This is an optimization exercise on Yosys and OpenROAD, whose aim is small area, not a production implementation.
In this exercise RTL edits were held to simulation tests only and were not proved equivalent to the original.
Not every run is shown, and edits may drop behaviour that the tests do not exercise.
Power figures rest on the tool's default switching activity, not on a simulated workload. The flow treats the clock pin as an ideal source, which a real chip does not have.

`design.v`:
```
`timescale 1ns / 1ps
module RegisterBank(clk,writeEnabled,regAddress1,regAddress2,writeAddress,writeData,pc,dataOut1,dataOut2);
	input logic clk;
	input writeEnabled;  
	input logic [3:0] regAddress1;  
	input logic [3:0] regAddress2;  
	input logic [3:0] writeAddress;  
	input logic [31:0] writeData;  
	input logic [31:0] pc; 
	output logic [31:0] dataOut1;  
	output logic [31:0] dataOut2;  
	logic [31:0] regs [15:0];
	always_ff @(posedge clk) 
		begin
			for (int i = 0; i < 16; i++)
				if(writeEnabled && writeAddress == i) begin
					regs[i] <= writeData;  
				end
		end
	assign dataOut1 = (regAddress1 == 4'b1111) ? pc : regs[regAddress1];  
	assign dataOut2 = (regAddress2 == 4'b1111) ? pc : regs[regAddress2];  
endmodule
```
`run.sh`:
```
#!/bin/bash
# synth_recipe.tcl (not shown) runs the flow's synth.tcl, then flattens the netlist and writes it again
# the make line also repeats each setting of config.mk as NAME=value (left out here)
make -C /OpenROAD-flow-scripts/flow DESIGN_CONFIG=/design/flow/config.mk WORK_HOME=/design/flow/orfs CLKGATE_MAP_FILE= SYNTH_SCRIPT=/design/flow/synth_recipe.tcl finish
```
`config.mk`:
```
export PLATFORM = sky130hd
export DESIGN_NAME = RegisterBank
export DESIGN_NICKNAME = RegisterBank
export VERILOG_FILES = /design/flow/design.v
export SDC_FILE = /design/flow/constraint.sdc
export NUM_CORES = 4
export LEC_CHECK = 0
export CAP_MARGIN = 20
export CORE_MARGIN = 2
export CORE_UTILIZATION = 40
export SLEW_MARGIN = 20
```
`constraint.sdc`:
```
create_clock -name core_clock -period 5.0 [get_ports {clk}]
set_input_delay 1.0000 -clock core_clock [delete_from_list [all_inputs] [get_ports {clk}]]
set_output_delay 1.0000 -clock core_clock [all_outputs]
set_load 0.01 [all_outputs]
```
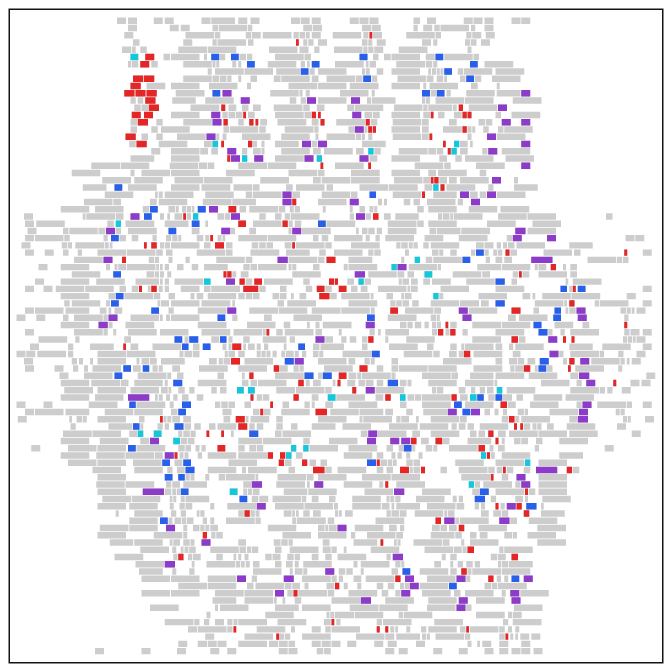
(run_1/logic_types.png)
and/or cells: drawn in cyan, cells 32, most used or3_1. mux cells: drawn in purple, cells 105, most used mux2i_1. non-inverting ao/oa cells: drawn in blue, cells 83, most used a22o_1, where spread over the die. nor cells: drawn in red, cells 162, most used nor2_1.
leading cell type in the layout, fill and taps excluded: sky130_fd_sc_hd__edfxtp_1
proportion of cell area occupied by multi-input gates: 28.7%

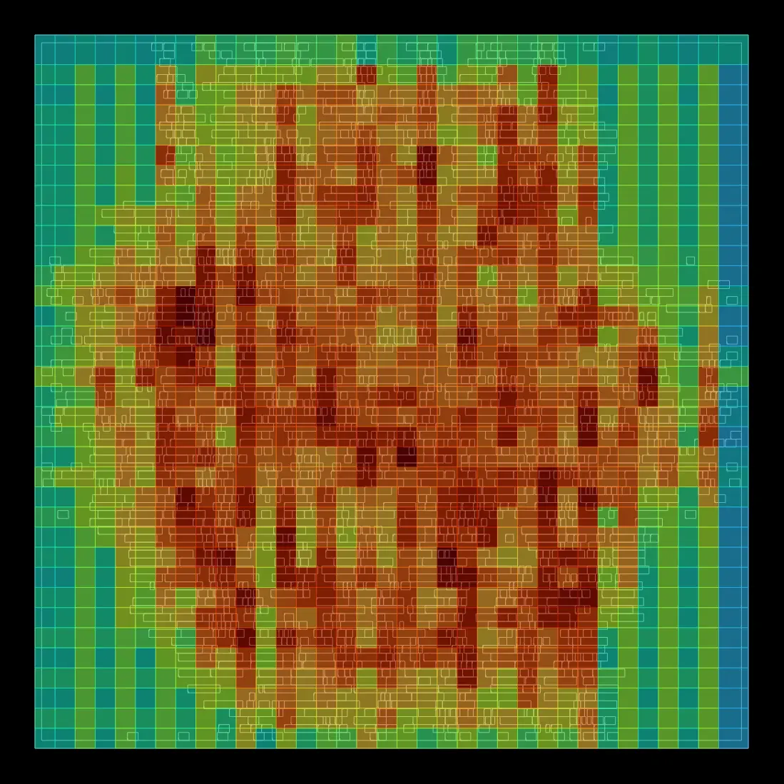
(run_1/congestion.png)
met2 layer usage reported by global route: 46.4%
layer with the highest usage: met2
share of the core filled with cells in the final layout: 48.2%
average wire length per cell after detail routing: 34.0 um
global-route met3 utilization: 7.75%

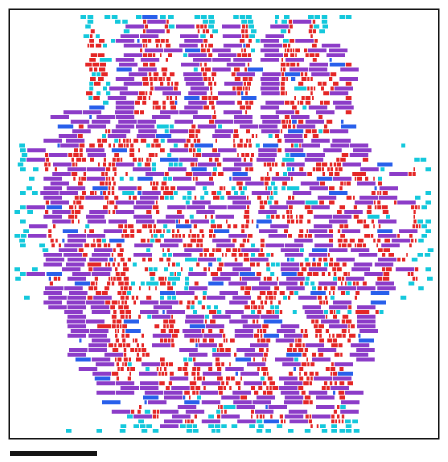
(run_1/placement_by_type.png)
The bar under the picture is 50 um long.
sequential cells: drawn in purple, cells 480, share of their area 54%. clock drivers and dummy loads: drawn in blue, cells 90, share of their area 6.0%. remaining buffers and delay cells: drawn in cyan, cells 303, share of their area 10%. combinational and other logic: drawn in red, cells 1,185, share of their area 30%.
site row count: 88
flip-flop and latch share of the layout cell area: 52.0%
core region area: 57,500 sq um

==> out/metrics.yaml, run 1 <==
logic_synthesis:
  synth_async_sr_flop_share_pct: 0
  synth_enable_flop_cells: 480
  postSynthRegisterBits: 480
  synth.top_cell.area_share_pct: 62.2
  synth_area_sq_um: 23200
  synth_area_leader_cell: "sky130_fd_sc_hd__edfxtp_1"
  netlist-cell-type-count: 69
  syn_nets: 1901
  synth_warnings: 2
  synth_flop_cell: "sky130_fd_sc_hd__edfxtp_1"
  per_instance_average_area_after_synthesis_sq_um: 12.7
  postSynthCellCount: 1823
  ys_top_cells_by_area: "sky130_fd_sc_hd__edfxtp_1 62%, sky130_fd_sc_hd__a22oi_1 4.9%, sky130_fd_sc_hd__mux2i_1 3.8%"
  seq_area_frac_synth_pct: 62.2
global_routing:
  overflow: 0
  grtUsageTotal_pct: 31.2
  grt_start_max_net_pins: 37
  antenna_found_initial: 1
  grt_pass1_vias: 18797
  grt_pass1_wl_um: 134000
layout:
  drive_above_1_share_pct: 15.5
  layout_top_registers: "regs (480)"
  areaGrowthSynthToFinish_pct: 19.5
  commonest_cells_after_routing_fill_and_taps_aside: "480 x sky130_fd_sc_hd__edfxtp_1, 157 x sky130_fd_sc_hd__buf_4, 150 x sky130_fd_sc_hd__a22oi_1, 133 x sky130_fd_sc_hd__clkdlybuf4s50_1, 118 x sky130_fd_sc_hd__nand2_1"
  post-route-cell-area_sq_um: 27700
  largest_register_ff_count: 480
  layout.cells.non_filler: 2823
  fin_nets: 2098
  antenna_cells: 0
  regMostFlops: "regs"
power:
  total_leakage_power_nw: 8.95
  power.share.sequential_pct: 47.5
  comb_power_share_pct: 13.2
  power.density_nw_per_um2: 346
  power_switching_mw: 2.43
  p_int_mw: 7.16
  worst_ir_drop_vdd_v: 0.000231
  p_clk_share_pct: 39.3
  switching_share_pct: 25.3
  report.power.total_mw: 9.59
drt:
  drt-pass1-iter-count: 6
  via_count_of_the_routed_design: 19738
  drc: 0
  drtAntennaViolNets: 0
  drt-initial-drc-count: 3562
  vias_per_cell: 6.99
  totalWireLength_um: 96000
clock_tree:
  ctsHoldBuffers: 0
  tritoncts_sink_count: 480
  clock_tree.root_cell: "sky130_fd_sc_hd__clkbuf_16"
  cts_made_buffers: 50
  cts_post_setup_buffers_inserted: 0
  htree_levels: 2
  cts.path.max_buffers: 3
  clk_transition_reported_paths_ps: 60
  tritoncts_clock_tree: "done"
  cts-resized-gates: 0
floorplan:
  effective_utilization_at_floorplan_pct: 40.3
  dieArea_sq_um: 59900
  y_dimension_of_the_die_um: 245
  die_width_um: 245
  ioPinCount: 142
status:
  run_status: "complete, no violations"
setup_path:
  timing.critical_path.arrival_ps: 3840
  crit_path_max_fanout: 25
  timing.critical_path.from_type: "input port"
  critPathKind: "input port to output port"
  cp-end-kind: "output port"
  worst-endpoint-required_ps: 4000
sta:
  timing.max_slew.rel_slack_pct: 38.4
  finalMaxSlewViolations: 0
  time_the_final_worst_path_needs_with_i_o_delays_and_setup_ps: 4840
  tns_ps: 0
  finalHoldViolCount: 0
  final.period_utilization_pct: 96.8
  maxClockFrequency_ghz: 0.207
  worstMarginPinSlew_ps: 922
  rsz0062_at_grt: "no"
  setup_violations: 0
run:
  maxCapViolations: 0
worst_hold_path:
  worst_hold_path.endpoint: "regs[11][26]"
  timing.hold.worst_path_depth: 1
  hold_class: "input port to flop"
  hold_path.startpoint: "writeData[26]"
place:
  detailed_place.area_sq_um: 26100
  place.detailed.hpwl_um: 61200
  dp_cells: 2733
  gpl.final_weighted_congestion: 0.960
  numPortBuffers: 141
[run 1: layout make-up]
| class | instances | area (sq um) |
|---|---|---|
| clock buffer | 58 | 1300 |
| clock inverter | 32 | 313 |
| fill | 5106 | 29800 |
| inverter | 9 | 33.8 |
| multi-input combinational | 1176 | 7940 |
| sequential | 480 | 14400 |
| tap | 765 | 957 |
| timing repair buffer | 303 | 2760 |
[run 1: Yosys cell counts (6+ instances only)]
master,number
sky130_fd_sc_hd__nor2_1,72
sky130_fd_sc_hd__clkbuf_1,33
sky130_fd_sc_hd__and2_1,6
sky130_fd_sc_hd__edfxtp_1,480
sky130_fd_sc_hd__o211ai_1,14
sky130_fd_sc_hd__o21ai_1,11
sky130_fd_sc_hd__nor3_1,28
sky130_fd_sc_hd__nand2b_1,15
sky130_fd_sc_hd__nor4_1,15
sky130_fd_sc_hd__a31oi_1,16
sky130_fd_sc_hd__o21ai_0,97
sky130_fd_sc_hd__a21o_1,10
sky130_fd_sc_hd__a22o_1,30
sky130_fd_sc_hd__a32oi_1,7
sky130_fd_sc_hd__or3_1,8
sky130_fd_sc_hd__buf_2,77
sky130_fd_sc_hd__mux2_2,13
sky130_fd_sc_hd__o221ai_1,30
sky130_fd_sc_hd__nand2_1,120
sky130_fd_sc_hd__buf_6,20
sky130_fd_sc_hd__o22a_1,18
sky130_fd_sc_hd__buf_4,25
sky130_fd_sc_hd__nor2b_1,21
sky130_fd_sc_hd__nor3b_1,8
sky130_fd_sc_hd__nand3_1,26
sky130_fd_sc_hd__nor3_2,8
sky130_fd_sc_hd__a22oi_1,150
sky130_fd_sc_hd__mux2i_1,88
sky130_fd_sc_hd__a21oi_1,106
sky130_fd_sc_hd__a32o_1,10
sky130_fd_sc_hd__a221oi_1,56
sky130_fd_sc_hd__o22ai_1,115
[run 1: power groups by stage]
stage / registers, mW / clock network (mW) / logic, mW
after floorplan: 4.63 / 0 / 0.582
after global placement: 4.64 / 0 / 1.21
after detailed placement: 4.64 / 0 / 1.22
after CTS: 4.56 / 3.78 / 1.22
after global routing: 4.56 / 3.92 / 1.30
final: 4.56 / 3.77 / 1.26
[run 1: worst max-delay path by stage]
stage | start | slack (ps) | cells after the start | end
finish | regAddress1[2] | 160 | 8 | dataOut1[31]
global route | regAddress1[2] | 140 | 8 | dataOut1[31]
CTS | regAddress1[2] | 210 | 8 | dataOut1[31]
detailed placement | regAddress1[2] | 220 | 8 | dataOut1[31]
global placement | regAddress1[2] | 250 | 8 | dataOut1[31]
floorplan | writeAddress[3] | 820 | 2 | regs[0][0]
[run 1: stage by stage]
stage,setup WS (ps),hold slack (ps)
detailed placement,221,1920
global route,140,1320
floorplan,819,1100
finish,162,1290
CTS,214,1280
global placement,248,1890
[run 1: worst max-delay path, stage by stage]
cell and delay (ps):
sky130_fd_sc_hd__buf_2 650, sky130_fd_sc_hd__buf_4 260, sky130_fd_sc_hd__nand2b_1 210, sky130_fd_sc_hd__nor2_1 100
sky130_fd_sc_hd__a221o_1 360, sky130_fd_sc_hd__a211oi_1 520, sky130_fd_sc_hd__a21oi_1 180, sky130_fd_sc_hd__clkdlybuf4s50_1 520
[run 1: kinds of logic after synthesis]
family | count (synthesis) | share of synthesized area (%)
buf+inv | 167 | 4.18
compound gates | 709 | 21.0
mux | 105 | 4.82
simple gates | 362 | 7.81
flops | 480 | 62.2
[run 1: layer usage]
layer,wire (um),track usage [%]
met4,5900,17.1
met1,35100,41.8
met3,13600,7.75
met5,13,0
met2,41400,46.4
==> run_1/worst_path.png <==
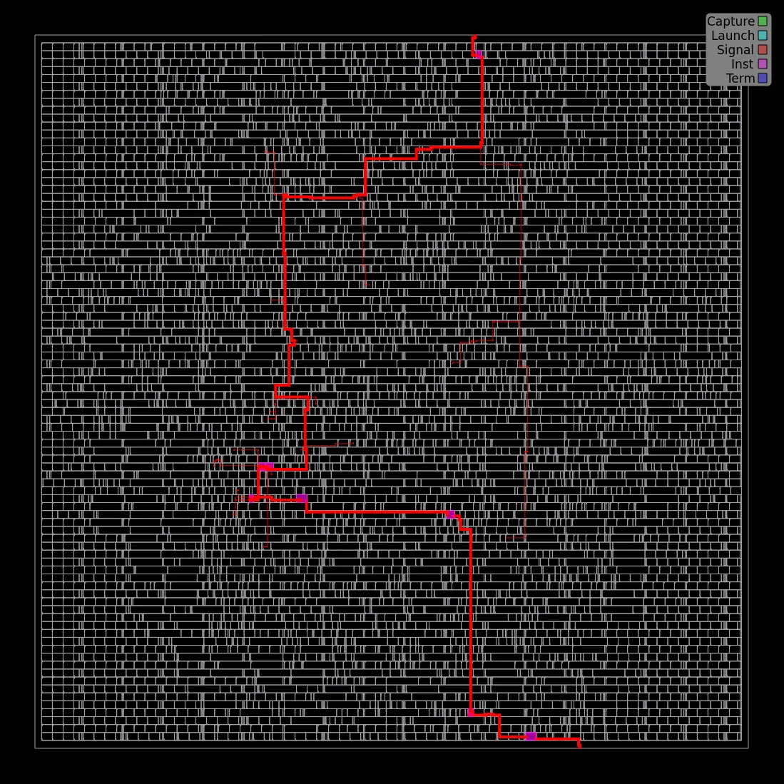

--- run 2 (diff from run 1) ---
==> design.v (replaced) <==
`timescale 1ns / 1ps
module rb_oai22(input logic a1, a2, b1, b2, output logic y);
	assign y = ~((a1 | a2) & (b1 | b2));
endmodule
module rb_nor8(input logic [7:0] a, output logic y);
	assign y = ~|a;
endmodule
module rb_rdbit(input logic [15:0] n, input logic [15:0] d, output logic y);
	logic [7:0] p;
	genvar k;
	generate
		for (k = 0; k < 8; k++) begin : g_p
			rb_oai22 u (.a1(n[2*k]), .a2(d[2*k]), .b1(n[2*k+1]), .b2(d[2*k+1]), .y(p[k]));
		end
	endgenerate
	rb_nor8 u_y (.a(p), .y(y));
endmodule
module RegisterBank(clk,writeEnabled,regAddress1,regAddress2,writeAddress,writeData,pc,dataOut1,dataOut2);
	input logic clk;
	input writeEnabled;
	input logic [3:0] regAddress1;
	input logic [3:0] regAddress2;
	input logic [3:0] writeAddress;
	input logic [31:0] writeData;
	input logic [31:0] pc;
	output logic [31:0] dataOut1;
	output logic [31:0] dataOut2;
	logic [31:0] regs [14:0];
	always_ff @(posedge clk)
		for (int i = 0; i < 15; i++)
			if (writeEnabled && writeAddress == i)
				regs[i] <= writeData;
	logic [15:0] n1, n2;
	always_comb
		for (int i = 0; i < 16; i++) begin
			n1[i] = regAddress1 != i;
			n2[i] = regAddress2 != i;
		end
	genvar b;
	generate
		for (b = 0; b < 32; b++) begin : g_bit
			logic [15:0] d;
			for (genvar i = 0; i < 15; i++) begin : g_d
				assign d[i] = regs[i][b];
			end
			assign d[15] = pc[b];
			rb_rdbit u_r1 (.n(n1), .d(d), .y(dataOut1[b]));
			rb_rdbit u_r2 (.n(n2), .d(d), .y(dataOut2[b]));
		end
	endgenerate
endmodule
==> flow/run.sh (new file) <==
#!/bin/bash
set -euo pipefail
bash standard.sh \
  "BUFFER_PORTS_ARGS=-buffer_cell sky130_fd_sc_hd__buf_1" \
  "CTS_ARGS=-sink_clustering_enable -repair_clock_nets -dont_use_dummy_load -buf_list {sky130_fd_sc_hd__clkbuf_4 sky130_fd_sc_hd__clkbuf_8}" \
  finish > flow_make.log 2>&1
==> standard.sh (new file) <==
#!/bin/bash
# synth_recipe.tcl (not shown) runs the flow's synth.tcl, then flattens the netlist and writes it again
# the make line also repeats each setting of config.mk as NAME=value (left out here)
make -C /OpenROAD-flow-scripts/flow DESIGN_CONFIG=/design/flow/config.mk WORK_HOME=/design/flow/orfs CLKGATE_MAP_FILE= SYNTH_SCRIPT=/design/flow/synth_recipe.tcl "${@:-finish}"
--- a/config.mk
+++ b/config.mk
@@ -5,7 +5,9 @@
 export SDC_FILE = /design/flow/constraint.sdc
 export NUM_CORES = 4
 export LEC_CHECK = 0
-export CAP_MARGIN = 20
+export CAP_MARGIN = 0
 export CORE_MARGIN = 2
 export CORE_UTILIZATION = 40
-export SLEW_MARGIN = 20
+export CTS_BUF_LIST = sky130_fd_sc_hd__clkbuf_4 sky130_fd_sc_hd__clkbuf_8
+export SLEW_MARGIN = 0
+export SYNTH_HIERARCHICAL = 1
removed: run.sh
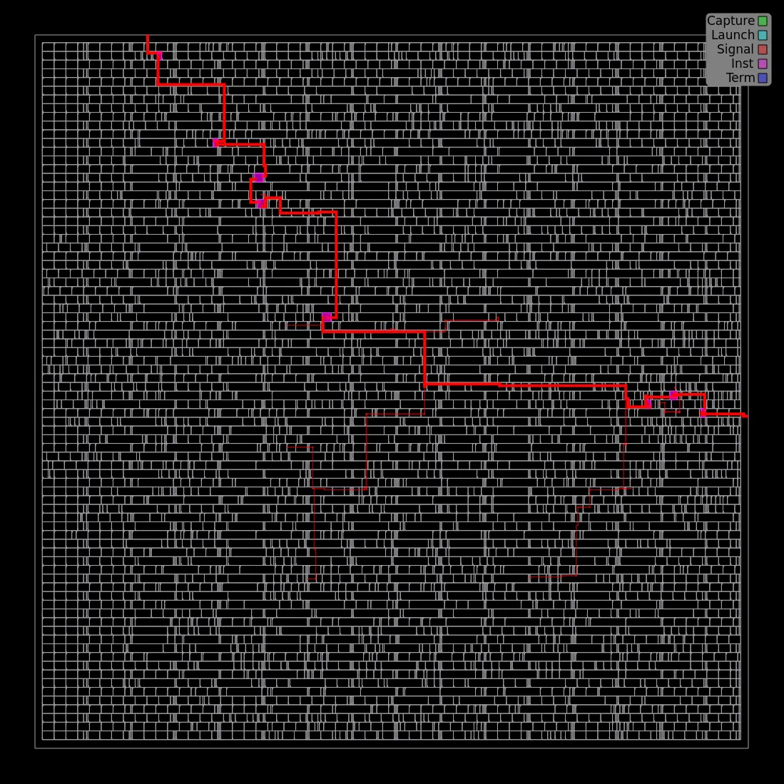
(run_2/worst_path.png)
non-filler cells in the finished layout: 2,144
setup ws final: 622 ps
time the final worst path needs with I/O delays and setup: 4380 ps
setup TNS after final layout: 0 ps

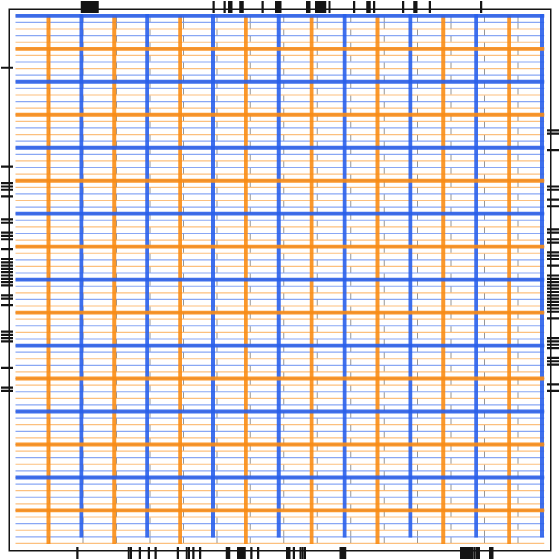
(run_2/power_grid.png)
Pins as bars on the die edge. Tap cells in gray.
VSS: drawn in orange. VDD: drawn in blue.
615 tap cells. 81 met1 rails follow the rows.

==> out/metrics.yaml, run 2 <==
layout:
  ff_latch_area_sq_um: 14400  # unchanged
  multiInputGateArea_sq_um: 4870  # was 7940 sq um
  largest_register_ff_count: 480  # unchanged
  drive_above_1_share_pct: 10.5  # was 15.5%
  commonest_cells_after_routing_fill_and_taps_aside: "512 x sky130_fd_sc_hd__o22ai_1, 480 x sky130_fd_sc_hd__edfxtp_1, 141 x sky130_fd_sc_hd__buf_1, 128 x sky130_fd_sc_hd__or4_1, 78 x sky130_fd_sc_hd__clkbuf_8"  # was 480 x sky130_fd_sc_hd__edfxtp_1, 157 x sky130_fd_sc_hd__buf_4, 150 x sky130_fd_sc_hd__a22oi_1, 133 x sky130_fd_sc_hd__clkdlybuf4s50_1, 118 x sky130_fd_sc_hd__nand2_1
  fin_nets: 1607  # was 2,098
  final_common_cell: "sky130_fd_sc_hd__o22ai_1"  # was sky130_fd_sc_hd__edfxtp_1
  layout_top_registers: "regs (480)"  # unchanged
  regMostFlops: "regs"  # unchanged
  fillCellCount: 4128  # was 5,106
clock_tree:
  cts_made_buffers: 78  # was 50
  tritoncts_sink_count: 480  # unchanged
  htree_levels: 3  # was 2
  clk_transition_reported_paths_ps: 70  # was 60 ps
  tritoncts_clock_tree: "done"  # unchanged
  cts.path.max_buffers: 3  # unchanged
  ctsHoldBuffers: 0  # unchanged
  cts_post_setup_buffers_inserted: 0  # unchanged
  cts-resized-gates: 0  # unchanged
  clock_tree.root_cell: "sky130_fd_sc_hd__clkbuf_8"  # was sky130_fd_sc_hd__clkbuf_16
logic_synthesis:
  ys_top_cells_by_area: "sky130_fd_sc_hd__edfxtp_1 75%, sky130_fd_sc_hd__o22ai_1 17%, sky130_fd_sc_hd__or4_1 5.0%"  # was sky130_fd_sc_hd__edfxtp_1 62%, sky130_fd_sc_hd__a22oi_1 4.9%, sky130_fd_sc_hd__mux2i_1 3.8%
  synth_flop_cell: "sky130_fd_sc_hd__edfxtp_1"  # unchanged
  synth_enable_flop_cells: 480  # unchanged
  synth_async_sr_flop_share_pct: 0  # unchanged
  synth_warnings: 8  # was 2
  postSynthCellCount: 1250  # was 1,823
  synth_area_sq_um: 19100  # was 23,200 sq um
  leading_cell_type_by_number_of_instances_after_synthesis: "sky130_fd_sc_hd__o22ai_1"  # was sky130_fd_sc_hd__edfxtp_1
  yosys-top-cells-count: "512 x sky130_fd_sc_hd__o22ai_1, 480 x sky130_fd_sc_hd__edfxtp_1, 128 x sky130_fd_sc_hd__or4_1"  # was 480 x sky130_fd_sc_hd__edfxtp_1, 150 x sky130_fd_sc_hd__a22oi_1, 120 x sky130_fd_sc_hd__nand2_1
  synth.top_cell.area_share_pct: 75.3  # was 62.2%
  syn_nets: 1328  # was 1,901
  postSynthRegisterBits: 480  # unchanged
  seq_area_frac_synth_pct: 75.3  # was 62.2%
  synth_area_leader_cell: "sky130_fd_sc_hd__edfxtp_1"  # unchanged
drt:
  vias_per_cell: 7.01  # was 6.99
  totalWireLength_um: 67600  # was 96,000 um
  drc: 0  # unchanged
  drt-pass1-iter-count: 5  # was 6
  drt-initial-drc-count: 2281  # was 3,562
  drtAntennaViolNets: 0  # unchanged
  wl_per_cell_um: 31.5  # was 34.0 um
  via_count_of_the_routed_design: 15026  # was 19,738
global_routing:
  grt_pass1_wl_um: 95400  # was 134,000 um
  grt_start_max_net_pins: 33  # was 37
  grtUsageTotal_pct: 26.6  # was 31.2%
  antenna_found_initial: 3  # was 1
  overflow: 0  # unchanged
sta:
  finalHoldViolCount: 0  # unchanged
  worstMarginPinSlew_ps: 1120  # was 922 ps
  maxClockFrequency_ghz: 0.228  # was 0.207 GHz
  timing.max_slew.rel_slack_pct: 25.5  # was 38.4%
  rsz0062_at_grt: "no"  # unchanged
  final.period_utilization_pct: 87.6  # was 96.8%
  setup_violations: 0  # unchanged
setup_path:
  crit_path_max_fanout: 13  # was 25
  cp_top_family: "simple AND/OR/NAND/NOR gates"  # was buffers and inverters
  timing.critical_path.arrival_ps: 3380  # was 3840 ps
  cp_num_buf_inv: 3  # unchanged
  cp-end-kind: "output port"  # unchanged
  timing.critical_path.slowest_cell_delay_ps: 710  # was 650 ps
  slowest_stage: "sky130_fd_sc_hd__nand2_1"  # was sky130_fd_sc_hd__buf_2
  timing.critical_path.from_type: "input port"  # unchanged
  cpMostUsedCell: "sky130_fd_sc_hd__buf_1"
  critical_path.cell_chain: "buf_1 -> nor2b_1 -> nand2_1 -> buf_4 -> o22ai_1 -> or4_1 -> nor2_1 -> buf_1"  # was buf_2 -> buf_4 -> nand2b_1 -> nor2_1 -> a221o_1 -> a211oi_1 -> a21oi_1 -> clkdlybuf4s50_1
  critPathKind: "input port to output port"  # unchanged
  worst-endpoint-required_ps: 4000  # about the same
power:
  switching_share_pct: 23.0  # was 25.3%
  power_switching_mw: 1.82  # was 2.43 mW
  report.power.total_mw: 7.89  # was 9.59 mW
  p_clk_share_pct: 34.5  # was 39.3%
  p_int_mw: 6.08  # was 7.16 mW
  comb_power_share_pct: 7.8  # was 13.2%
  worst_ir_drop_vdd_v: 0.000153  # was 0.000231 V
  total_leakage_power_nw: 7.07  # was 8.95 nW
  power.density_nw_per_um2: 352  # was 346 nW/um^2
  power.share.sequential_pct: 57.7  # was 47.5%
worst_hold_path:
  hold_class: "input port to flop"  # unchanged
run:
  maxCapViolations: 0  # unchanged
floorplan:
  die_width_um: 223  # was 245 um
  y_dimension_of_the_die_um: 223  # was 245 um
  ioPinCount: 142  # unchanged
  dieArea_sq_um: 49600  # was 59,900 sq um
  effective_utilization_at_floorplan_pct: 40.3  # about the same
place:
  detailed_place.area_sq_um: 21300  # was 26,100 sq um
  numPortBuffers: 141  # unchanged
  place.detailed.hpwl_um: 37200  # was 61,200 um
  dp_cells: 2064  # was 2,733
status:
  run_status: "complete, no violations"  # unchanged
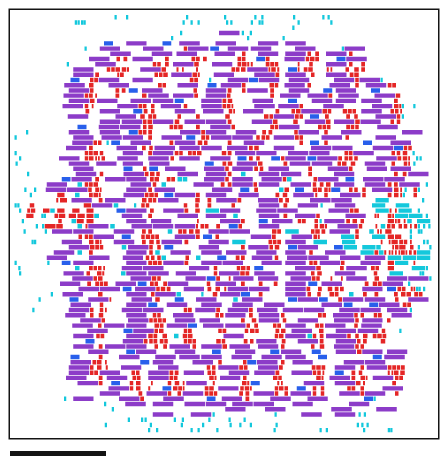
(run_2/placement_by_type.png)
The bar under the picture is 50 um long.
sequential cells: drawn in purple, cells 480, share of their area 67%. clock drivers: drawn in blue, cells 78, share of their area 5.0%. combinational and other logic: drawn in red, cells 770, share of their area 22%. remaining buffers and delay cells: drawn in cyan, cells 199, share of their area 5.9%.
share of the core filled with cells in the final layout: 47.2%
flip-flop and latch share of the layout cell area: 64.3%
final instance area: 22,400 sq um
core region area: 47,400 sq um
site row count: 80

==> run 2: changes by cell type in the layout (fill, tap and decap cells not counted), moves of 124 or more <==
| cell | before | now |
|---|---|---|
| sky130_fd_sc_hd__o22ai_1 | 115 | 512 |
| sky130_fd_sc_hd__a22oi_1 | 150 | 0 |
| sky130_fd_sc_hd__buf_1 | 0 | 141 |
| sky130_fd_sc_hd__clkdlybuf4s50_1 | 133 | 0 |
| sky130_fd_sc_hd__or4_1 | 0 | 128 |
| sky130_fd_sc_hd__buf_4 | 157 | 33 |
==> run 2: metrics by stage <==
stage | worst slack (ps) | hold slack [ps]
after CTS | 698 | 818
after global placement | 774 | 1480
after floorplan | 1120 | 1100
after detailed placement | 718 | 1480
after global routing | 564 | 873
final | 622 | 865
==> run 2: cell families after synthesis <==
group	after synthesis	share of synthesized area, %
simple gates	258	7.94
compound gates	512	16.7
flops	480	75.3
==> run 2: layout make-up <==
cell class / instances / share of cell area [%]
sequential: 480 / 64.3
multi-input combinational: 770 / 21.7
timing repair buffer: 199 / 5.70
clock buffer: 78 / 4.79
tap: 615 / 3.43
antenna: 2 / 0.0223
==> run 2: per-module statistics from Yosys (local to each module, per instance), a selection <==
| module | cell area [sq um] | flip-flops and latches |
|---|---|---|
| rb_oai22 | 6.26 | 0 |
| RegisterBank | 14700 | 480 |
| rb_nor8 | 18.8 | 0 |
==> run 2: path summary, 6_finish.rpt <==
path / startpoint / to / cells past startpoint
worst max-delay path: regAddress1[3] / dataOut1[6] / 8
worst min-delay path: writeData[5] / regs[13][5] / 1
==> run 2: layer usage <==
metal | vias to the layer above | global-route usage [%] | wire, um
li1 | 6139 | - | -
met1 | 7404 | 37.9 | 26700
met2 | 1287 | 38.4 | 29100
met3 | 194 | 7.63 | 9650
met4 | 2 | 11.0 | 2260
met5 | - | 0 | 11
==> run 2: power by group through the flow <==
stage | Sequential, mW | Combinational [mW] | Clock (mW)
after floorplan | 4.63 | 0.269 | 0
after global placement | 4.63 | 0.596 | 0
after detailed placement | 4.63 | 0.603 | 0
after CTS | 4.55 | 0.605 | 2.76
after global routing | 4.56 | 0.648 | 2.92
final | 4.56 | 0.615 | 2.72
==> run_2/congestion.png <==
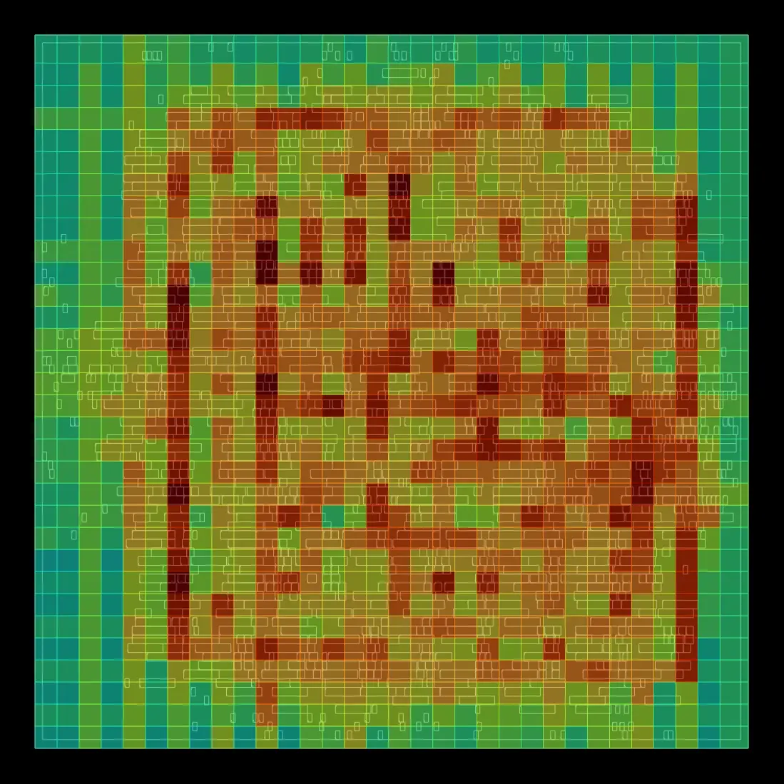

--- run 3 (diff from run 2) ---
==> run.sh (new file) <==
#!/bin/bash
# synth_recipe.tcl (not shown) runs the flow's synth.tcl, then flattens the netlist and writes it again
# the make line also repeats each setting of config.mk as NAME=value (left out here)
make -C /OpenROAD-flow-scripts/flow DESIGN_CONFIG=/design/flow/config.mk WORK_HOME=/design/flow/orfs CLKGATE_MAP_FILE= SYNTH_SCRIPT=/design/flow/synth_recipe.tcl finish
removed: flow/run.sh
removed: standard.sh
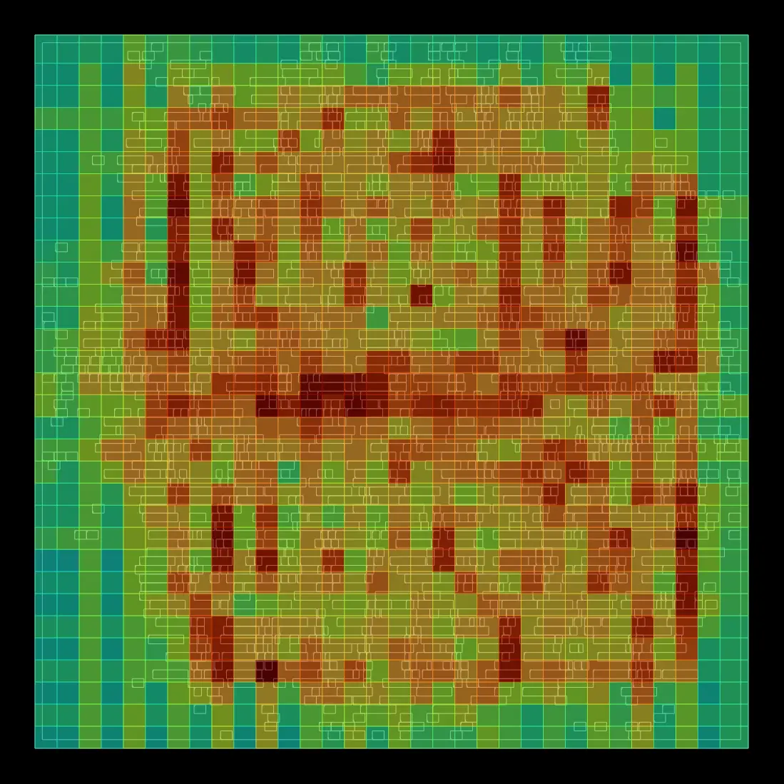
(run_3/congestion.png)
share of the core filled with cells in the final layout: 50.0%
met2 layer usage reported by global route: 39.0%

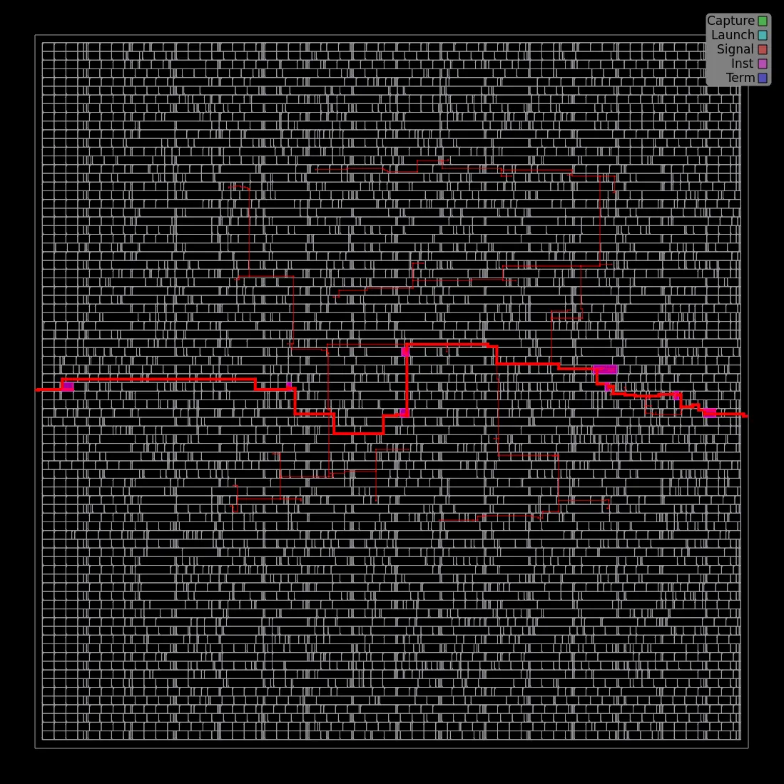
(run_3/worst_path.png)
time the final worst path needs with I/O delays and setup: 4870 ps
non-filler cells in the finished layout: 2,207

==> out/metrics.yaml, run 3 <==
sta:
  setup_violations: 0  # unchanged
  rsz0062_at_grt: "no"  # unchanged
  final.period_utilization_pct: 97.3  # was 87.6%
  finalWorstSetupSlack_ps: 134  # was 622 ps
  tns_ps: 0  # unchanged
  timing.max_slew.rel_slack_pct: 35.5  # was 25.5%
  worstMarginPinSlew_ps: 966  # was 1120 ps
  finalMaxSlewViolations: 0  # unchanged
  finalHoldViolCount: 0  # unchanged
  worst_hold_slack_ps: 1270  # was 865 ps
  maxClockFrequency_ghz: 0.206  # was 0.228 GHz
setup_path:
  critPathKind: "input port to output port"  # unchanged
  worst-endpoint-required_ps: 4000  # about the same
  timing.critical_path.arrival_ps: 3870  # was 3380 ps
  crit_path_max_fanout: 32  # was 13
  cp-end-kind: "output port"  # unchanged
layout:
  regMostFlops: "regs"  # unchanged
  ff_latch_area_sq_um: 14400  # unchanged
  commonest_cells_after_routing_fill_and_taps_aside: "512 x sky130_fd_sc_hd__o22ai_1, 480 x sky130_fd_sc_hd__edfxtp_1, 141 x sky130_fd_sc_hd__clkdlybuf4s50_1, 128 x sky130_fd_sc_hd__or4_1, 81 x sky130_fd_sc_hd__clkbuf_8"  # was 512 x sky130_fd_sc_hd__o22ai_1, 480 x sky130_fd_sc_hd__edfxtp_1, 141 x sky130_fd_sc_hd__buf_1, 128 x sky130_fd_sc_hd__or4_1, 78 x sky130_fd_sc_hd__clkbuf_8
  layout_top_registers: "regs (480)"  # unchanged
  multiInputGateArea_sq_um: 4840  # was 4870 sq um
  drive_above_1_share_pct: 12.6  # was 10.5%
  fillCellCount: 4006  # was 4,128
  largest_register_ff_count: 480  # unchanged
  final_common_cell: "sky130_fd_sc_hd__o22ai_1"  # unchanged
  areaGrowthSynthToFinish_pct: 23.9  # was 17.1%
drt:
  totalWireLength_um: 65900  # was 67,600 um
  vias_per_cell: 6.67  # was 7.01
  drt-initial-drc-count: 2051  # was 2,281
  wl_per_cell_um: 29.9  # was 31.5 um
  drc: 0  # unchanged
  via_count_of_the_routed_design: 14711  # was 15,026
  drtAntennaViolNets: 0  # unchanged
  drt-pass1-iter-count: 8  # was 5
clock_tree:
  clk_transition_reported_paths_ps: 60  # was 70 ps
  htree_levels: 3  # unchanged
  tritoncts_clock_tree: "done"  # unchanged
  clock_tree.root_cell: "sky130_fd_sc_hd__clkbuf_8"  # unchanged
  tritoncts_sink_count: 480  # unchanged
  cts-resized-gates: 0  # unchanged
  cts_made_buffers: 78  # unchanged
logic_synthesis:
  syn_nets: 1328  # unchanged
  postSynthCellCount: 1250  # unchanged
  synth_warnings: 8  # unchanged
  per_instance_average_area_after_synthesis_sq_um: 15.3  # unchanged
  netlist-cell-type-count: 13  # unchanged
  synth_area_leader_cell: "sky130_fd_sc_hd__edfxtp_1"  # unchanged
  synth.top_cell.area_share_pct: 75.3  # unchanged
  leading_cell_type_by_number_of_instances_after_synthesis: "sky130_fd_sc_hd__o22ai_1"  # unchanged
  synth_area_sq_um: 19100  # unchanged
  synth_flop_cell: "sky130_fd_sc_hd__edfxtp_1"  # unchanged
  seq_area_frac_synth_pct: 75.3  # unchanged
  yosys-top-cells-count: "512 x sky130_fd_sc_hd__o22ai_1, 480 x sky130_fd_sc_hd__edfxtp_1, 128 x sky130_fd_sc_hd__or4_1"  # unchanged
  ys_top_cells_by_area: "sky130_fd_sc_hd__edfxtp_1 75%, sky130_fd_sc_hd__o22ai_1 17%, sky130_fd_sc_hd__or4_1 5.0%"  # unchanged
  synth_enable_flop_cells: 480  # unchanged
  synth_async_sr_flop_share_pct: 0  # unchanged
floorplan:
  core_sq_um: 47400  # unchanged
  effective_utilization_at_floorplan_pct: 40.3  # unchanged
  placementRows: 80  # unchanged
  die_width_um: 223  # unchanged
  y_dimension_of_the_die_um: 223  # unchanged
  dieArea_sq_um: 49600  # unchanged
  ioPinCount: 142  # unchanged
place:
  gpl.final_weighted_congestion: 0.806  # was 0.825
  place.detailed.hpwl_um: 36300  # was 37,200 um
  place_worst_setup_slack_ps: 301  # was 718 ps
  numPortBuffers: 141  # unchanged
global_routing:
  grtUsageTotal_pct: 26.3  # was 26.6%
  grt_start_max_net_pins: 33  # unchanged
  overflow: 0  # unchanged
  antenna_found_initial: 1  # was 3
  grt_pass1_vias: 14872  # was 14,533
power:
  report.power.total_mw: 8.55  # was 7.89 mW
  total_leakage_power_nw: 7.70  # was 7.07 nW
  worst_ir_drop_vdd_v: 0.000155  # was 0.000153 V
  power.density_nw_per_um2: 361  # was 352 nW/um^2
worst_hold_path:
  hold_path.startpoint: "writeData[23]"  # was writeData[5]
  worst_hold_path.endpoint: "regs[2][23]"  # was regs[13][5]
  timing.hold.worst_path_depth: 1  # unchanged
  hold_class: "input port to flop"  # unchanged
status:
  run_status: "complete, no violations"  # unchanged
run:
  maxCapViolations: 0  # unchanged
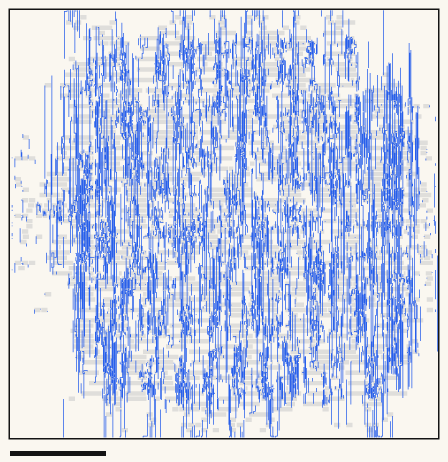
(run_3/layer_met2.png)
The bar under the picture is 50 um long. Cells faint in the background.
The layer holds 44% of the routed length. 1,451 nets have wire on it. The longest straight run is 72.8 um. The layer carries 28.8 mm of wire. The wires run mostly vertical.

==> run 3: worst max-delay path: stages <==
cell                              delay (ps)
sky130_fd_sc_hd__clkdlybuf4s50_1         610
sky130_fd_sc_hd__nor2_1                  150
sky130_fd_sc_hd__nand2_1                 140
sky130_fd_sc_hd__buf_12                  270
sky130_fd_sc_hd__o22ai_1                 130
sky130_fd_sc_hd__or4_1                   600
sky130_fd_sc_hd__nor2_1                  340
sky130_fd_sc_hd__clkdlybuf4s50_1         620
==> run 3: per-module statistics from Yosys (local to each module, per instance), excerpt <==
module	flops+latches	copies in the design	cells inside
RegisterBank	480	1	546
rb_oai22	0	512	1
rb_nor8	0	64	3
==> run 3: worst max-delay path by stage <==
stage                          startpoint      endpoint  slack [ps]  cells after the start
after global routing       regAddress1[3]  dataOut1[22]         110                      8
final                      regAddress1[3]  dataOut1[18]         130                      8
after CTS                  regAddress1[3]  dataOut1[22]         260                      8
after floorplan           writeAddress[3]    regs[4][0]        1120                      2
after global placement     regAddress2[1]  dataOut2[18]         290                      8
after detailed placement   regAddress1[0]  dataOut1[30]         300                      8
==> run 3: cells by family after synthesis <==
group,after synthesis,share of synthesized area (%)
AOI/OAI and AO/OA,512,16.7
DFF,480,75.3
and+or+nand+nor,258,7.94
==> run 3: metrics by stage <==
step | instance area [sq um] | std cells
floorplan | 19100 | 1250
global placement | 22200 | 2069
detailed placement | 22200 | 2069
CTS | 23700 | 2206
global route | 23700 | 2206
finish | 23700 | 2207
==> run 3: area by class of cell <==
type / instances / share of cell area (%)
flip-flops and latches: 480 / 60.8
clock buffers: 106 / 5.49
repair buffers: 204 / 9.32
diodes: 1 / 0.0106
well taps: 615 / 3.25
clock inverters: 31 / 0.713
multi-input cells: 770 / 20.4
==> run 3: per-layer routing <==
metal,track usage (%),part of all wire [%]
met2,39.0,44
met5,1.27,0.13
met4,8.51,2.2
met3,7.04,13
met1,37.5,40
==> run 3: power by group <==
group / switching, mW / internal [mW] / total, mW / leakage, nW
clock: 1.52 / 1.74 / 3.26 / 0.774
combinational: 0.420 / 0.318 / 0.737 / 2.59
sequential: 0.0359 / 4.52 / 4.55 / 4.34
==> run_3/placement_by_type.png <==
The bar under the picture is 50 um long.
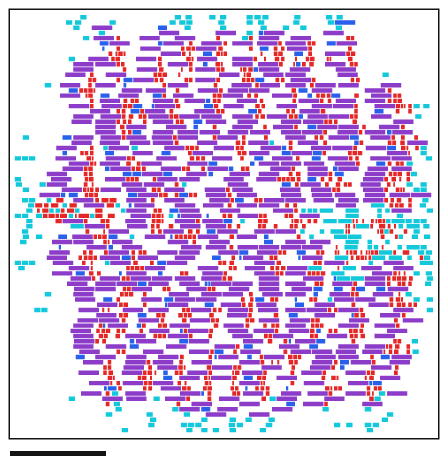

--- run 4 (diff from run 3) ---
==> config.mk (replaced) <==
export PLATFORM = sky130hd
export DESIGN_NAME = RegisterBank
export DESIGN_NICKNAME = RegisterBank
export VERILOG_FILES = /design/flow/design.v
export SDC_FILE = /design/flow/constraint.sdc
export NUM_CORES = 4
export LEC_CHECK = 0
export CAP_MARGIN = 20
export CORE_MARGIN = 2
export CORE_UTILIZATION = 40
export SLEW_MARGIN = 20
export SYNTH_HIERARCHICAL = 1
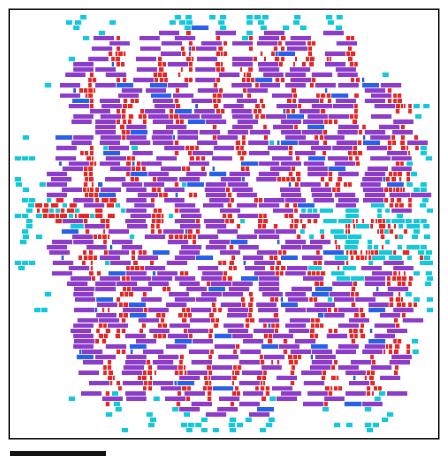
(run_4/placement_by_type.png)
The bar under the picture is 50 um long.
remaining buffers and delay cells: drawn in cyan, cells 204, share of their area 9.6%. clock drivers and dummy loads: drawn in blue, cells 90, share of their area 6.6%. combinational and other logic: drawn in red, cells 770, share of their area 21%. sequential cells: drawn in purple, cells 480, share of their area 63%.

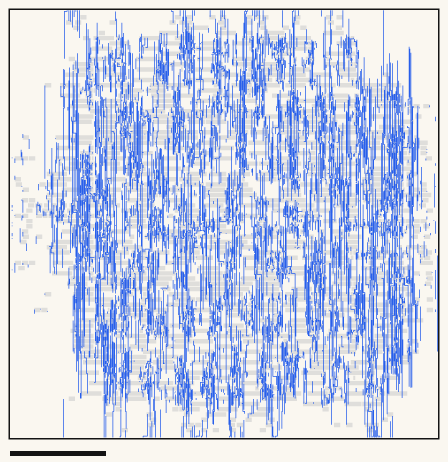
(run_4/layer_met2.png)
The bar under the picture is 50 um long. Cells faint in the background.
The layer holds 44% of the routed length. The wires run mostly vertical. The longest straight run is 72.8 um. The layer carries 28.6 mm of wire. 1,418 nets have wire on it.

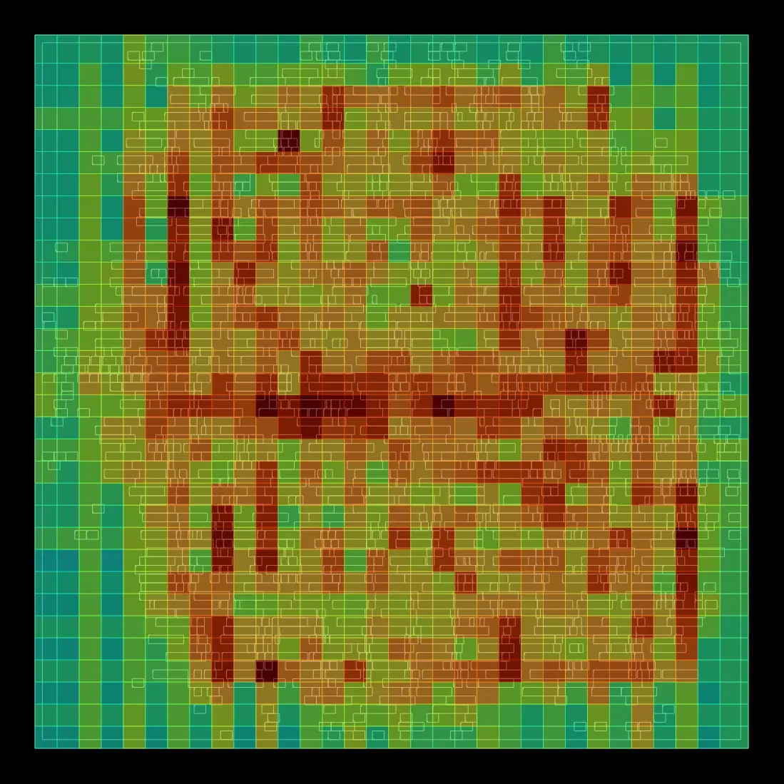
(run_4/congestion.png)
global-route total usage across every layer: 26.1%
average wire length per cell after detail routing: 30.4 um
share of the core filled with cells in the final layout: 50.1%

==> out/metrics.yaml, run 4 <==
power:
  total_leakage_power_nw: 7.66  # was 7.70 nW
  worst_ir_drop_vdd_v: 0.000241  # was 0.000155 V
  report.power.total_mw: 8.79  # was 8.55 mW
  power.density_nw_per_um2: 370  # was 361 nW/um^2
logic_synthesis:
  syn_nets: 1328  # unchanged
  per_instance_average_area_after_synthesis_sq_um: 15.3  # unchanged
  ys_top_cells_by_area: "sky130_fd_sc_hd__edfxtp_1 75%, sky130_fd_sc_hd__o22ai_1 17%, sky130_fd_sc_hd__or4_1 5.0%"  # unchanged
  synth_area_sq_um: 19100  # unchanged
  synth.top_cell.area_share_pct: 75.3  # unchanged
  postSynthRegisterBits: 480  # unchanged
  synth_flop_cell: "sky130_fd_sc_hd__edfxtp_1"  # unchanged
  netlist-cell-type-count: 13  # unchanged
  synth_enable_flop_cells: 480  # unchanged
  synth_area_leader_cell: "sky130_fd_sc_hd__edfxtp_1"  # unchanged
  postSynthCellCount: 1250  # unchanged
  seq_area_frac_synth_pct: 75.3  # unchanged
  synth_warnings: 8  # unchanged
  leading_cell_type_by_number_of_instances_after_synthesis: "sky130_fd_sc_hd__o22ai_1"  # unchanged
  synth_async_sr_flop_share_pct: 0  # unchanged
  yosys-top-cells-count: "512 x sky130_fd_sc_hd__o22ai_1, 480 x sky130_fd_sc_hd__edfxtp_1, 128 x sky130_fd_sc_hd__or4_1"  # unchanged
sta:
  tns_ps: 0  # unchanged
  worst_hold_slack_ps: 1310  # was 1270 ps
  timing.max_slew.rel_slack_pct: 36.0  # was 35.5%
  final.period_utilization_pct: 97.2  # was 97.3%
  rsz0062_at_grt: "no"  # unchanged
  time_the_final_worst_path_needs_with_i_o_delays_and_setup_ps: 4860  # was 4870 ps
  maxClockFrequency_ghz: 0.206  # about the same
  finalHoldViolCount: 0  # unchanged
  setup_violations: 0  # unchanged
  finalMaxSlewViolations: 0  # unchanged
  worstMarginPinSlew_ps: 958  # was 966 ps
clock_tree:
  ctsHoldBuffers: 0  # unchanged
  cts_post_setup_buffers_inserted: 0  # unchanged
  cts.path.max_buffers: 3  # unchanged
  clk_transition_reported_paths_ps: 60  # about the same
  htree_levels: 2  # was 3
  tritoncts_sink_count: 480  # unchanged
  clock_tree.root_cell: "sky130_fd_sc_hd__clkbuf_16"  # was sky130_fd_sc_hd__clkbuf_8
  cts-resized-gates: 0  # unchanged
  cts_made_buffers: 49  # was 78
  tritoncts_clock_tree: "done"  # unchanged
floorplan:
  placementRows: 80  # unchanged
  ioPinCount: 142  # unchanged
  effective_utilization_at_floorplan_pct: 40.3  # unchanged
  y_dimension_of_the_die_um: 223  # unchanged
  core_sq_um: 47400  # unchanged
  dieArea_sq_um: 49600  # unchanged
  die_width_um: 223  # unchanged
worst_hold_path:
  worst_hold_path.endpoint: "regs[2][23]"  # unchanged
  hold_path.startpoint: "writeData[23]"  # unchanged
  timing.hold.worst_path_depth: 1  # unchanged
  hold_class: "input port to flop"  # unchanged
setup_path:
  critPathKind: "input port to output port"  # unchanged
  timing.critical_path.arrival_ps: 3860  # was 3870 ps
  cp_top_family: "buffers and inverters"  # unchanged
  cpMostUsedCell: "sky130_fd_sc_hd__clkdlybuf4s50_1"
  slowest_stage: "sky130_fd_sc_hd__clkdlybuf4s50_1"  # unchanged
  worst-endpoint-required_ps: 4000  # about the same
  cp-end-kind: "output port"  # unchanged
  critical_path.cell_chain: "clkdlybuf4s50_1 -> nor2b_1 -> nand2_1 -> buf_12 -> o22ai_1 -> or4_1 -> nor2_1 -> clkdlybuf4s50_1"  # was clkdlybuf4s50_1 -> nor2_1 -> nand2_1 -> buf_12 -> o22ai_1 -> or4_1 -> nor2_1 -> clkdlybuf4s50_1
  timing.critical_path.slowest_cell_delay_ps: 610  # was 620 ps
  crit_path_max_fanout: 32  # unchanged
  timing.critical_path.from_type: "input port"  # unchanged
  cp_num_buf_inv: 3  # unchanged
drt:
  vias_per_cell: 6.73  # was 6.67
  drt-initial-drc-count: 2166  # was 2,051
  via_count_of_the_routed_design: 14537  # was 14,711
  drtAntennaViolNets: 0  # unchanged
  drc: 0  # unchanged
  drt-pass1-iter-count: 6  # was 8
  totalWireLength_um: 65600  # was 65,900 um
layout:
  largest_register_ff_count: 480  # unchanged
  commonest_cells_after_routing_fill_and_taps_aside: "512 x sky130_fd_sc_hd__o22ai_1, 480 x sky130_fd_sc_hd__edfxtp_1, 141 x sky130_fd_sc_hd__clkdlybuf4s50_1, 128 x sky130_fd_sc_hd__or4_1, 68 x sky130_fd_sc_hd__nor2_1"  # was 512 x sky130_fd_sc_hd__o22ai_1, 480 x sky130_fd_sc_hd__edfxtp_1, 141 x sky130_fd_sc_hd__clkdlybuf4s50_1, 128 x sky130_fd_sc_hd__or4_1, 81 x sky130_fd_sc_hd__clkbuf_8
  final_common_cell: "sky130_fd_sc_hd__o22ai_1"  # unchanged
  fillCellCount: 3990  # was 4,006
  areaGrowthSynthToFinish_pct: 24.1  # was 23.9%
  regMostFlops: "regs"  # unchanged
  fin_nets: 1583  # was 1,612
  drive_above_1_share_pct: 9.20  # was 12.6%
  layout_top_registers: "regs (480)"  # unchanged
  layout.cells.non_filler: 2160  # was 2,207
status:
  run_status: "complete, no violations"  # unchanged
global_routing:
  antenna_found_initial: 1  # unchanged
  overflow: 0  # unchanged
  grt_start_max_net_pins: 33  # unchanged
  grt_pass1_vias: 14695  # was 14,872
  grt_pass1_wl_um: 94500  # was 95,300 um
place:
  dp_cells: 2069  # unchanged
  place.detailed.hpwl_um: 36300  # unchanged
  numPortBuffers: 141  # unchanged
  gpl.final_weighted_congestion: 0.806  # unchanged
run:
  maxCapViolations: 0  # unchanged
==> run 4: cell count changes in the layout (fill, tap and decap cells not counted), sizes merged <==
| cell | previous run | this run |
|---|---|---|
| clkbuf | 106 | 70 |
| bufinv | 1 | 3 |
| clkinvlp | 4 | 1 |
| clkinv | 26 | 15 |
| inv | 0 | 1 |
==> run 4: final cells by class <==
class / instances / area (sq um) / share of cell area, %
Tap cell: 615 / 769 / 3.24
Timing Repair Buffer: 204 / 2210 / 9.30
Clock inverter: 20 / 169 / 0.711
Multi-Input combinational cell: 770 / 4840 / 20.4
Clock buffer: 70 / 1350 / 5.67
Antenna cell: 1 / 2.50 / 0.0105
Sequential cell: 480 / 14400 / 60.7
==> run 4: routing by layer <==
layer | track usage, % | share of wire [%] | up-vias
li1 | - | - | 6140
met1 | 37.2 | 41 | 7259
met2 | 38.9 | 44 | 997
met3 | 7.14 | 13 | 139
met4 | 7.79 | 2.3 | 2
met5 | 1.27 | 0.13 | -
==> run 4: worst max-delay path by stage <==
stage	endpoint	depth (start not counted)	slack, ps	startpoint
final	dataOut2[18]	8	140	regAddress2[1]
after global routing	dataOut2[18]	8	110	regAddress2[1]
after CTS	dataOut2[18]	8	280	regAddress2[1]
after detailed placement	dataOut1[30]	8	300	regAddress1[0]
after global placement	dataOut2[18]	8	290	regAddress2[1]
after floorplan	regs[4][0]	2	1120	writeAddress[3]
==> run 4: modules after synthesis (local to each module, per instance), a selection <==
module | flops+latches | area (sq um) | cells inside
rb_nor8 | 0 | 18.8 | 3
RegisterBank | 480 | 14700 | 546
rb_oai22 | 0 | 6.26 | 1
==> run 4: logic make-up (layout without fill, tap and decap cells) <==
family                 after synthesis  in the layout  synth area share, %
AO/OA/AOI/OAI                      512            512                 16.7
buffers and inverters                0            294                    0
flip-flops                         480            480                 75.3
AND/OR/NAND/NOR                    258            258                 7.94
other                                0              1                    0
==> run 4: stage by stage <==
step                      setup WS (ps)  utilization, %  instance area, sq um
after floorplan                    1120               -                 19100
after global placement              290            46.9                 22200
after detailed placement            301            46.9                 22200
after CTS                           282            50.1                 23700
after global routing                106            50.1                 23700
final                               138            50.1                 23700
==> run 4: where the power goes <==
part	total [mW]	switching [mW]	internal (mW)
Sequential	4.55	0.0360	4.52
Combinational	0.737	0.420	0.318
Clock	3.50	1.48	2.02
Total	8.79	1.93	6.86
==> run_4/logic_types.png <==
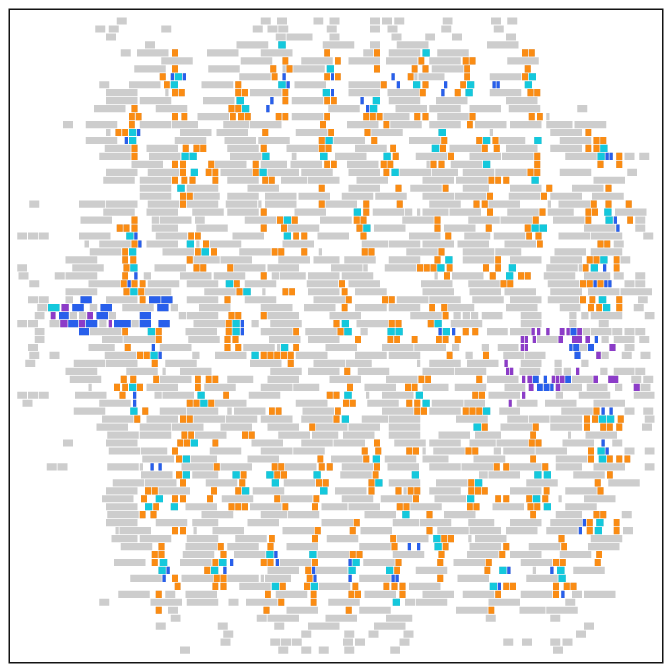

--- run 5 (diff from run 4) ---
==> flow/run.sh (new file) <==
#!/bin/bash
set -euo pipefail
bash standard.sh synth > flow_synth.log 2>&1
bash standard.sh \
  "BUFFER_PORTS_ARGS=-buffer_cell sky130_fd_sc_hd__buf_1" \
  "CTS_ARGS=-sink_clustering_enable -repair_clock_nets -dont_use_dummy_load -sink_clustering_size 30 -sink_clustering_max_diameter 100 -buf_list sky130_fd_sc_hd__clkbuf_16" \
  finish > flow_make.log 2>&1
==> standard.sh (new file) <==
#!/bin/bash
# synth_recipe.tcl (not shown) runs the flow's synth.tcl, then flattens the netlist and writes it again
# the make line also repeats each setting of config.mk as NAME=value (left out here)
make -C /OpenROAD-flow-scripts/flow DESIGN_CONFIG=/design/flow/config.mk WORK_HOME=/design/flow/orfs CLKGATE_MAP_FILE= SYNTH_SCRIPT=/design/flow/synth_recipe.tcl "${@:-finish}"
--- a/config.mk
+++ b/config.mk
@@ -5,8 +5,9 @@
 export SDC_FILE = /design/flow/constraint.sdc
 export NUM_CORES = 4
 export LEC_CHECK = 0
-export CAP_MARGIN = 20
+export CAP_MARGIN = 0
 export CORE_MARGIN = 2
 export CORE_UTILIZATION = 40
-export SLEW_MARGIN = 20
+export GPL_TIMING_DRIVEN = 0
+export SLEW_MARGIN = 0
 export SYNTH_HIERARCHICAL = 1
removed: run.sh
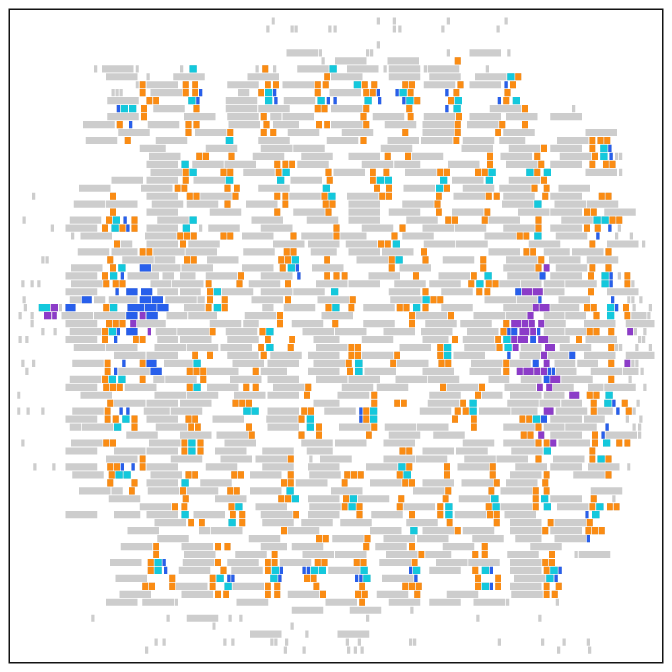
(run_5/logic_types.png)
aoi and oai cells: drawn in orange, cells 512, most used o22ai_1, where spread over the die. nand cells: drawn in purple, cells 38, most used nand2_2, where a horizontal strip, middle. nor cells: drawn in blue, cells 91, most used nor2_1, where spread over the die. and/or cells: drawn in cyan, cells 129, most used or4_1, where spread over the die.

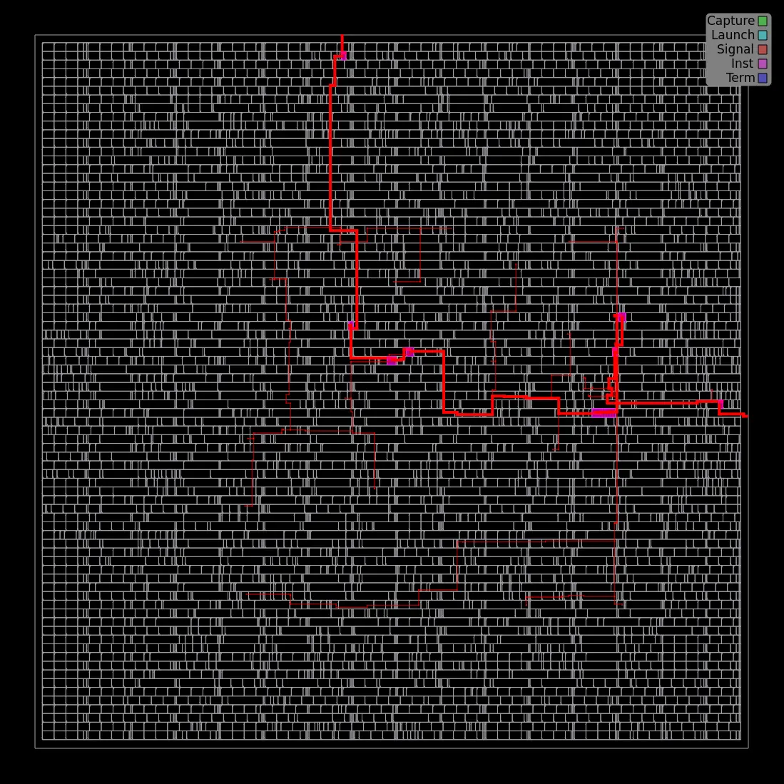
(run_5/worst_path.png)
share of the core filled with cells in the final layout: 47.0%
time the final worst path needs with I/O delays and setup: 4400 ps
non-filler cells in the finished layout: 2,089
setup ws final: 604 ps

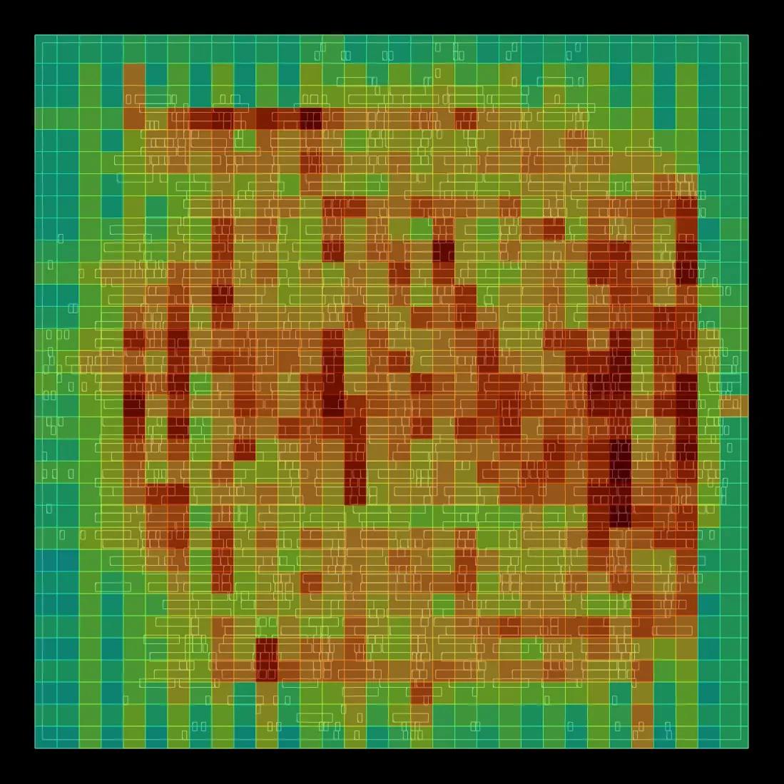
(run_5/congestion.png)
global-route total usage across every layer: 25.8%
met2 layer usage reported by global route: 38.5%
met1 Use GR: 37.9%

==> out/metrics.yaml, run 5 <==
setup_path:
  timing.critical_path.arrival_ps: 3400  # was 3860 ps
  critical_path.cell_chain: "buf_1 -> nor2_1 -> nand2_2 -> buf_12 -> o22ai_1 -> or4_1 -> nor2_1 -> buf_1"  # was clkdlybuf4s50_1 -> nor2b_1 -> nand2_1 -> buf_12 -> o22ai_1 -> or4_1 -> nor2_1 -> clkdlybuf4s50_1
  timing.critical_path.slowest_cell_delay_ps: 560  # was 610 ps
  crit_path_max_fanout: 20  # was 32
  critPathKind: "input port to output port"  # unchanged
  slowest_stage: "sky130_fd_sc_hd__or4_1"  # was sky130_fd_sc_hd__clkdlybuf4s50_1
  timing.critical_path.from_type: "input port"  # unchanged
  cp-end-kind: "output port"  # unchanged
  worst-endpoint-required_ps: 4000  # about the same
clock_tree:
  cts.path.max_buffers: 3  # unchanged
  clock_tree.root_cell: "sky130_fd_sc_hd__clkbuf_16"  # unchanged
  cts_post_setup_buffers_inserted: 0  # unchanged
  tritoncts_clock_tree: "done"  # unchanged
  htree_levels: 1  # was 2
  clk_transition_reported_paths_ps: 120  # was 60 ps
  cts_made_buffers: 19  # was 49
  cts-resized-gates: 0  # unchanged
  ctsHoldBuffers: 0  # unchanged
  tritoncts_sink_count: 480  # unchanged
logic_synthesis:
  yosys-top-cells-count: "512 x sky130_fd_sc_hd__o22ai_1, 480 x sky130_fd_sc_hd__edfxtp_1, 128 x sky130_fd_sc_hd__or4_1"  # unchanged
  per_instance_average_area_after_synthesis_sq_um: 15.3  # unchanged
  postSynthCellCount: 1250  # unchanged
  postSynthRegisterBits: 480  # unchanged
  seq_area_frac_synth_pct: 75.3  # unchanged
  synth_flop_cell: "sky130_fd_sc_hd__edfxtp_1"  # unchanged
  synth_async_sr_flop_share_pct: 0  # unchanged
  ys_top_cells_by_area: "sky130_fd_sc_hd__edfxtp_1 75%, sky130_fd_sc_hd__o22ai_1 17%, sky130_fd_sc_hd__or4_1 5.0%"  # unchanged
  synth_enable_flop_cells: 480  # unchanged
  synth.top_cell.area_share_pct: 75.3  # unchanged
  synth_area_sq_um: 19100  # unchanged
  leading_cell_type_by_number_of_instances_after_synthesis: "sky130_fd_sc_hd__o22ai_1"  # unchanged
  syn_nets: 1328  # unchanged
  synth_area_leader_cell: "sky130_fd_sc_hd__edfxtp_1"  # unchanged
  synth_warnings: 8  # unchanged
  netlist-cell-type-count: 13  # unchanged
drt:
  drt-initial-drc-count: 2001  # was 2,166
  via_count_of_the_routed_design: 14585  # was 14,537
  wl_per_cell_um: 31.6  # was 30.4 um
  drtAntennaViolNets: 0  # unchanged
  totalWireLength_um: 65900  # was 65,600 um
  drt-pass1-iter-count: 7  # was 6
  drc: 0  # unchanged
  vias_per_cell: 6.98  # was 6.73
sta:
  worstMarginPinSlew_ps: 787  # was 958 ps
  final.period_utilization_pct: 87.9  # was 97.2%
  finalMaxSlewViolations: 0  # unchanged
  maxClockFrequency_ghz: 0.227  # was 0.206 GHz
  finalHoldViolCount: 0  # unchanged
  timing.max_slew.rel_slack_pct: 47.3  # was 36.0%
  setup_violations: 0  # unchanged
  rsz0062_at_grt: "no"  # unchanged
worst_hold_path:
  timing.hold.worst_path_depth: 1  # unchanged
  hold_path.startpoint: "writeData[20]"  # was writeData[23]
  hold_class: "input port to flop"  # unchanged
  worst_hold_path.endpoint: "regs[9][20]"  # was regs[2][23]
global_routing:
  grt_start_max_net_pins: 31  # was 33
  grt_pass1_wl_um: 93300  # was 94,500 um
  overflow: 0  # unchanged
  antenna_found_initial: 1  # unchanged
  grt_pass1_vias: 14037  # was 14,695
place:
  detailed_place.area_sq_um: 21800  # was 22,200 sq um
  numPortBuffers: 141  # unchanged
  place.detailed.hpwl_um: 42700  # was 36,300 um
  dp_cells: 2069  # unchanged
  gpl.final_weighted_congestion: 0.770  # was 0.806
layout:
  regMostFlops: "regs"  # unchanged
  post-route-cell-area_sq_um: 22300  # was 23,700 sq um
  fillCellCount: 4122  # was 3,990
  multiInputGateArea_sq_um: 4930  # was 4840 sq um
  commonest_cells_after_routing_fill_and_taps_aside: "512 x sky130_fd_sc_hd__o22ai_1, 480 x sky130_fd_sc_hd__edfxtp_1, 141 x sky130_fd_sc_hd__buf_1, 128 x sky130_fd_sc_hd__or4_1, 68 x sky130_fd_sc_hd__nor2_1"  # was 512 x sky130_fd_sc_hd__o22ai_1, 480 x sky130_fd_sc_hd__edfxtp_1, 141 x sky130_fd_sc_hd__clkdlybuf4s50_1, 128 x sky130_fd_sc_hd__or4_1, 68 x sky130_fd_sc_hd__nor2_1
  fin_nets: 1553  # was 1,583
  ff_latch_area_sq_um: 14400  # unchanged
  final_common_cell: "sky130_fd_sc_hd__o22ai_1"  # unchanged
  layout_top_registers: "regs (480)"  # unchanged
  largest_register_ff_count: 480  # unchanged
  drive_above_1_share_pct: 8.69  # was 9.20%
  areaGrowthSynthToFinish_pct: 16.6  # was 24.1%
run:
  maxCapViolations: 0  # unchanged
power:
  switching_share_pct: 22.8  # was 22.0%
  p_clk_share_pct: 26.1  # was 39.8%
  p_int_mw: 5.40  # was 6.86 mW
  worst_ir_drop_vdd_v: 0.000179  # was 0.000241 V
  power.density_nw_per_um2: 314  # was 370 nW/um^2
  power_switching_mw: 1.60  # was 1.93 mW
  power.share.sequential_pct: 64.9  # was 51.8%
  comb_power_share_pct: 9.0  # was 8.4%
  total_leakage_power_nw: 6.93  # was 7.66 nW
status:
  run_status: "complete, no violations"  # unchanged
floorplan:
  dieArea_sq_um: 49600  # unchanged
  effective_utilization_at_floorplan_pct: 40.3  # unchanged
  core_sq_um: 47400  # unchanged
  ioPinCount: 142  # unchanged
  die_width_um: 223  # unchanged
  y_dimension_of_the_die_um: 223  # unchanged
  placementRows: 80  # unchanged
-- run 5: cell counts after synthesis --
Identical to the previous run, type by type.
-- run 5: cell type report --
class,count,share of cell area [%]
diodes,1,0.0112
multi-input cells,770,22.1
well taps,615,3.45
repair buffers,204,7.70
clock buffers,19,2.13
flip-flops and latches,480,64.6
-- run 5: critical path: cells and delay by family --
kind                   cells  cell delay, ps
AOI/OAI and AO/OA          1             100
buffers and inverters      3             780
and+or+nand+nor            4            1490
-- run 5: worst max path at each step --
| stage | start | endpoint | slack [ps] | cells after the start |
|---|---|---|---|---|
| floorplan | writeAddress[3] | regs[4][0] | 1120 | 2 |
| global placement | writeAddress[3] | regs[4][26] | -2120 | 3 |
| detailed placement | regAddress1[3] | dataOut1[23] | 680 | 8 |
| CTS | regAddress1[0] | dataOut1[23] | 670 | 8 |
| global route | regAddress1[0] | dataOut1[23] | 550 | 8 |
| finish | regAddress1[3] | dataOut1[23] | 600 | 8 |
-- run 5: kinds of logic (layout without fill, tap and decap cells) --
family	count (synthesis)	count (layout)	share of synthesized area (%)
buffers and inverters	0	223	0
DFF	480	480	75.3
other	0	1	0
AOI/OAI and AO/OA	512	512	16.7
and+or+nand+nor	258	258	7.94
-- run 5: per-layer routing --
layer  vias up  track usage (%)  wire length, um
met4         0             7.92             1670
met1      7302             37.9            25900
met3       135             5.34             9170
met5         -                0                0
li1       6037                -                -
met2      1111             38.5            29100
-- run 5: per-stage QoR --
step                      TNS (ps)  setup WS, ps  hold WS [ps]  power [mW]  utilization [%]
after detailed placement         0           680          1480        5.25             46.0
after global placement     -201180         -2120          1480        5.19             43.1
after CTS                        0           669           901        7.01             47.0
after global routing             0           548           942        7.19             47.0
final                            0           604           913        7.00             47.0
after floorplan                  0          1120          1100        4.90                -
-- run 5: power by group through the flow --
stage | combinational [mW] | clock, mW | sequential, mW
3_3_place_gp | 0.552 | 0 | 4.64
3_5_place_dp | 0.619 | 0 | 4.63
6_report | 0.629 | 1.82 | 4.54
2_1_floorplan | 0.269 | 0 | 4.63
5_1_grt | 0.665 | 1.97 | 4.55
4_1_cts | 0.621 | 1.85 | 4.54
-- run 5: Yosys stat by module (local to each module, per instance), excerpt --
module        flip-flops and latches  copies in the design  cell area, sq um
rb_nor8                            0                    64              18.8
rb_oai22                           0                   512              6.26
RegisterBank                     480                     1             14700
==> run_5/placement_by_type.png <==
The bar under the picture is 50 um long.
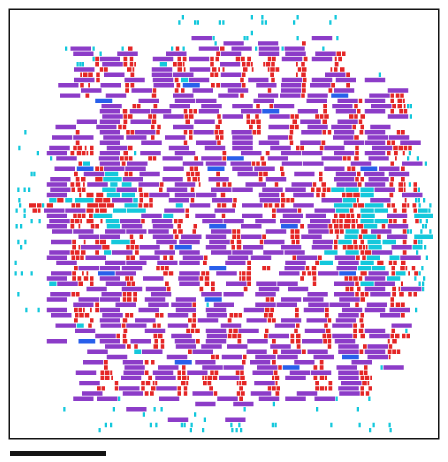

--- run 6 (diff from run 5) ---
--- a/flow/run.sh
+++ b/flow/run.sh
@@ -4,4 +4,5 @@
 bash standard.sh \
   "BUFFER_PORTS_ARGS=-buffer_cell sky130_fd_sc_hd__buf_1" \
   "CTS_ARGS=-sink_clustering_enable -repair_clock_nets -dont_use_dummy_load -sink_clustering_size 30 -sink_clustering_max_diameter 100 -buf_list sky130_fd_sc_hd__clkbuf_16" \
+  "RECOVER_POWER=100" \
   finish > flow_make.log 2>&1
--- a/config.mk
+++ b/config.mk
@@ -8,6 +8,5 @@
 export CAP_MARGIN = 0
 export CORE_MARGIN = 2
 export CORE_UTILIZATION = 40
-export GPL_TIMING_DRIVEN = 0
 export SLEW_MARGIN = 0
 export SYNTH_HIERARCHICAL = 1
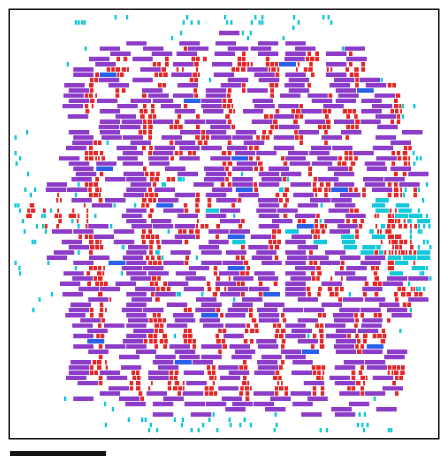
(run_6/placement_by_type.png)
The bar under the picture is 50 um long.
remaining buffers and delay cells: drawn in cyan, cells 199, share of their area 5.7%. clock drivers: drawn in blue, cells 19, share of their area 2.3%. sequential cells: drawn in purple, cells 480, share of their area 69%. combinational and other logic: drawn in red, cells 770, share of their area 23%.

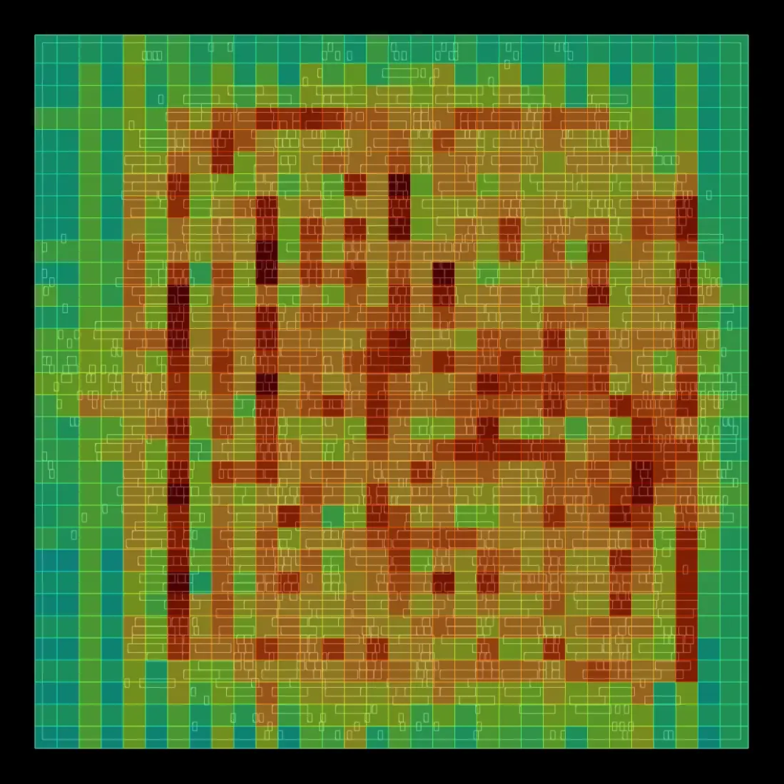
(run_6/congestion.png)
met1 Use GR: 38.2%
average wire length per cell after detail routing: 32.1 um
global-route met3 utilization: 5.96%

==> out/metrics.yaml, run 6 <==
power:
  power_switching_mw: 1.61  # was 1.60 mW
  total_leakage_power_nw: 6.65  # was 6.93 nW
  comb_power_share_pct: 8.7  # was 9.0%
  switching_share_pct: 23.0  # was 22.8%
  p_int_mw: 5.38  # was 5.40 mW
  report.power.total_mw: 6.99  # was 7.00 mW
  power.density_nw_per_um2: 323  # was 314 nW/um^2
logic_synthesis:
  netlist-cell-type-count: 13  # unchanged
  per_instance_average_area_after_synthesis_sq_um: 15.3  # unchanged
  ys_top_cells_by_area: "sky130_fd_sc_hd__edfxtp_1 75%, sky130_fd_sc_hd__o22ai_1 17%, sky130_fd_sc_hd__or4_1 5.0%"  # unchanged
  synth_flop_cell: "sky130_fd_sc_hd__edfxtp_1"  # unchanged
  yosys-top-cells-count: "512 x sky130_fd_sc_hd__o22ai_1, 480 x sky130_fd_sc_hd__edfxtp_1, 128 x sky130_fd_sc_hd__or4_1"  # unchanged
  postSynthCellCount: 1250  # unchanged
  postSynthRegisterBits: 480  # unchanged
  synth_async_sr_flop_share_pct: 0  # unchanged
  synth_enable_flop_cells: 480  # unchanged
  syn_nets: 1328  # unchanged
  synth.top_cell.area_share_pct: 75.3  # unchanged
  leading_cell_type_by_number_of_instances_after_synthesis: "sky130_fd_sc_hd__o22ai_1"  # unchanged
clock_tree:
  cts_post_setup_buffers_inserted: 0  # unchanged
  cts-resized-gates: 0  # unchanged
  ctsHoldBuffers: 0  # unchanged
  clock_tree.root_cell: "sky130_fd_sc_hd__clkbuf_16"  # unchanged
  cts_made_buffers: 19  # unchanged
  tritoncts_sink_count: 480  # unchanged
  clk_transition_reported_paths_ps: 110  # was 120 ps
  tritoncts_clock_tree: "done"  # unchanged
  cts.path.max_buffers: 3  # unchanged
layout:
  regMostFlops: "regs"  # unchanged
  final_common_cell: "sky130_fd_sc_hd__o22ai_1"  # unchanged
  drive_above_1_share_pct: 4.29  # was 8.69%
  areaGrowthSynthToFinish_pct: 12.9  # was 16.6%
  largest_register_ff_count: 480  # unchanged
  fillCellCount: 4212  # was 4,122
  post-route-cell-area_sq_um: 21600  # was 22,300 sq um
  commonest_cells_after_routing_fill_and_taps_aside: "512 x sky130_fd_sc_hd__o22ai_1, 480 x sky130_fd_sc_hd__edfxtp_1, 128 x sky130_fd_sc_hd__or4_1, 104 x sky130_fd_sc_hd__buf_1, 78 x sky130_fd_sc_hd__nor2_1"  # was 512 x sky130_fd_sc_hd__o22ai_1, 480 x sky130_fd_sc_hd__edfxtp_1, 141 x sky130_fd_sc_hd__buf_1, 128 x sky130_fd_sc_hd__or4_1, 68 x sky130_fd_sc_hd__nor2_1
sta:
  worstMarginPinSlew_ps: 3110  # was 787 ps
  rsz0062_at_grt: "no"  # unchanged
  finalMaxSlewViolations: 382  # was 0
  timing.max_slew.rel_slack_pct: -108  # was 47.3%
  setup_violations: 0  # unchanged
  tns_ps: 0  # unchanged
worst_hold_path:
  hold_class: "input port to flop"  # unchanged
  timing.hold.worst_path_depth: 1  # unchanged
floorplan:
  placementRows: 80  # unchanged
  ioPinCount: 142  # unchanged
  die_width_um: 223  # unchanged
  y_dimension_of_the_die_um: 223  # unchanged
  effective_utilization_at_floorplan_pct: 40.3  # unchanged
global_routing:
  grt_start_max_net_pins: 33  # was 31
  grt_pass1_vias: 14054  # was 14,037
  grtUsageTotal_pct: 26.0  # was 25.8%
  antenna_found_initial: 3  # was 1
  overflow: 0  # unchanged
place:
  dp_cells: 2064  # was 2,069
  detailed_place.area_sq_um: 21300  # was 21,800 sq um
  place.detailed.hpwl_um: 37200  # was 42,700 um
  numPortBuffers: 141  # unchanged
run:
  maxCapViolations: 17  # was 0
setup_path:
  cpMostUsedCell: "sky130_fd_sc_hd__clkbuf_1"
  cp-end-kind: "output port"  # unchanged
  timing.critical_path.from_type: "input port"  # unchanged
  critical_path.cell_chain: "clkbuf_1 -> nor2b_1 -> nand2_1 -> clkbuf_1 -> o22ai_1 -> or4_1 -> nor2_1 -> buf_1"  # was buf_1 -> nor2_1 -> nand2_2 -> buf_12 -> o22ai_1 -> or4_1 -> nor2_1 -> buf_1
  crit_path_max_fanout: 13  # was 20
  timing.critical_path.arrival_ps: 3580  # was 3400 ps
drt:
  wl_met2_um: 28900  # was 29,100 um
  drtAntennaViolNets: 0  # unchanged
  drc: 0  # unchanged
  drt-initial-drc-count: 2503  # was 2,001
  highest_layer: "met5"  # was met4
  totalWireLength_um: 66900  # was 65,900 um
  via_count_of_the_routed_design: 14821  # was 14,585
status:
  check.faults: "capacitance limit, slew limit"
  run_status: "complete, but fails checks"  # was complete, no violations
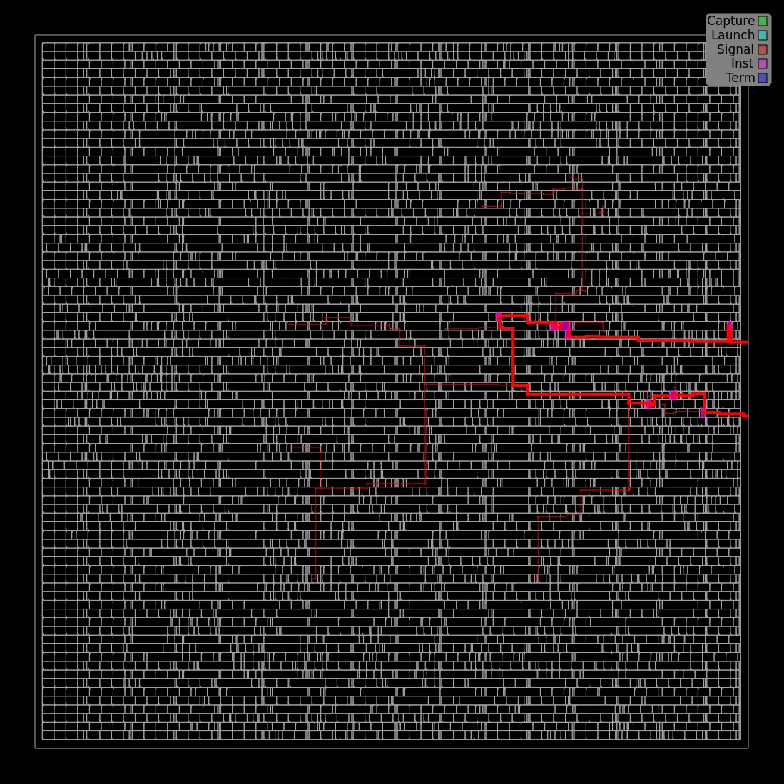
(run_6/worst_path.png)
share of the core filled with cells in the final layout: 45.6%
setup ws final: 425 ps
time the final worst path needs with I/O delays and setup: 4580 ps
non-filler cells in the finished layout: 2,084

==> run 6: cell counts after synthesis <==
Identical to the previous run, type by type.
==> run 6: kinds of logic (layout without fill, tap and decap cells) <==
group | after synthesis | after routing | share of synthesized area (%)
compound gates | 512 | 512 | 16.7
flops | 480 | 480 | 75.3
simple gates | 258 | 258 | 7.94
other cells | 0 | 1 | 0
buf+inv | 0 | 218 | 0
==> run 6: final cells by class <==
class	count	area, sq um	area share, %
Antenna cell	1	2.50	0.0116
Clock buffer	19	475	2.20
Multi-Input combinational cell	770	4760	22.0
Sequential cell	480	14400	66.7
Tap cell	615	769	3.56
Timing Repair Buffer	199	1190	5.52
==> run 6: worst paths after layout <==
kind | startpoint | to | slack [ps]
min | writeData[7] | regs[11][7] | 910
max | regAddress1[3] | dataOut1[16] | 420
==> run 6: power groups by stage <==
stage / Sequential, mW / Combinational (mW) / Clock (mW)
finish: 4.55 / 0.605 / 1.84
global route: 4.56 / 0.639 / 1.97
CTS: 4.54 / 0.605 / 1.86
detailed placement: 4.63 / 0.603 / 0
global placement: 4.63 / 0.596 / 0
floorplan: 4.63 / 0.269 / 0
==> run 6: per-layer routing <==
| layer | up-vias | track usage (%) |
|---|---|---|
| met5 | - | 0 |
| met4 | 4 | 8.03 |
| met3 | 175 | 5.96 |
| met2 | 1148 | 38.5 |
| met1 | 7467 | 38.2 |
| li1 | 6027 | - |
==> run 6: per-module statistics from Yosys (local to each module, per instance), a selection <==
module / times used / flops+latches
rb_oai22: 512 / 0
rb_nor8: 64 / 0
RegisterBank: 1 / 480
==> run 6: critical path: cells and delay by family <==
kind	cells	cell delay [ps]
buffers and inverters	3	940
AOI/OAI and AO/OA	1	130
and+or+nand+nor	4	1500
==> run_6/layer_met2.png <==
The bar under the picture is 50 um long. Cells faint in the background.
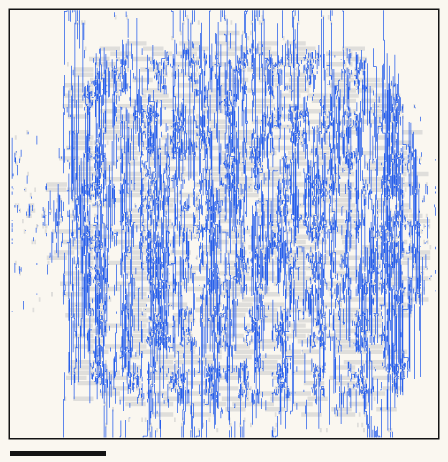

--- run 7 (diff from run 6) ---
==> flow/run.sh (replaced) <==
#!/bin/bash
set -euo pipefail
bash standard.sh synth > flow_synth.log 2>&1
DU="sky130_fd_sc_hd__probe_p_8 sky130_fd_sc_hd__probec_p_8 sky130_fd_sc_hd__lpflow_bleeder_1 sky130_fd_sc_hd__lpflow_clkbufkapwr_1 sky130_fd_sc_hd__lpflow_clkbufkapwr_16 sky130_fd_sc_hd__lpflow_clkbufkapwr_2 sky130_fd_sc_hd__lpflow_clkbufkapwr_4 sky130_fd_sc_hd__lpflow_clkbufkapwr_8 sky130_fd_sc_hd__lpflow_clkinvkapwr_1 sky130_fd_sc_hd__lpflow_clkinvkapwr_16 sky130_fd_sc_hd__lpflow_clkinvkapwr_2 sky130_fd_sc_hd__lpflow_clkinvkapwr_4 sky130_fd_sc_hd__lpflow_clkinvkapwr_8 sky130_fd_sc_hd__lpflow_decapkapwr_12 sky130_fd_sc_hd__lpflow_decapkapwr_3 sky130_fd_sc_hd__lpflow_decapkapwr_4 sky130_fd_sc_hd__lpflow_decapkapwr_6 sky130_fd_sc_hd__lpflow_decapkapwr_8 sky130_fd_sc_hd__lpflow_inputiso0n_1 sky130_fd_sc_hd__lpflow_inputiso0p_1 sky130_fd_sc_hd__lpflow_inputiso1n_1 sky130_fd_sc_hd__lpflow_inputiso1p_1 sky130_fd_sc_hd__lpflow_inputisolatch_1 sky130_fd_sc_hd__lpflow_isobufsrc_1 sky130_fd_sc_hd__lpflow_isobufsrc_16 sky130_fd_sc_hd__lpflow_isobufsrc_2 sky130_fd_sc_hd__lpflow_isobufsrc_4 sky130_fd_sc_hd__lpflow_isobufsrc_8 sky130_fd_sc_hd__lpflow_isobufsrckapwr_16 sky130_fd_sc_hd__lpflow_lsbuf_lh_hl_isowell_tap_1 sky130_fd_sc_hd__lpflow_lsbuf_lh_hl_isowell_tap_2 sky130_fd_sc_hd__lpflow_lsbuf_lh_hl_isowell_tap_4 sky130_fd_sc_hd__lpflow_lsbuf_lh_isowell_4 sky130_fd_sc_hd__lpflow_lsbuf_lh_isowell_tap_1 sky130_fd_sc_hd__lpflow_lsbuf_lh_isowell_tap_2 sky130_fd_sc_hd__lpflow_lsbuf_lh_isowell_tap_4 sky130_fd_sc_hd__buf_6 sky130_fd_sc_hd__buf_8 sky130_fd_sc_hd__buf_12 sky130_fd_sc_hd__buf_16 sky130_fd_sc_hd__bufinv_8 sky130_fd_sc_hd__bufinv_16"
bash standard.sh \
  "BUFFER_PORTS_ARGS=-buffer_cell sky130_fd_sc_hd__buf_1" \
  "CTS_ARGS=-sink_clustering_enable -repair_clock_nets -dont_use_dummy_load -sink_clustering_size 30 -sink_clustering_max_diameter 100 -buf_list sky130_fd_sc_hd__clkbuf_16" \
  "DONT_USE_CELLS=$DU" \
  finish > flow_make.log 2>&1
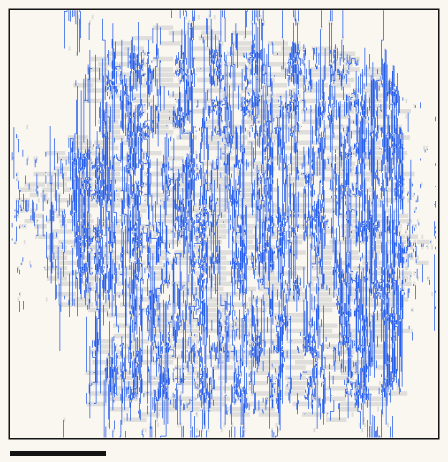
(run_7/layer_met2.png)
The bar under the picture is 50 um long. Cells faint in the background.
The longest straight run is 79.4 um. The layer holds 43% of the routed length. The wires run mostly vertical. The layer carries 28.8 mm of wire. 1,392 nets have wire on it.

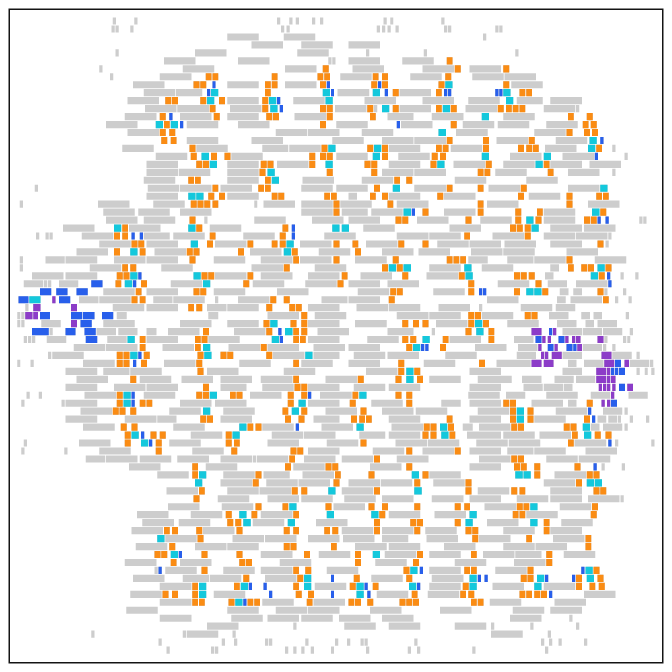
(run_7/logic_types.png)
and/or cells: drawn in cyan, cells 129, most used or4_1. nor cells: drawn in blue, cells 91, most used nor2_1, where spread over the die. aoi and oai cells: drawn in orange, cells 512, most used o22ai_1. nand cells: drawn in purple, cells 38, most used nand2_1, where a horizontal strip, middle.
non-filler cells in the finished layout: 2,091
proportion of cell area occupied by multi-input gates: 22.0%

==> out/metrics.yaml, run 7 <==
run:
  maxCapViolations: 0  # was 17
place:
  place.detailed.hpwl_um: 38400  # was 37,200 um
  numPortBuffers: 141  # unchanged
  gpl.final_weighted_congestion: 0.819  # was 0.825
  dp_cells: 2070  # was 2,064
clock_tree:
  cts_post_setup_buffers_inserted: 0  # unchanged
  clock_tree.root_cell: "sky130_fd_sc_hd__clkbuf_16"  # unchanged
  tritoncts_sink_count: 480  # unchanged
  cts-resized-gates: 0  # unchanged
  clk_transition_reported_paths_ps: 110  # about the same
  tritoncts_clock_tree: "done"  # unchanged
  ctsHoldBuffers: 0  # unchanged
  htree_levels: 1  # unchanged
  cts_made_buffers: 19  # unchanged
setup_path:
  cp-end-kind: "output port"  # unchanged
  timing.critical_path.from_type: "input port"  # unchanged
  timing.critical_path.arrival_ps: 3330  # was 3580 ps
  worstSetupStartpoint: "regAddress2[1]"  # was regAddress1[3]
  crit_path_max_fanout: 18  # was 13
  worst-endpoint-required_ps: 4000  # about the same
  critPathKind: "input port to output port"  # unchanged
logic_synthesis:
  ys_top_cells_by_area: "sky130_fd_sc_hd__edfxtp_1 75%, sky130_fd_sc_hd__o22ai_1 17%, sky130_fd_sc_hd__or4_1 5.0%"  # unchanged
  syn_nets: 1328  # unchanged
  synth_async_sr_flop_share_pct: 0  # unchanged
  leading_cell_type_by_number_of_instances_after_synthesis: "sky130_fd_sc_hd__o22ai_1"  # unchanged
  synth_flop_cell: "sky130_fd_sc_hd__edfxtp_1"  # unchanged
  per_instance_average_area_after_synthesis_sq_um: 15.3  # unchanged
  synth_area_leader_cell: "sky130_fd_sc_hd__edfxtp_1"  # unchanged
  synth.top_cell.area_share_pct: 75.3  # unchanged
  synth_warnings: 8  # unchanged
  synth_area_sq_um: 19100  # unchanged
  netlist-cell-type-count: 13  # unchanged
  postSynthRegisterBits: 480  # unchanged
  yosys-top-cells-count: "512 x sky130_fd_sc_hd__o22ai_1, 480 x sky130_fd_sc_hd__edfxtp_1, 128 x sky130_fd_sc_hd__or4_1"  # unchanged
  postSynthCellCount: 1250  # unchanged
floorplan:
  y_dimension_of_the_die_um: 223  # unchanged
  ioPinCount: 142  # unchanged
  effective_utilization_at_floorplan_pct: 40.3  # unchanged
  placementRows: 80  # unchanged
  dieArea_sq_um: 49600  # unchanged
  die_width_um: 223  # unchanged
drt:
  drtAntennaViolNets: 0  # unchanged
  met1_length_um: 27000  # was 27,300 um
  wl_met2_um: 28800  # was 28,900 um
  vias_per_cell: 7.06  # was 7.11
  drc: 0  # unchanged
  drt-initial-drc-count: 2392  # was 2,503
  drt-pass1-iter-count: 5  # was 6
  totalWireLength_um: 67300  # was 66,900 um
  via_count_of_the_routed_design: 14768  # was 14,821
  wl_per_cell_um: 32.2  # was 32.1 um
  met3_wirelength_um: 8950  # was 8740 um
layout:
  ff_latch_area_sq_um: 14400  # unchanged
  regMostFlops: "regs"  # unchanged
  fillCellCount: 4167  # was 4,212
  layout_top_registers: "regs (480)"  # unchanged
  final_common_cell: "sky130_fd_sc_hd__o22ai_1"  # unchanged
  areaGrowthSynthToFinish_pct: 15.6  # was 12.9%
  fin_nets: 1554  # was 1,548
  multiInputGateArea_sq_um: 4870  # was 4760 sq um
  commonest_cells_after_routing_fill_and_taps_aside: "512 x sky130_fd_sc_hd__o22ai_1, 480 x sky130_fd_sc_hd__edfxtp_1, 141 x sky130_fd_sc_hd__buf_1, 128 x sky130_fd_sc_hd__or4_1, 68 x sky130_fd_sc_hd__nor2_1"  # was 512 x sky130_fd_sc_hd__o22ai_1, 480 x sky130_fd_sc_hd__edfxtp_1, 128 x sky130_fd_sc_hd__or4_1, 104 x sky130_fd_sc_hd__buf_1, 78 x sky130_fd_sc_hd__nor2_1
  drive_above_1_share_pct: 6.24  # was 4.29%
  largest_register_ff_count: 480  # unchanged
sta:
  rsz0062_at_grt: "no"  # unchanged
  finalHoldViolCount: 0  # unchanged
  worst_hold_slack_ps: 929  # was 914 ps
  finalMaxSlewViolations: 0  # was 382
  maxClockFrequency_ghz: 0.231  # was 0.219 GHz
  setup_violations: 0  # unchanged
  timing.max_slew.rel_slack_pct: 24.1  # was -108%
  worstMarginPinSlew_ps: 1140  # was 3110 ps
  tns_ps: 0  # unchanged
  final.period_utilization_pct: 86.7  # was 91.5%
  time_the_final_worst_path_needs_with_i_o_delays_and_setup_ps: 4330  # was 4580 ps
global_routing:
  grt_pass1_wl_um: 95300  # was 94,100 um
  grt_start_max_net_pins: 33  # unchanged
  antenna_found_initial: 3  # unchanged
  grtUsageTotal_pct: 26.4  # was 26.0%
  overflow: 0  # unchanged
  grt_pass1_vias: 14294  # was 14,054
power:
  total_leakage_power_nw: 6.92  # was 6.65 nW
  worst_ir_drop_vdd_v: 0.000188  # was 0.000204 V
worst_hold_path:
  hold_class: "input port to flop"  # unchanged
  hold_path.startpoint: "writeData[11]"  # was writeData[7]
status:
  run_status: "complete, no violations"  # was complete, but fails checks
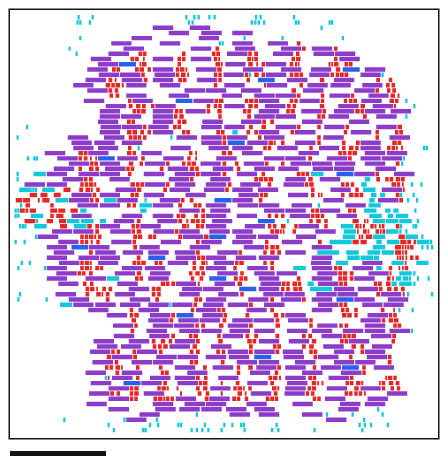
(run_7/placement_by_type.png)
The bar under the picture is 50 um long.
remaining buffers and delay cells: drawn in cyan, cells 205, share of their area 7.4%. combinational and other logic: drawn in red, cells 770, share of their area 23%. sequential cells: drawn in purple, cells 480, share of their area 68%. clock drivers: drawn in blue, cells 19, share of their area 2.2%.
share of the core filled with cells in the final layout: 46.6%
flip-flop and latch share of the layout cell area: 65.2%
final instance area: 22,100 sq um

run 7: cell types whose count changed in the layout (fill, tap and decap cells not counted), sizes merged:
cell | before | now
clkbuf | 80 | 19
bufbuf | 0 | 45
dlygate4sd1 | 0 | 15
clkdlybuf4s18 | 0 | 4
buf | 138 | 141
diode | 1 | 2
run 7: worst paths after layout:
| path | to | cells past startpoint |
|---|---|---|
| setup / recovery | dataOut2[2] | 8 |
| hold / removal | regs[11][11] | 1 |
run 7: final cells by class:
cell class,instances,area share [%]
flip-flops and latches,480,65.2
well taps,615,3.48
repair buffers,205,7.17
multi-input cells,770,22.0
clock buffers,19,2.15
diodes,2,0.0226
run 7: layer usage:
layer  GRT usage, %  up-vias
met4           8.25        4
met5              0        -
met3           6.03      215
met2           39.1     1179
li1               -     6044
met1           38.7     7326
run 7: per-module statistics from Yosys (local to each module, per instance), a selection:
module,cell area [sq um],cells inside,flip-flops and latches,copies in the design
rb_nor8,18.8,3,0,64
rb_oai22,6.26,1,0,512
RegisterBank,14700,546,480,1
run 7: cell families (layout without fill, tap and decap cells):
kind of cell / Yosys count / in the layout / share of synthesized area (%)
buffers and inverters: 0 / 224 / 0
AO/OA/AOI/OAI: 512 / 512 / 16.7
AND/OR/NAND/NOR: 258 / 258 / 7.94
flip-flops: 480 / 480 / 75.3
other: 0 / 2 / 0
run 7: metrics by stage:
stage               utilization, %  instance area [sq um]  setup slack [ps]
detailed placement            45.6                  21600               717
global placement              45.6                  21600               776
finish                        46.6                  22100               666
global route                  46.6                  22100               567
floorplan                        -                  19100              1120
CTS                           46.6                  22100               705
run 7: where the power goes:
part           internal (mW)  leakage (nW)  total [mW]  switching, mW
registers               4.51          4.34        4.54         0.0361
logic                  0.196          2.35       0.623          0.427
clock network          0.692         0.234        1.84           1.15
total                   5.40          6.92        7.01           1.61
run 7: critical path, stage by stage:
cell and delay (ps):
sky130_fd_sc_hd__buf_1 240, sky130_fd_sc_hd__nor2_1 150, sky130_fd_sc_hd__nand3_2 460, sky130_fd_sc_hd__bufbuf_8 390, sky130_fd_sc_hd__o22ai_1 90, sky130_fd_sc_hd__or4_1 570
sky130_fd_sc_hd__nor2_1 210, sky130_fd_sc_hd__buf_1 180
==> run_7/worst_path.png <==
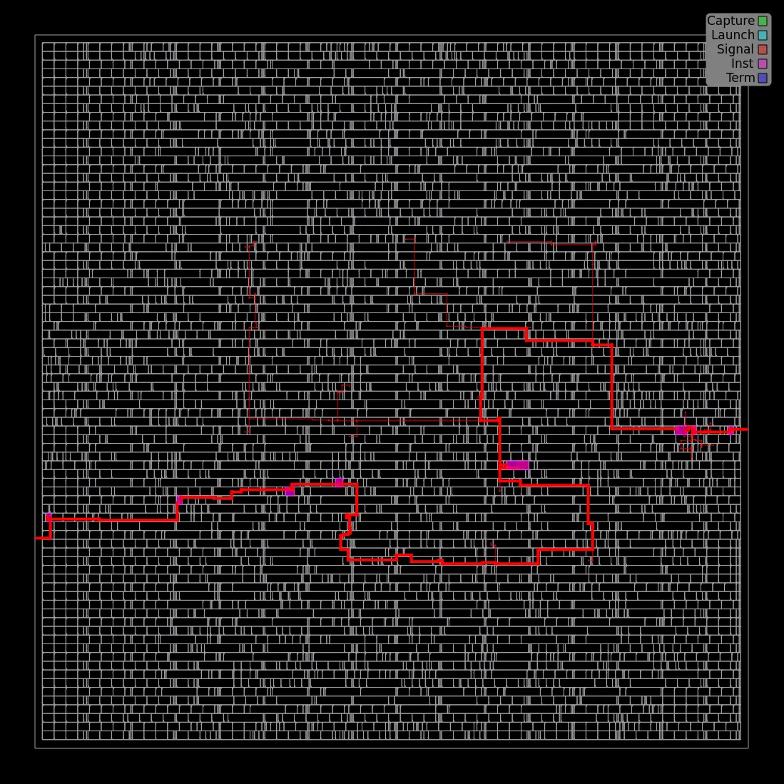

--- run 8 (diff from run 7) ---
==> flow/run.sh (replaced) <==
#!/bin/bash
# The standard layout (standard.sh), run unchanged for synthesis; for the
# later steps: plain buf_1 cells as port buffers, a clock tree without dummy
# loads, and a smaller set of buffer cells for the resizer.
set -euo pipefail
bash standard.sh synth > flow_synth.log 2>&1
DU="sky130_fd_sc_hd__probe_p_8 sky130_fd_sc_hd__probec_p_8 sky130_fd_sc_hd__lpflow_bleeder_1 sky130_fd_sc_hd__lpflow_clkbufkapwr_1 sky130_fd_sc_hd__lpflow_clkbufkapwr_16 sky130_fd_sc_hd__lpflow_clkbufkapwr_2 sky130_fd_sc_hd__lpflow_clkbufkapwr_4 sky130_fd_sc_hd__lpflow_clkbufkapwr_8 sky130_fd_sc_hd__lpflow_clkinvkapwr_1 sky130_fd_sc_hd__lpflow_clkinvkapwr_16 sky130_fd_sc_hd__lpflow_clkinvkapwr_2 sky130_fd_sc_hd__lpflow_clkinvkapwr_4 sky130_fd_sc_hd__lpflow_clkinvkapwr_8 sky130_fd_sc_hd__lpflow_decapkapwr_12 sky130_fd_sc_hd__lpflow_decapkapwr_3 sky130_fd_sc_hd__lpflow_decapkapwr_4 sky130_fd_sc_hd__lpflow_decapkapwr_6 sky130_fd_sc_hd__lpflow_decapkapwr_8 sky130_fd_sc_hd__lpflow_inputiso0n_1 sky130_fd_sc_hd__lpflow_inputiso0p_1 sky130_fd_sc_hd__lpflow_inputiso1n_1 sky130_fd_sc_hd__lpflow_inputiso1p_1 sky130_fd_sc_hd__lpflow_inputisolatch_1 sky130_fd_sc_hd__lpflow_isobufsrc_1 sky130_fd_sc_hd__lpflow_isobufsrc_16 sky130_fd_sc_hd__lpflow_isobufsrc_2 sky130_fd_sc_hd__lpflow_isobufsrc_4 sky130_fd_sc_hd__lpflow_isobufsrc_8 sky130_fd_sc_hd__lpflow_isobufsrckapwr_16 sky130_fd_sc_hd__lpflow_lsbuf_lh_hl_isowell_tap_1 sky130_fd_sc_hd__lpflow_lsbuf_lh_hl_isowell_tap_2 sky130_fd_sc_hd__lpflow_lsbuf_lh_hl_isowell_tap_4 sky130_fd_sc_hd__lpflow_lsbuf_lh_isowell_4 sky130_fd_sc_hd__lpflow_lsbuf_lh_isowell_tap_1 sky130_fd_sc_hd__lpflow_lsbuf_lh_isowell_tap_2 sky130_fd_sc_hd__lpflow_lsbuf_lh_isowell_tap_4 sky130_fd_sc_hd__buf_6 sky130_fd_sc_hd__buf_8 sky130_fd_sc_hd__buf_12 sky130_fd_sc_hd__buf_16 sky130_fd_sc_hd__bufbuf_16 sky130_fd_sc_hd__bufbuf_8 sky130_fd_sc_hd__bufinv_16 sky130_fd_sc_hd__bufinv_8 sky130_fd_sc_hd__clkdlybuf4s15_1 sky130_fd_sc_hd__clkdlybuf4s15_2 sky130_fd_sc_hd__clkdlybuf4s18_1 sky130_fd_sc_hd__clkdlybuf4s18_2 sky130_fd_sc_hd__clkdlybuf4s25_1 sky130_fd_sc_hd__clkdlybuf4s25_2 sky130_fd_sc_hd__clkdlybuf4s50_1 sky130_fd_sc_hd__clkdlybuf4s50_2 sky130_fd_sc_hd__dlygate4sd1_1 sky130_fd_sc_hd__dlygate4sd2_1 sky130_fd_sc_hd__dlygate4sd3_1 sky130_fd_sc_hd__dlymetal6s2s_1 sky130_fd_sc_hd__dlymetal6s4s_1 sky130_fd_sc_hd__dlymetal6s6s_1 sky130_fd_sc_hd__clkbuf_8 sky130_fd_sc_hd__clkbuf_4 sky130_fd_sc_hd__clkbuf_2 sky130_fd_sc_hd__clkbuf_1 sky130_fd_sc_hd__buf_2 sky130_fd_sc_hd__buf_4"
bash standard.sh \
  "BUFFER_PORTS_ARGS=-buffer_cell sky130_fd_sc_hd__buf_1" \
  "CTS_ARGS=-sink_clustering_enable -repair_clock_nets -dont_use_dummy_load -sink_clustering_size 30 -sink_clustering_max_diameter 100 -buf_list sky130_fd_sc_hd__clkbuf_16" \
  "DONT_USE_CELLS=$DU" \
  finish > flow_make.log 2>&1
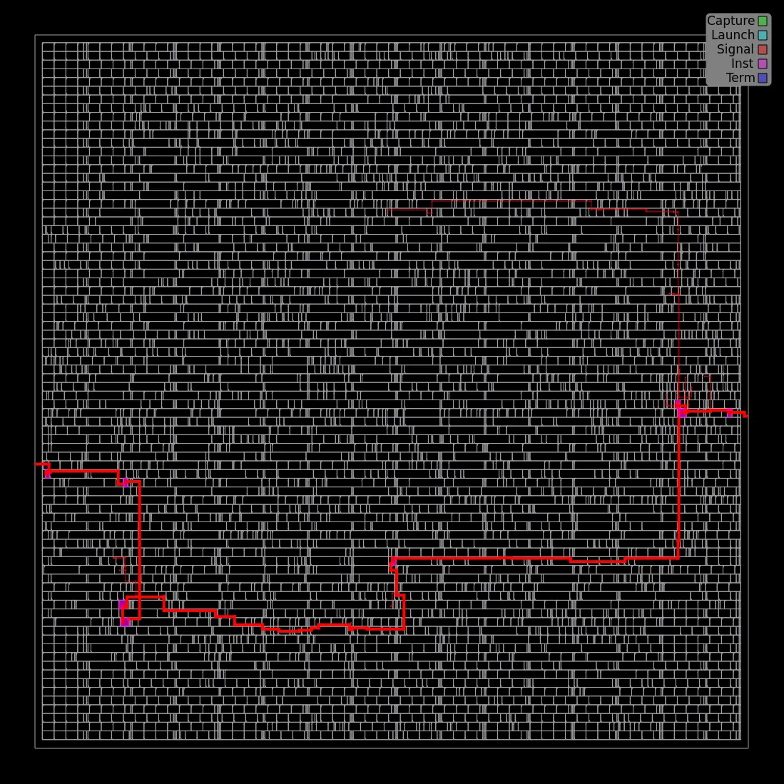
(run_8/worst_path.png)
time the final worst path needs with I/O delays and setup: 4670 ps
non-filler cells in the finished layout: 2,214

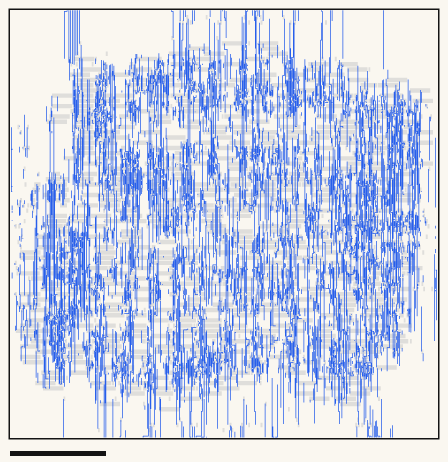
(run_8/layer_met2.png)
The bar under the picture is 50 um long. Cells faint in the background.
The layer holds 45% of the routed length. The layer carries 28.3 mm of wire. The wires run mostly vertical.

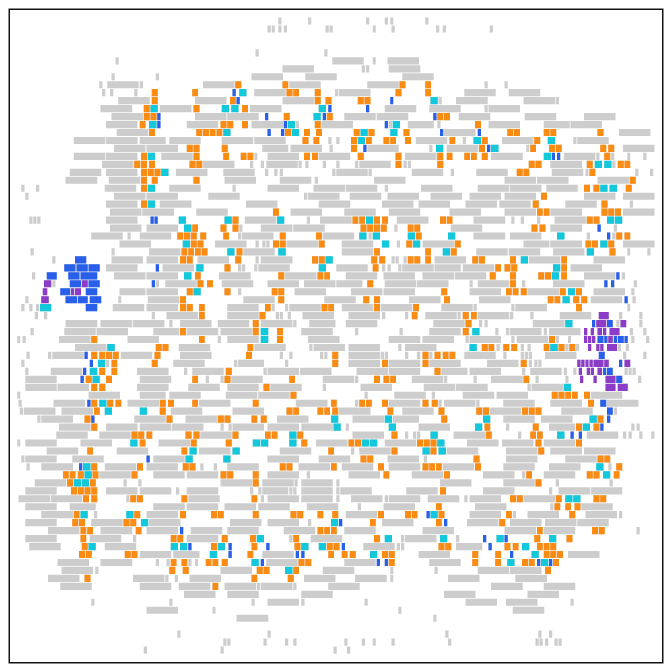
(run_8/logic_types.png)
nor cells: drawn in blue, cells 91, most used nor2_1, where spread over the die. nand cells: drawn in purple, cells 38, most used nand2_1, where a horizontal strip, middle. aoi and oai cells: drawn in orange, cells 512, most used o22ai_1, where spread over the die. and/or cells: drawn in cyan, cells 129, most used or4_1, where spread over the die.
leading cell type in the layout, fill and taps excluded: sky130_fd_sc_hd__o22ai_1
proportion of cell area occupied by multi-input gates: 22.4%

==> out/metrics.yaml, run 8 <==
status:
  run_status: "complete, no violations"  # unchanged
setup_path:
  cp_num_buf_inv: 3  # unchanged
  critPathKind: "input port to output port"  # unchanged
  slowest_stage: "sky130_fd_sc_hd__nand2_1"  # was sky130_fd_sc_hd__or4_1
  critical_path.cell_chain: "buf_1 -> nor2b_1 -> nand2_1 -> buf_1 -> o22ai_1 -> or4_1 -> nor2_1 -> buf_1"  # was buf_1 -> nor2_1 -> nand3_2 -> bufbuf_8 -> o22ai_1 -> or4_1 -> nor2_1 -> buf_1
  timing.critical_path.slowest_cell_delay_ps: 580  # was 570 ps
  crit_path_max_fanout: 11  # was 18
  cp-end-kind: "output port"  # unchanged
  worst-endpoint-required_ps: 4000  # about the same
  timing.critical_path.arrival_ps: 3670  # was 3330 ps
  cpMostUsedCell: "sky130_fd_sc_hd__buf_1"
  cp_top_family: "simple AND/OR/NAND/NOR gates"  # unchanged
  timing.critical_path.from_type: "input port"  # unchanged
place:
  place.detailed.hpwl_um: 45700  # was 38,400 um
  gpl.final_weighted_congestion: 0.894  # was 0.819
  detailed_place.area_sq_um: 21300  # was 21,600 sq um
  numPortBuffers: 141  # unchanged
global_routing:
  grtUsageTotal_pct: 24.7  # was 26.4%
  grt_pass1_vias: 14370  # was 14,294
  grt_start_max_net_pins: 31  # was 33
  grt_pass1_wl_um: 92400  # was 95,300 um
  antenna_found_initial: 1  # was 3
  overflow: 0  # unchanged
clock_tree:
  tritoncts_clock_tree: "done"  # unchanged
  cts.path.max_buffers: 3  # unchanged
  cts_post_setup_buffers_inserted: 0  # unchanged
  htree_levels: 1  # unchanged
  cts_made_buffers: 19  # unchanged
  clk_transition_reported_paths_ps: 110  # about the same
  tritoncts_sink_count: 480  # unchanged
  ctsHoldBuffers: 0  # unchanged
  clock_tree.root_cell: "sky130_fd_sc_hd__clkbuf_16"  # unchanged
  cts-resized-gates: 0  # unchanged
logic_synthesis:
  netlist-cell-type-count: 13  # unchanged
  postSynthCellCount: 1250  # unchanged
  synth_enable_flop_cells: 480  # unchanged
  yosys-top-cells-count: "512 x sky130_fd_sc_hd__o22ai_1, 480 x sky130_fd_sc_hd__edfxtp_1, 128 x sky130_fd_sc_hd__or4_1"  # unchanged
  ys_top_cells_by_area: "sky130_fd_sc_hd__edfxtp_1 75%, sky130_fd_sc_hd__o22ai_1 17%, sky130_fd_sc_hd__or4_1 5.0%"  # unchanged
  postSynthRegisterBits: 480  # unchanged
  synth_area_sq_um: 19100  # unchanged
  seq_area_frac_synth_pct: 75.3  # unchanged
  synth_async_sr_flop_share_pct: 0  # unchanged
  synth.top_cell.area_share_pct: 75.3  # unchanged
  synth_warnings: 8  # unchanged
  synth_area_leader_cell: "sky130_fd_sc_hd__edfxtp_1"  # unchanged
  leading_cell_type_by_number_of_instances_after_synthesis: "sky130_fd_sc_hd__o22ai_1"  # unchanged
  syn_nets: 1328  # unchanged
  per_instance_average_area_after_synthesis_sq_um: 15.3  # unchanged
  synth_flop_cell: "sky130_fd_sc_hd__edfxtp_1"  # unchanged
floorplan:
  y_dimension_of_the_die_um: 223  # unchanged
  dieArea_sq_um: 49600  # unchanged
  placementRows: 80  # unchanged
  die_width_um: 223  # unchanged
  ioPinCount: 142  # unchanged
  effective_utilization_at_floorplan_pct: 40.3  # unchanged
  core_sq_um: 47400  # unchanged
drt:
  via_count_of_the_routed_design: 14804  # was 14,768
  drt-initial-drc-count: 2300  # was 2,392
  wl_per_cell_um: 28.3  # was 32.2 um
  vias_per_cell: 6.69  # was 7.06
  drtAntennaViolNets: 0  # unchanged
  drt-pass1-iter-count: 6  # was 5
  drc: 0  # unchanged
  totalWireLength_um: 62600  # was 67,300 um
sta:
  finalHoldViolCount: 0  # unchanged
  maxClockFrequency_ghz: 0.214  # was 0.231 GHz
  final.period_utilization_pct: 93.4  # was 86.7%
  setup_violations: 0  # unchanged
  finalMaxSlewViolations: 0  # unchanged
  rsz0062_at_grt: "no"  # unchanged
  tns_ps: 0  # unchanged
  timing.max_slew.rel_slack_pct: 19.8  # was 24.1%
  worstMarginPinSlew_ps: 1200  # was 1140 ps
layout:
  fillCellCount: 4270  # was 4,167
  regMostFlops: "regs"  # unchanged
  multiInputGateArea_sq_um: 4870  # unchanged
  post-route-cell-area_sq_um: 21800  # was 22,100 sq um
  antenna_cells: 0  # was 2
  commonest_cells_after_routing_fill_and_taps_aside: "512 x sky130_fd_sc_hd__o22ai_1, 480 x sky130_fd_sc_hd__edfxtp_1, 330 x sky130_fd_sc_hd__buf_1, 128 x sky130_fd_sc_hd__or4_1, 68 x sky130_fd_sc_hd__nor2_1"  # was 512 x sky130_fd_sc_hd__o22ai_1, 480 x sky130_fd_sc_hd__edfxtp_1, 141 x sky130_fd_sc_hd__buf_1, 128 x sky130_fd_sc_hd__or4_1, 68 x sky130_fd_sc_hd__nor2_1
  fin_nets: 1679  # was 1,554
  layout_top_registers: "regs (480)"  # unchanged
  ff_latch_area_sq_um: 14400  # unchanged
  areaGrowthSynthToFinish_pct: 13.7  # was 15.6%
  drive_above_1_share_pct: 2.69  # was 6.24%
  largest_register_ff_count: 480  # unchanged
power:
  worst_ir_drop_vdd_v: 0.000245  # was 0.000188 V
  power.density_nw_per_um2: 321  # was 317 nW/um^2
  total_leakage_power_nw: 6.54  # was 6.92 nW
worst_hold_path:
  hold_class: "input port to flop"  # unchanged
run:
  maxCapViolations: 0  # unchanged
run 8: cell families after synthesis:
family	share of synthesized area, %
AO/OA/AOI/OAI	16.7
flip-flops	75.3
AND/OR/NAND/NOR	7.94
run 8: power by group:
part / total (mW) / leakage (nW) / internal (mW) / switching (mW)
sequential: 4.55 / 4.34 / 4.51 / 0.0375
clock: 1.85 / 0.234 / 0.692 / 1.15
combinational: 0.594 / 1.97 / 0.174 / 0.420
total: 6.99 / 6.54 / 5.37 / 1.61
run 8: layout make-up:
| class | count | share of cell area [%] |
|---|---|---|
| Timing Repair Buffer | 330 | 5.69 |
| Clock buffer | 19 | 2.18 |
| Tap cell | 615 | 3.54 |
| Sequential cell | 480 | 66.2 |
| Multi-Input combinational cell | 770 | 22.4 |
run 8: final timing paths:
| check | startpoint | to | slack, ps | cells past startpoint |
|---|---|---|---|---|
| setup / recovery | regAddress1[3] | dataOut1[21] | 330 | 8 |
| hold / removal | writeData[1] | regs[7][1] | 930 | 1 |
run 8: stage by stage:
step / worst slack, ps / std cells / util, % / hold slack (ps) / total power, mW
floorplan: 1120 / 1250 / - / 1100 / 4.90
global placement: 505 / 2195 / 44.9 / 1500 / 5.22
detailed placement: 463 / 2195 / 44.9 / 1500 / 5.23
CTS: 457 / 2214 / 45.9 / 916 / 7.01
global route: 275 / 2214 / 45.9 / 953 / 7.18
finish: 331 / 2214 / 45.9 / 930 / 6.99
run 8: layer usage:
| metal | vias to the layer above | track usage, % | part of all wire, % |
|---|---|---|---|
| met5 | - | 0 | 0.035 |
| met4 | 4 | 6.28 | 2.6 |
| met3 | 116 | 3.68 | 11 |
| met2 | 1012 | 38.3 | 45 |
| met1 | 7375 | 36.7 | 42 |
| li1 | 6297 | - | - |
run 8: modules after synthesis, one instance, submodules excluded, a selection:
module        cell area [sq um]  cells  times used  flip-flops and latches
RegisterBank              14700    546           1                     480
rb_nor8                    18.8      3          64                       0
rb_oai22                   6.26      1         512                       0
==> run_8/placement_by_type.png <==
The bar under the picture is 50 um long.
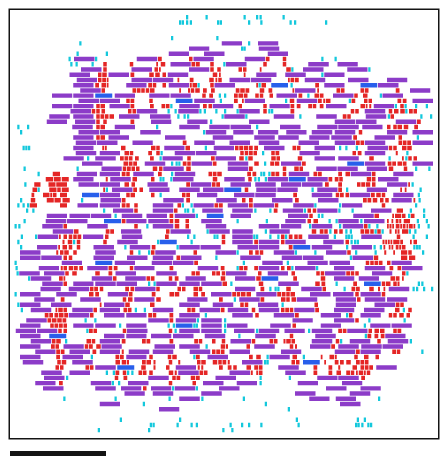

--- run 9 (diff from run 8) ---
==> flow/run.sh (replaced) <==
#!/bin/bash
# The standard layout (standard.sh), run unchanged for synthesis; for the
# later steps: plain buf_1 cells as port buffers, a clock tree without dummy
# loads, and a smaller set of buffer cells for the resizer.
set -euo pipefail
bash standard.sh synth > flow_synth.log 2>&1
DU="sky130_fd_sc_hd__probe_p_8 sky130_fd_sc_hd__probec_p_8 sky130_fd_sc_hd__lpflow_bleeder_1 sky130_fd_sc_hd__lpflow_clkbufkapwr_1 sky130_fd_sc_hd__lpflow_clkbufkapwr_16 sky130_fd_sc_hd__lpflow_clkbufkapwr_2 sky130_fd_sc_hd__lpflow_clkbufkapwr_4 sky130_fd_sc_hd__lpflow_clkbufkapwr_8 sky130_fd_sc_hd__lpflow_clkinvkapwr_1 sky130_fd_sc_hd__lpflow_clkinvkapwr_16 sky130_fd_sc_hd__lpflow_clkinvkapwr_2 sky130_fd_sc_hd__lpflow_clkinvkapwr_4 sky130_fd_sc_hd__lpflow_clkinvkapwr_8 sky130_fd_sc_hd__lpflow_decapkapwr_12 sky130_fd_sc_hd__lpflow_decapkapwr_3 sky130_fd_sc_hd__lpflow_decapkapwr_4 sky130_fd_sc_hd__lpflow_decapkapwr_6 sky130_fd_sc_hd__lpflow_decapkapwr_8 sky130_fd_sc_hd__lpflow_inputiso0n_1 sky130_fd_sc_hd__lpflow_inputiso0p_1 sky130_fd_sc_hd__lpflow_inputiso1n_1 sky130_fd_sc_hd__lpflow_inputiso1p_1 sky130_fd_sc_hd__lpflow_inputisolatch_1 sky130_fd_sc_hd__lpflow_isobufsrc_1 sky130_fd_sc_hd__lpflow_isobufsrc_16 sky130_fd_sc_hd__lpflow_isobufsrc_2 sky130_fd_sc_hd__lpflow_isobufsrc_4 sky130_fd_sc_hd__lpflow_isobufsrc_8 sky130_fd_sc_hd__lpflow_isobufsrckapwr_16 sky130_fd_sc_hd__lpflow_lsbuf_lh_hl_isowell_tap_1 sky130_fd_sc_hd__lpflow_lsbuf_lh_hl_isowell_tap_2 sky130_fd_sc_hd__lpflow_lsbuf_lh_hl_isowell_tap_4 sky130_fd_sc_hd__lpflow_lsbuf_lh_isowell_4 sky130_fd_sc_hd__lpflow_lsbuf_lh_isowell_tap_1 sky130_fd_sc_hd__lpflow_lsbuf_lh_isowell_tap_2 sky130_fd_sc_hd__lpflow_lsbuf_lh_isowell_tap_4 sky130_fd_sc_hd__buf_6 sky130_fd_sc_hd__buf_8 sky130_fd_sc_hd__buf_12 sky130_fd_sc_hd__buf_16 sky130_fd_sc_hd__bufbuf_16 sky130_fd_sc_hd__bufbuf_8 sky130_fd_sc_hd__bufinv_16 sky130_fd_sc_hd__bufinv_8 sky130_fd_sc_hd__clkdlybuf4s15_1 sky130_fd_sc_hd__clkdlybuf4s15_2 sky130_fd_sc_hd__clkdlybuf4s18_1 sky130_fd_sc_hd__clkdlybuf4s18_2 sky130_fd_sc_hd__clkdlybuf4s25_1 sky130_fd_sc_hd__clkdlybuf4s25_2 sky130_fd_sc_hd__clkdlybuf4s50_1 sky130_fd_sc_hd__clkdlybuf4s50_2 sky130_fd_sc_hd__dlygate4sd1_1 sky130_fd_sc_hd__dlygate4sd2_1 sky130_fd_sc_hd__dlygate4sd3_1 sky130_fd_sc_hd__dlymetal6s2s_1 sky130_fd_sc_hd__dlymetal6s4s_1 sky130_fd_sc_hd__dlymetal6s6s_1 sky130_fd_sc_hd__clkbuf_8 sky130_fd_sc_hd__clkbuf_2 sky130_fd_sc_hd__clkbuf_1"
bash standard.sh \
  "BUFFER_PORTS_ARGS=-buffer_cell sky130_fd_sc_hd__buf_1" \
  "CTS_ARGS=-sink_clustering_enable -repair_clock_nets -dont_use_dummy_load -sink_clustering_size 32 -sink_clustering_max_diameter 100 -buf_list {sky130_fd_sc_hd__clkbuf_4 sky130_fd_sc_hd__clkbuf_16}" \
  "DONT_USE_CELLS=$DU" \
  finish > flow_make.log 2>&1
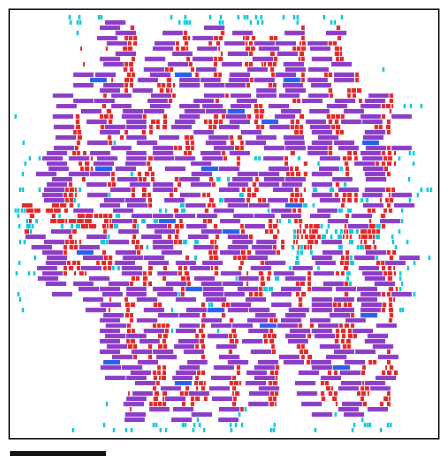
(run_9/placement_by_type.png)
The bar under the picture is 50 um long.
remaining buffers and delay cells: drawn in cyan, cells 224, share of their area 4.9%. combinational and other logic: drawn in red, cells 770, share of their area 23%. clock drivers: drawn in blue, cells 19, share of their area 2.3%. sequential cells: drawn in purple, cells 480, share of their area 69%.
final instance area: 21,500 sq um
share of the core filled with cells in the final layout: 45.4%
flip-flop and latch share of the layout cell area: 66.9%

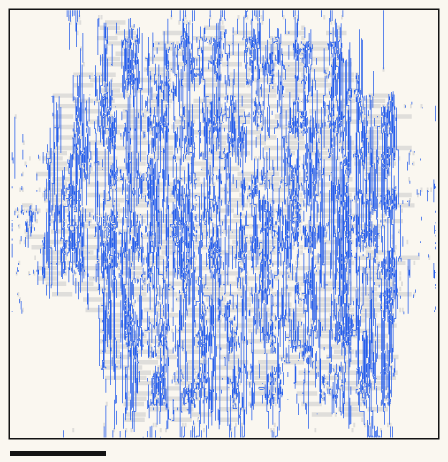
(run_9/layer_met2.png)
The bar under the picture is 50 um long. Cells faint in the background.
The wires run mostly vertical. 1,410 nets have wire on it. The layer carries 28.9 mm of wire. The layer holds 43% of the routed length.
via count of the routed design: 14,696
met2 layer usage reported by global route: 38.9%
total wire length: 66,900 um

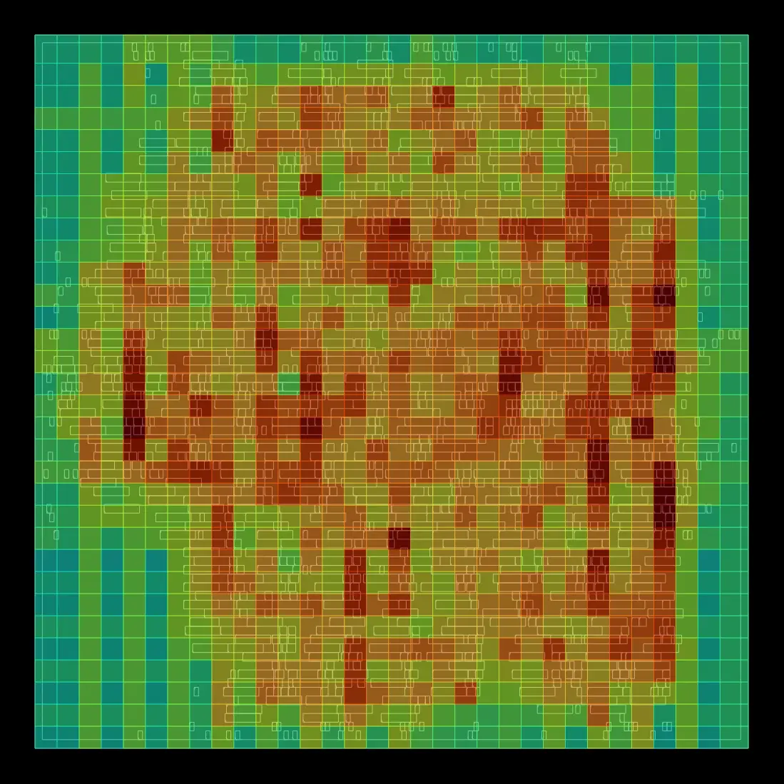
(run_9/congestion.png)
global-route total usage across every layer: 26.2%
met1 Use GR: 39.4%

==> out/metrics.yaml, run 9 <==
sta:
  timing.max_slew.rel_slack_pct: 19.5  # was 19.8%
  maxClockFrequency_ghz: 0.224  # was 0.214 GHz
  worst_hold_slack_ps: 918  # was 930 ps
  rsz0062_at_grt: "no"  # unchanged
  worstMarginPinSlew_ps: 1210  # was 1200 ps
  setup_violations: 0  # unchanged
  finalHoldViolCount: 0  # unchanged
  time_the_final_worst_path_needs_with_i_o_delays_and_setup_ps: 4460  # was 4670 ps
  finalWorstSetupSlack_ps: 538  # was 331 ps
  final.period_utilization_pct: 89.2  # was 93.4%
  tns_ps: 0  # unchanged
  finalMaxSlewViolations: 0  # unchanged
drt:
  wl_per_cell_um: 31.7  # was 28.3 um
  drt-pass1-iter-count: 5  # was 6
  drt-initial-drc-count: 2206  # was 2,300
  drtAntennaViolNets: 0  # unchanged
  vias_per_cell: 6.97  # was 6.69
  drc: 0  # unchanged
layout:
  antenna_cells: 0  # unchanged
  layout.cells.non_filler: 2108  # was 2,214
  largest_register_ff_count: 480  # unchanged
  layout_top_registers: "regs (480)"  # unchanged
  regMostFlops: "regs"  # unchanged
  fillCellCount: 4265  # was 4,270
  drive_above_1_share_pct: 7.57  # was 2.69%
  final_common_cell: "sky130_fd_sc_hd__o22ai_1"  # unchanged
  commonest_cells_after_routing_fill_and_taps_aside: "512 x sky130_fd_sc_hd__o22ai_1, 480 x sky130_fd_sc_hd__edfxtp_1, 154 x sky130_fd_sc_hd__buf_1, 128 x sky130_fd_sc_hd__or4_1, 68 x sky130_fd_sc_hd__nor2_1"  # was 512 x sky130_fd_sc_hd__o22ai_1, 480 x sky130_fd_sc_hd__edfxtp_1, 330 x sky130_fd_sc_hd__buf_1, 128 x sky130_fd_sc_hd__or4_1, 68 x sky130_fd_sc_hd__nor2_1
  fin_nets: 1573  # was 1,679
  areaGrowthSynthToFinish_pct: 12.5  # was 13.7%
clock_tree:
  tritoncts_sink_count: 480  # unchanged
  cts_post_setup_buffers_inserted: 0  # unchanged
  clk_transition_reported_paths_ps: 120  # was 110 ps
  tritoncts_clock_tree: "done"  # unchanged
  ctsHoldBuffers: 0  # unchanged
  cts.path.max_buffers: 3  # unchanged
  htree_levels: 1  # unchanged
  cts_made_buffers: 19  # unchanged
  clock_tree.root_cell: "sky130_fd_sc_hd__clkbuf_16"  # unchanged
  cts-resized-gates: 0  # unchanged
status:
  run_status: "complete, no violations"  # unchanged
logic_synthesis:
  synth_flop_cell: "sky130_fd_sc_hd__edfxtp_1"  # unchanged
  per_instance_average_area_after_synthesis_sq_um: 15.3  # unchanged
  synth_async_sr_flop_share_pct: 0  # unchanged
  synth.top_cell.area_share_pct: 75.3  # unchanged
  leading_cell_type_by_number_of_instances_after_synthesis: "sky130_fd_sc_hd__o22ai_1"  # unchanged
  synth_warnings: 8  # unchanged
  synth_enable_flop_cells: 480  # unchanged
  seq_area_frac_synth_pct: 75.3  # unchanged
  syn_nets: 1328  # unchanged
  postSynthRegisterBits: 480  # unchanged
  synth_area_sq_um: 19100  # unchanged
  synth_area_leader_cell: "sky130_fd_sc_hd__edfxtp_1"  # unchanged
  yosys-top-cells-count: "512 x sky130_fd_sc_hd__o22ai_1, 480 x sky130_fd_sc_hd__edfxtp_1, 128 x sky130_fd_sc_hd__or4_1"  # unchanged
  postSynthCellCount: 1250  # unchanged
  netlist-cell-type-count: 13  # unchanged
  ys_top_cells_by_area: "sky130_fd_sc_hd__edfxtp_1 75%, sky130_fd_sc_hd__o22ai_1 17%, sky130_fd_sc_hd__or4_1 5.0%"  # unchanged
worst_hold_path:
  hold_class: "input port to flop"  # unchanged
  worst_hold_path.endpoint: "regs[5][20]"  # was regs[7][1]
  timing.hold.worst_path_depth: 1  # unchanged
  hold_path.startpoint: "writeData[20]"  # was writeData[1]
place:
  dp_cells: 2089  # was 2,195
  place.detailed.hpwl_um: 41700  # was 45,700 um
  place_worst_setup_slack_ps: 639  # was 463 ps
  gpl.final_weighted_congestion: 0.855  # was 0.894
  detailed_place.area_sq_um: 21100  # was 21,300 sq um
  numPortBuffers: 141  # unchanged
setup_path:
  critPathKind: "input port to output port"  # unchanged
  crit_path_max_fanout: 13  # was 11
  cp-end-kind: "output port"  # unchanged
  worst-endpoint-required_ps: 4000  # about the same
  timing.critical_path.arrival_ps: 3460  # was 3670 ps
  timing.critical_path.from_type: "input port"  # unchanged
global_routing:
  overflow: 0  # unchanged
  grt_pass1_vias: 14006  # was 14,370
  grt_start_max_net_pins: 33  # was 31
  antenna_found_initial: 5  # was 1
  grt_pass1_wl_um: 94600  # was 92,400 um
power:
  power.density_nw_per_um2: 325  # was 321 nW/um^2
  power_switching_mw: 1.62  # was 1.61 mW
  total_leakage_power_nw: 6.60  # was 6.54 nW
  report.power.total_mw: 7.00  # was 6.99 mW
  comb_power_share_pct: 8.5  # about the same
  switching_share_pct: 23.2  # was 23.1%
  power.share.sequential_pct: 64.9  # was 65.1%
  p_clk_share_pct: 26.5  # was 26.4%
  p_int_mw: 5.37  # about the same
  worst_ir_drop_vdd_v: 0.000189  # was 0.000245 V
floorplan:
  effective_utilization_at_floorplan_pct: 40.3  # unchanged
  ioPinCount: 142  # unchanged
  core_sq_um: 47400  # unchanged
  dieArea_sq_um: 49600  # unchanged
  placementRows: 80  # unchanged
  y_dimension_of_the_die_um: 223  # unchanged
  die_width_um: 223  # unchanged
run:
  maxCapViolations: 0  # unchanged
run 9: power by group through the flow:
stage	sequential, mW	combinational [mW]	clock [mW]
4_1_cts	4.54	0.588	1.86
6_report	4.54	0.597	1.86
3_5_place_dp	4.64	0.586	0
2_1_floorplan	4.63	0.269	0
5_1_grt	4.55	0.632	1.98
3_3_place_gp	4.63	0.580	0
run 9: final cells by class:
type / instances / area, sq um / share of cell area (%)
multi-input combinational: 770 / 4870 / 22.6
timing repair buffer: 224 / 1010 / 4.69
sequential: 480 / 14400 / 66.9
tap: 615 / 769 / 3.57
clock buffer: 19 / 475 / 2.21
run 9: critical path, stage by stage:
cell and delay [ps]:
sky130_fd_sc_hd__buf_1 260, sky130_fd_sc_hd__nor2b_1 160, sky130_fd_sc_hd__nand2_1 600, sky130_fd_sc_hd__buf_4 370
sky130_fd_sc_hd__o22ai_1 110, sky130_fd_sc_hd__or4_1 560, sky130_fd_sc_hd__nor2_1 210, sky130_fd_sc_hd__buf_1 170
run 9: per-module statistics from Yosys (local to each module, per instance), a selection:
module | flip-flops and latches | cell area [sq um]
rb_oai22 | 0 | 6.26
RegisterBank | 480 | 14700
rb_nor8 | 0 | 18.8
run 9: kinds of logic (layout without fill, tap and decap cells):
family / count (synthesis) / count (layout) / share of synthesized area (%)
AOI/OAI and AO/OA: 512 / 512 / 16.7
buffers and inverters: 0 / 243 / 0
DFF: 480 / 480 / 75.3
and+or+nand+nor: 258 / 258 / 7.94
run 9: how the worst max path moves through the flow:
stage / startpoint / end / slack [ps] / cells after the start
after floorplan: writeAddress[3] / regs[4][0] / 1120 / 2
after global placement: regAddress1[3] / dataOut1[29] / 660 / 8
after detailed placement: regAddress1[3] / dataOut1[29] / 640 / 8
after CTS: regAddress1[3] / dataOut1[29] / 620 / 8
after global routing: regAddress1[3] / dataOut1[28] / 450 / 8
final: regAddress1[3] / dataOut1[21] / 540 / 8
run 9: metal layers:
layer  global-route usage, %  routed length, um
met4                    7.34               1960
met3                    5.14               8650
met1                    39.4              27200
met2                    38.9              28900
met5                       0                 64

## separate check: timing with driven ports
The results above use ideal ports. As a check the final layouts listed here were re-extracted and re-timed, cells and wires unchanged.
Step 1, drivers: a clkbuf_16 drives clk and a buf_2 each remaining input, both assumed.
Step 2 times the ports against the registers' clock, not the clock port: input delays grow and output delays shrink by t, the midpoint of the rising clock arrivals with the driver on.
a / b / c = no drivers / after step 1 / after step 2; a / b = the first two.
run | t, ns | setup slack, ns
run 1 | 0.661 | 0.162 / 0.135 / 0.135
run 2 | 0.654 | 0.622 / 0.585 / 0.585
run 3 | 0.675 | 0.134 / 0.101 / 0.101
run 4 | 0.631 | 0.138 / 0.115 / 0.115
run 5 | 0.599 | 0.604 / 0.573 / 0.573
run 6 | 0.601 | 0.425 / 0.390 / -0.013
run 7 | 0.593 | 0.666 / 0.641 / 0.641
run 8 | 0.602 | 0.331 / 0.307 / 0.307
run 9 | 0.591 | 0.538 / 0.454 / 0.454
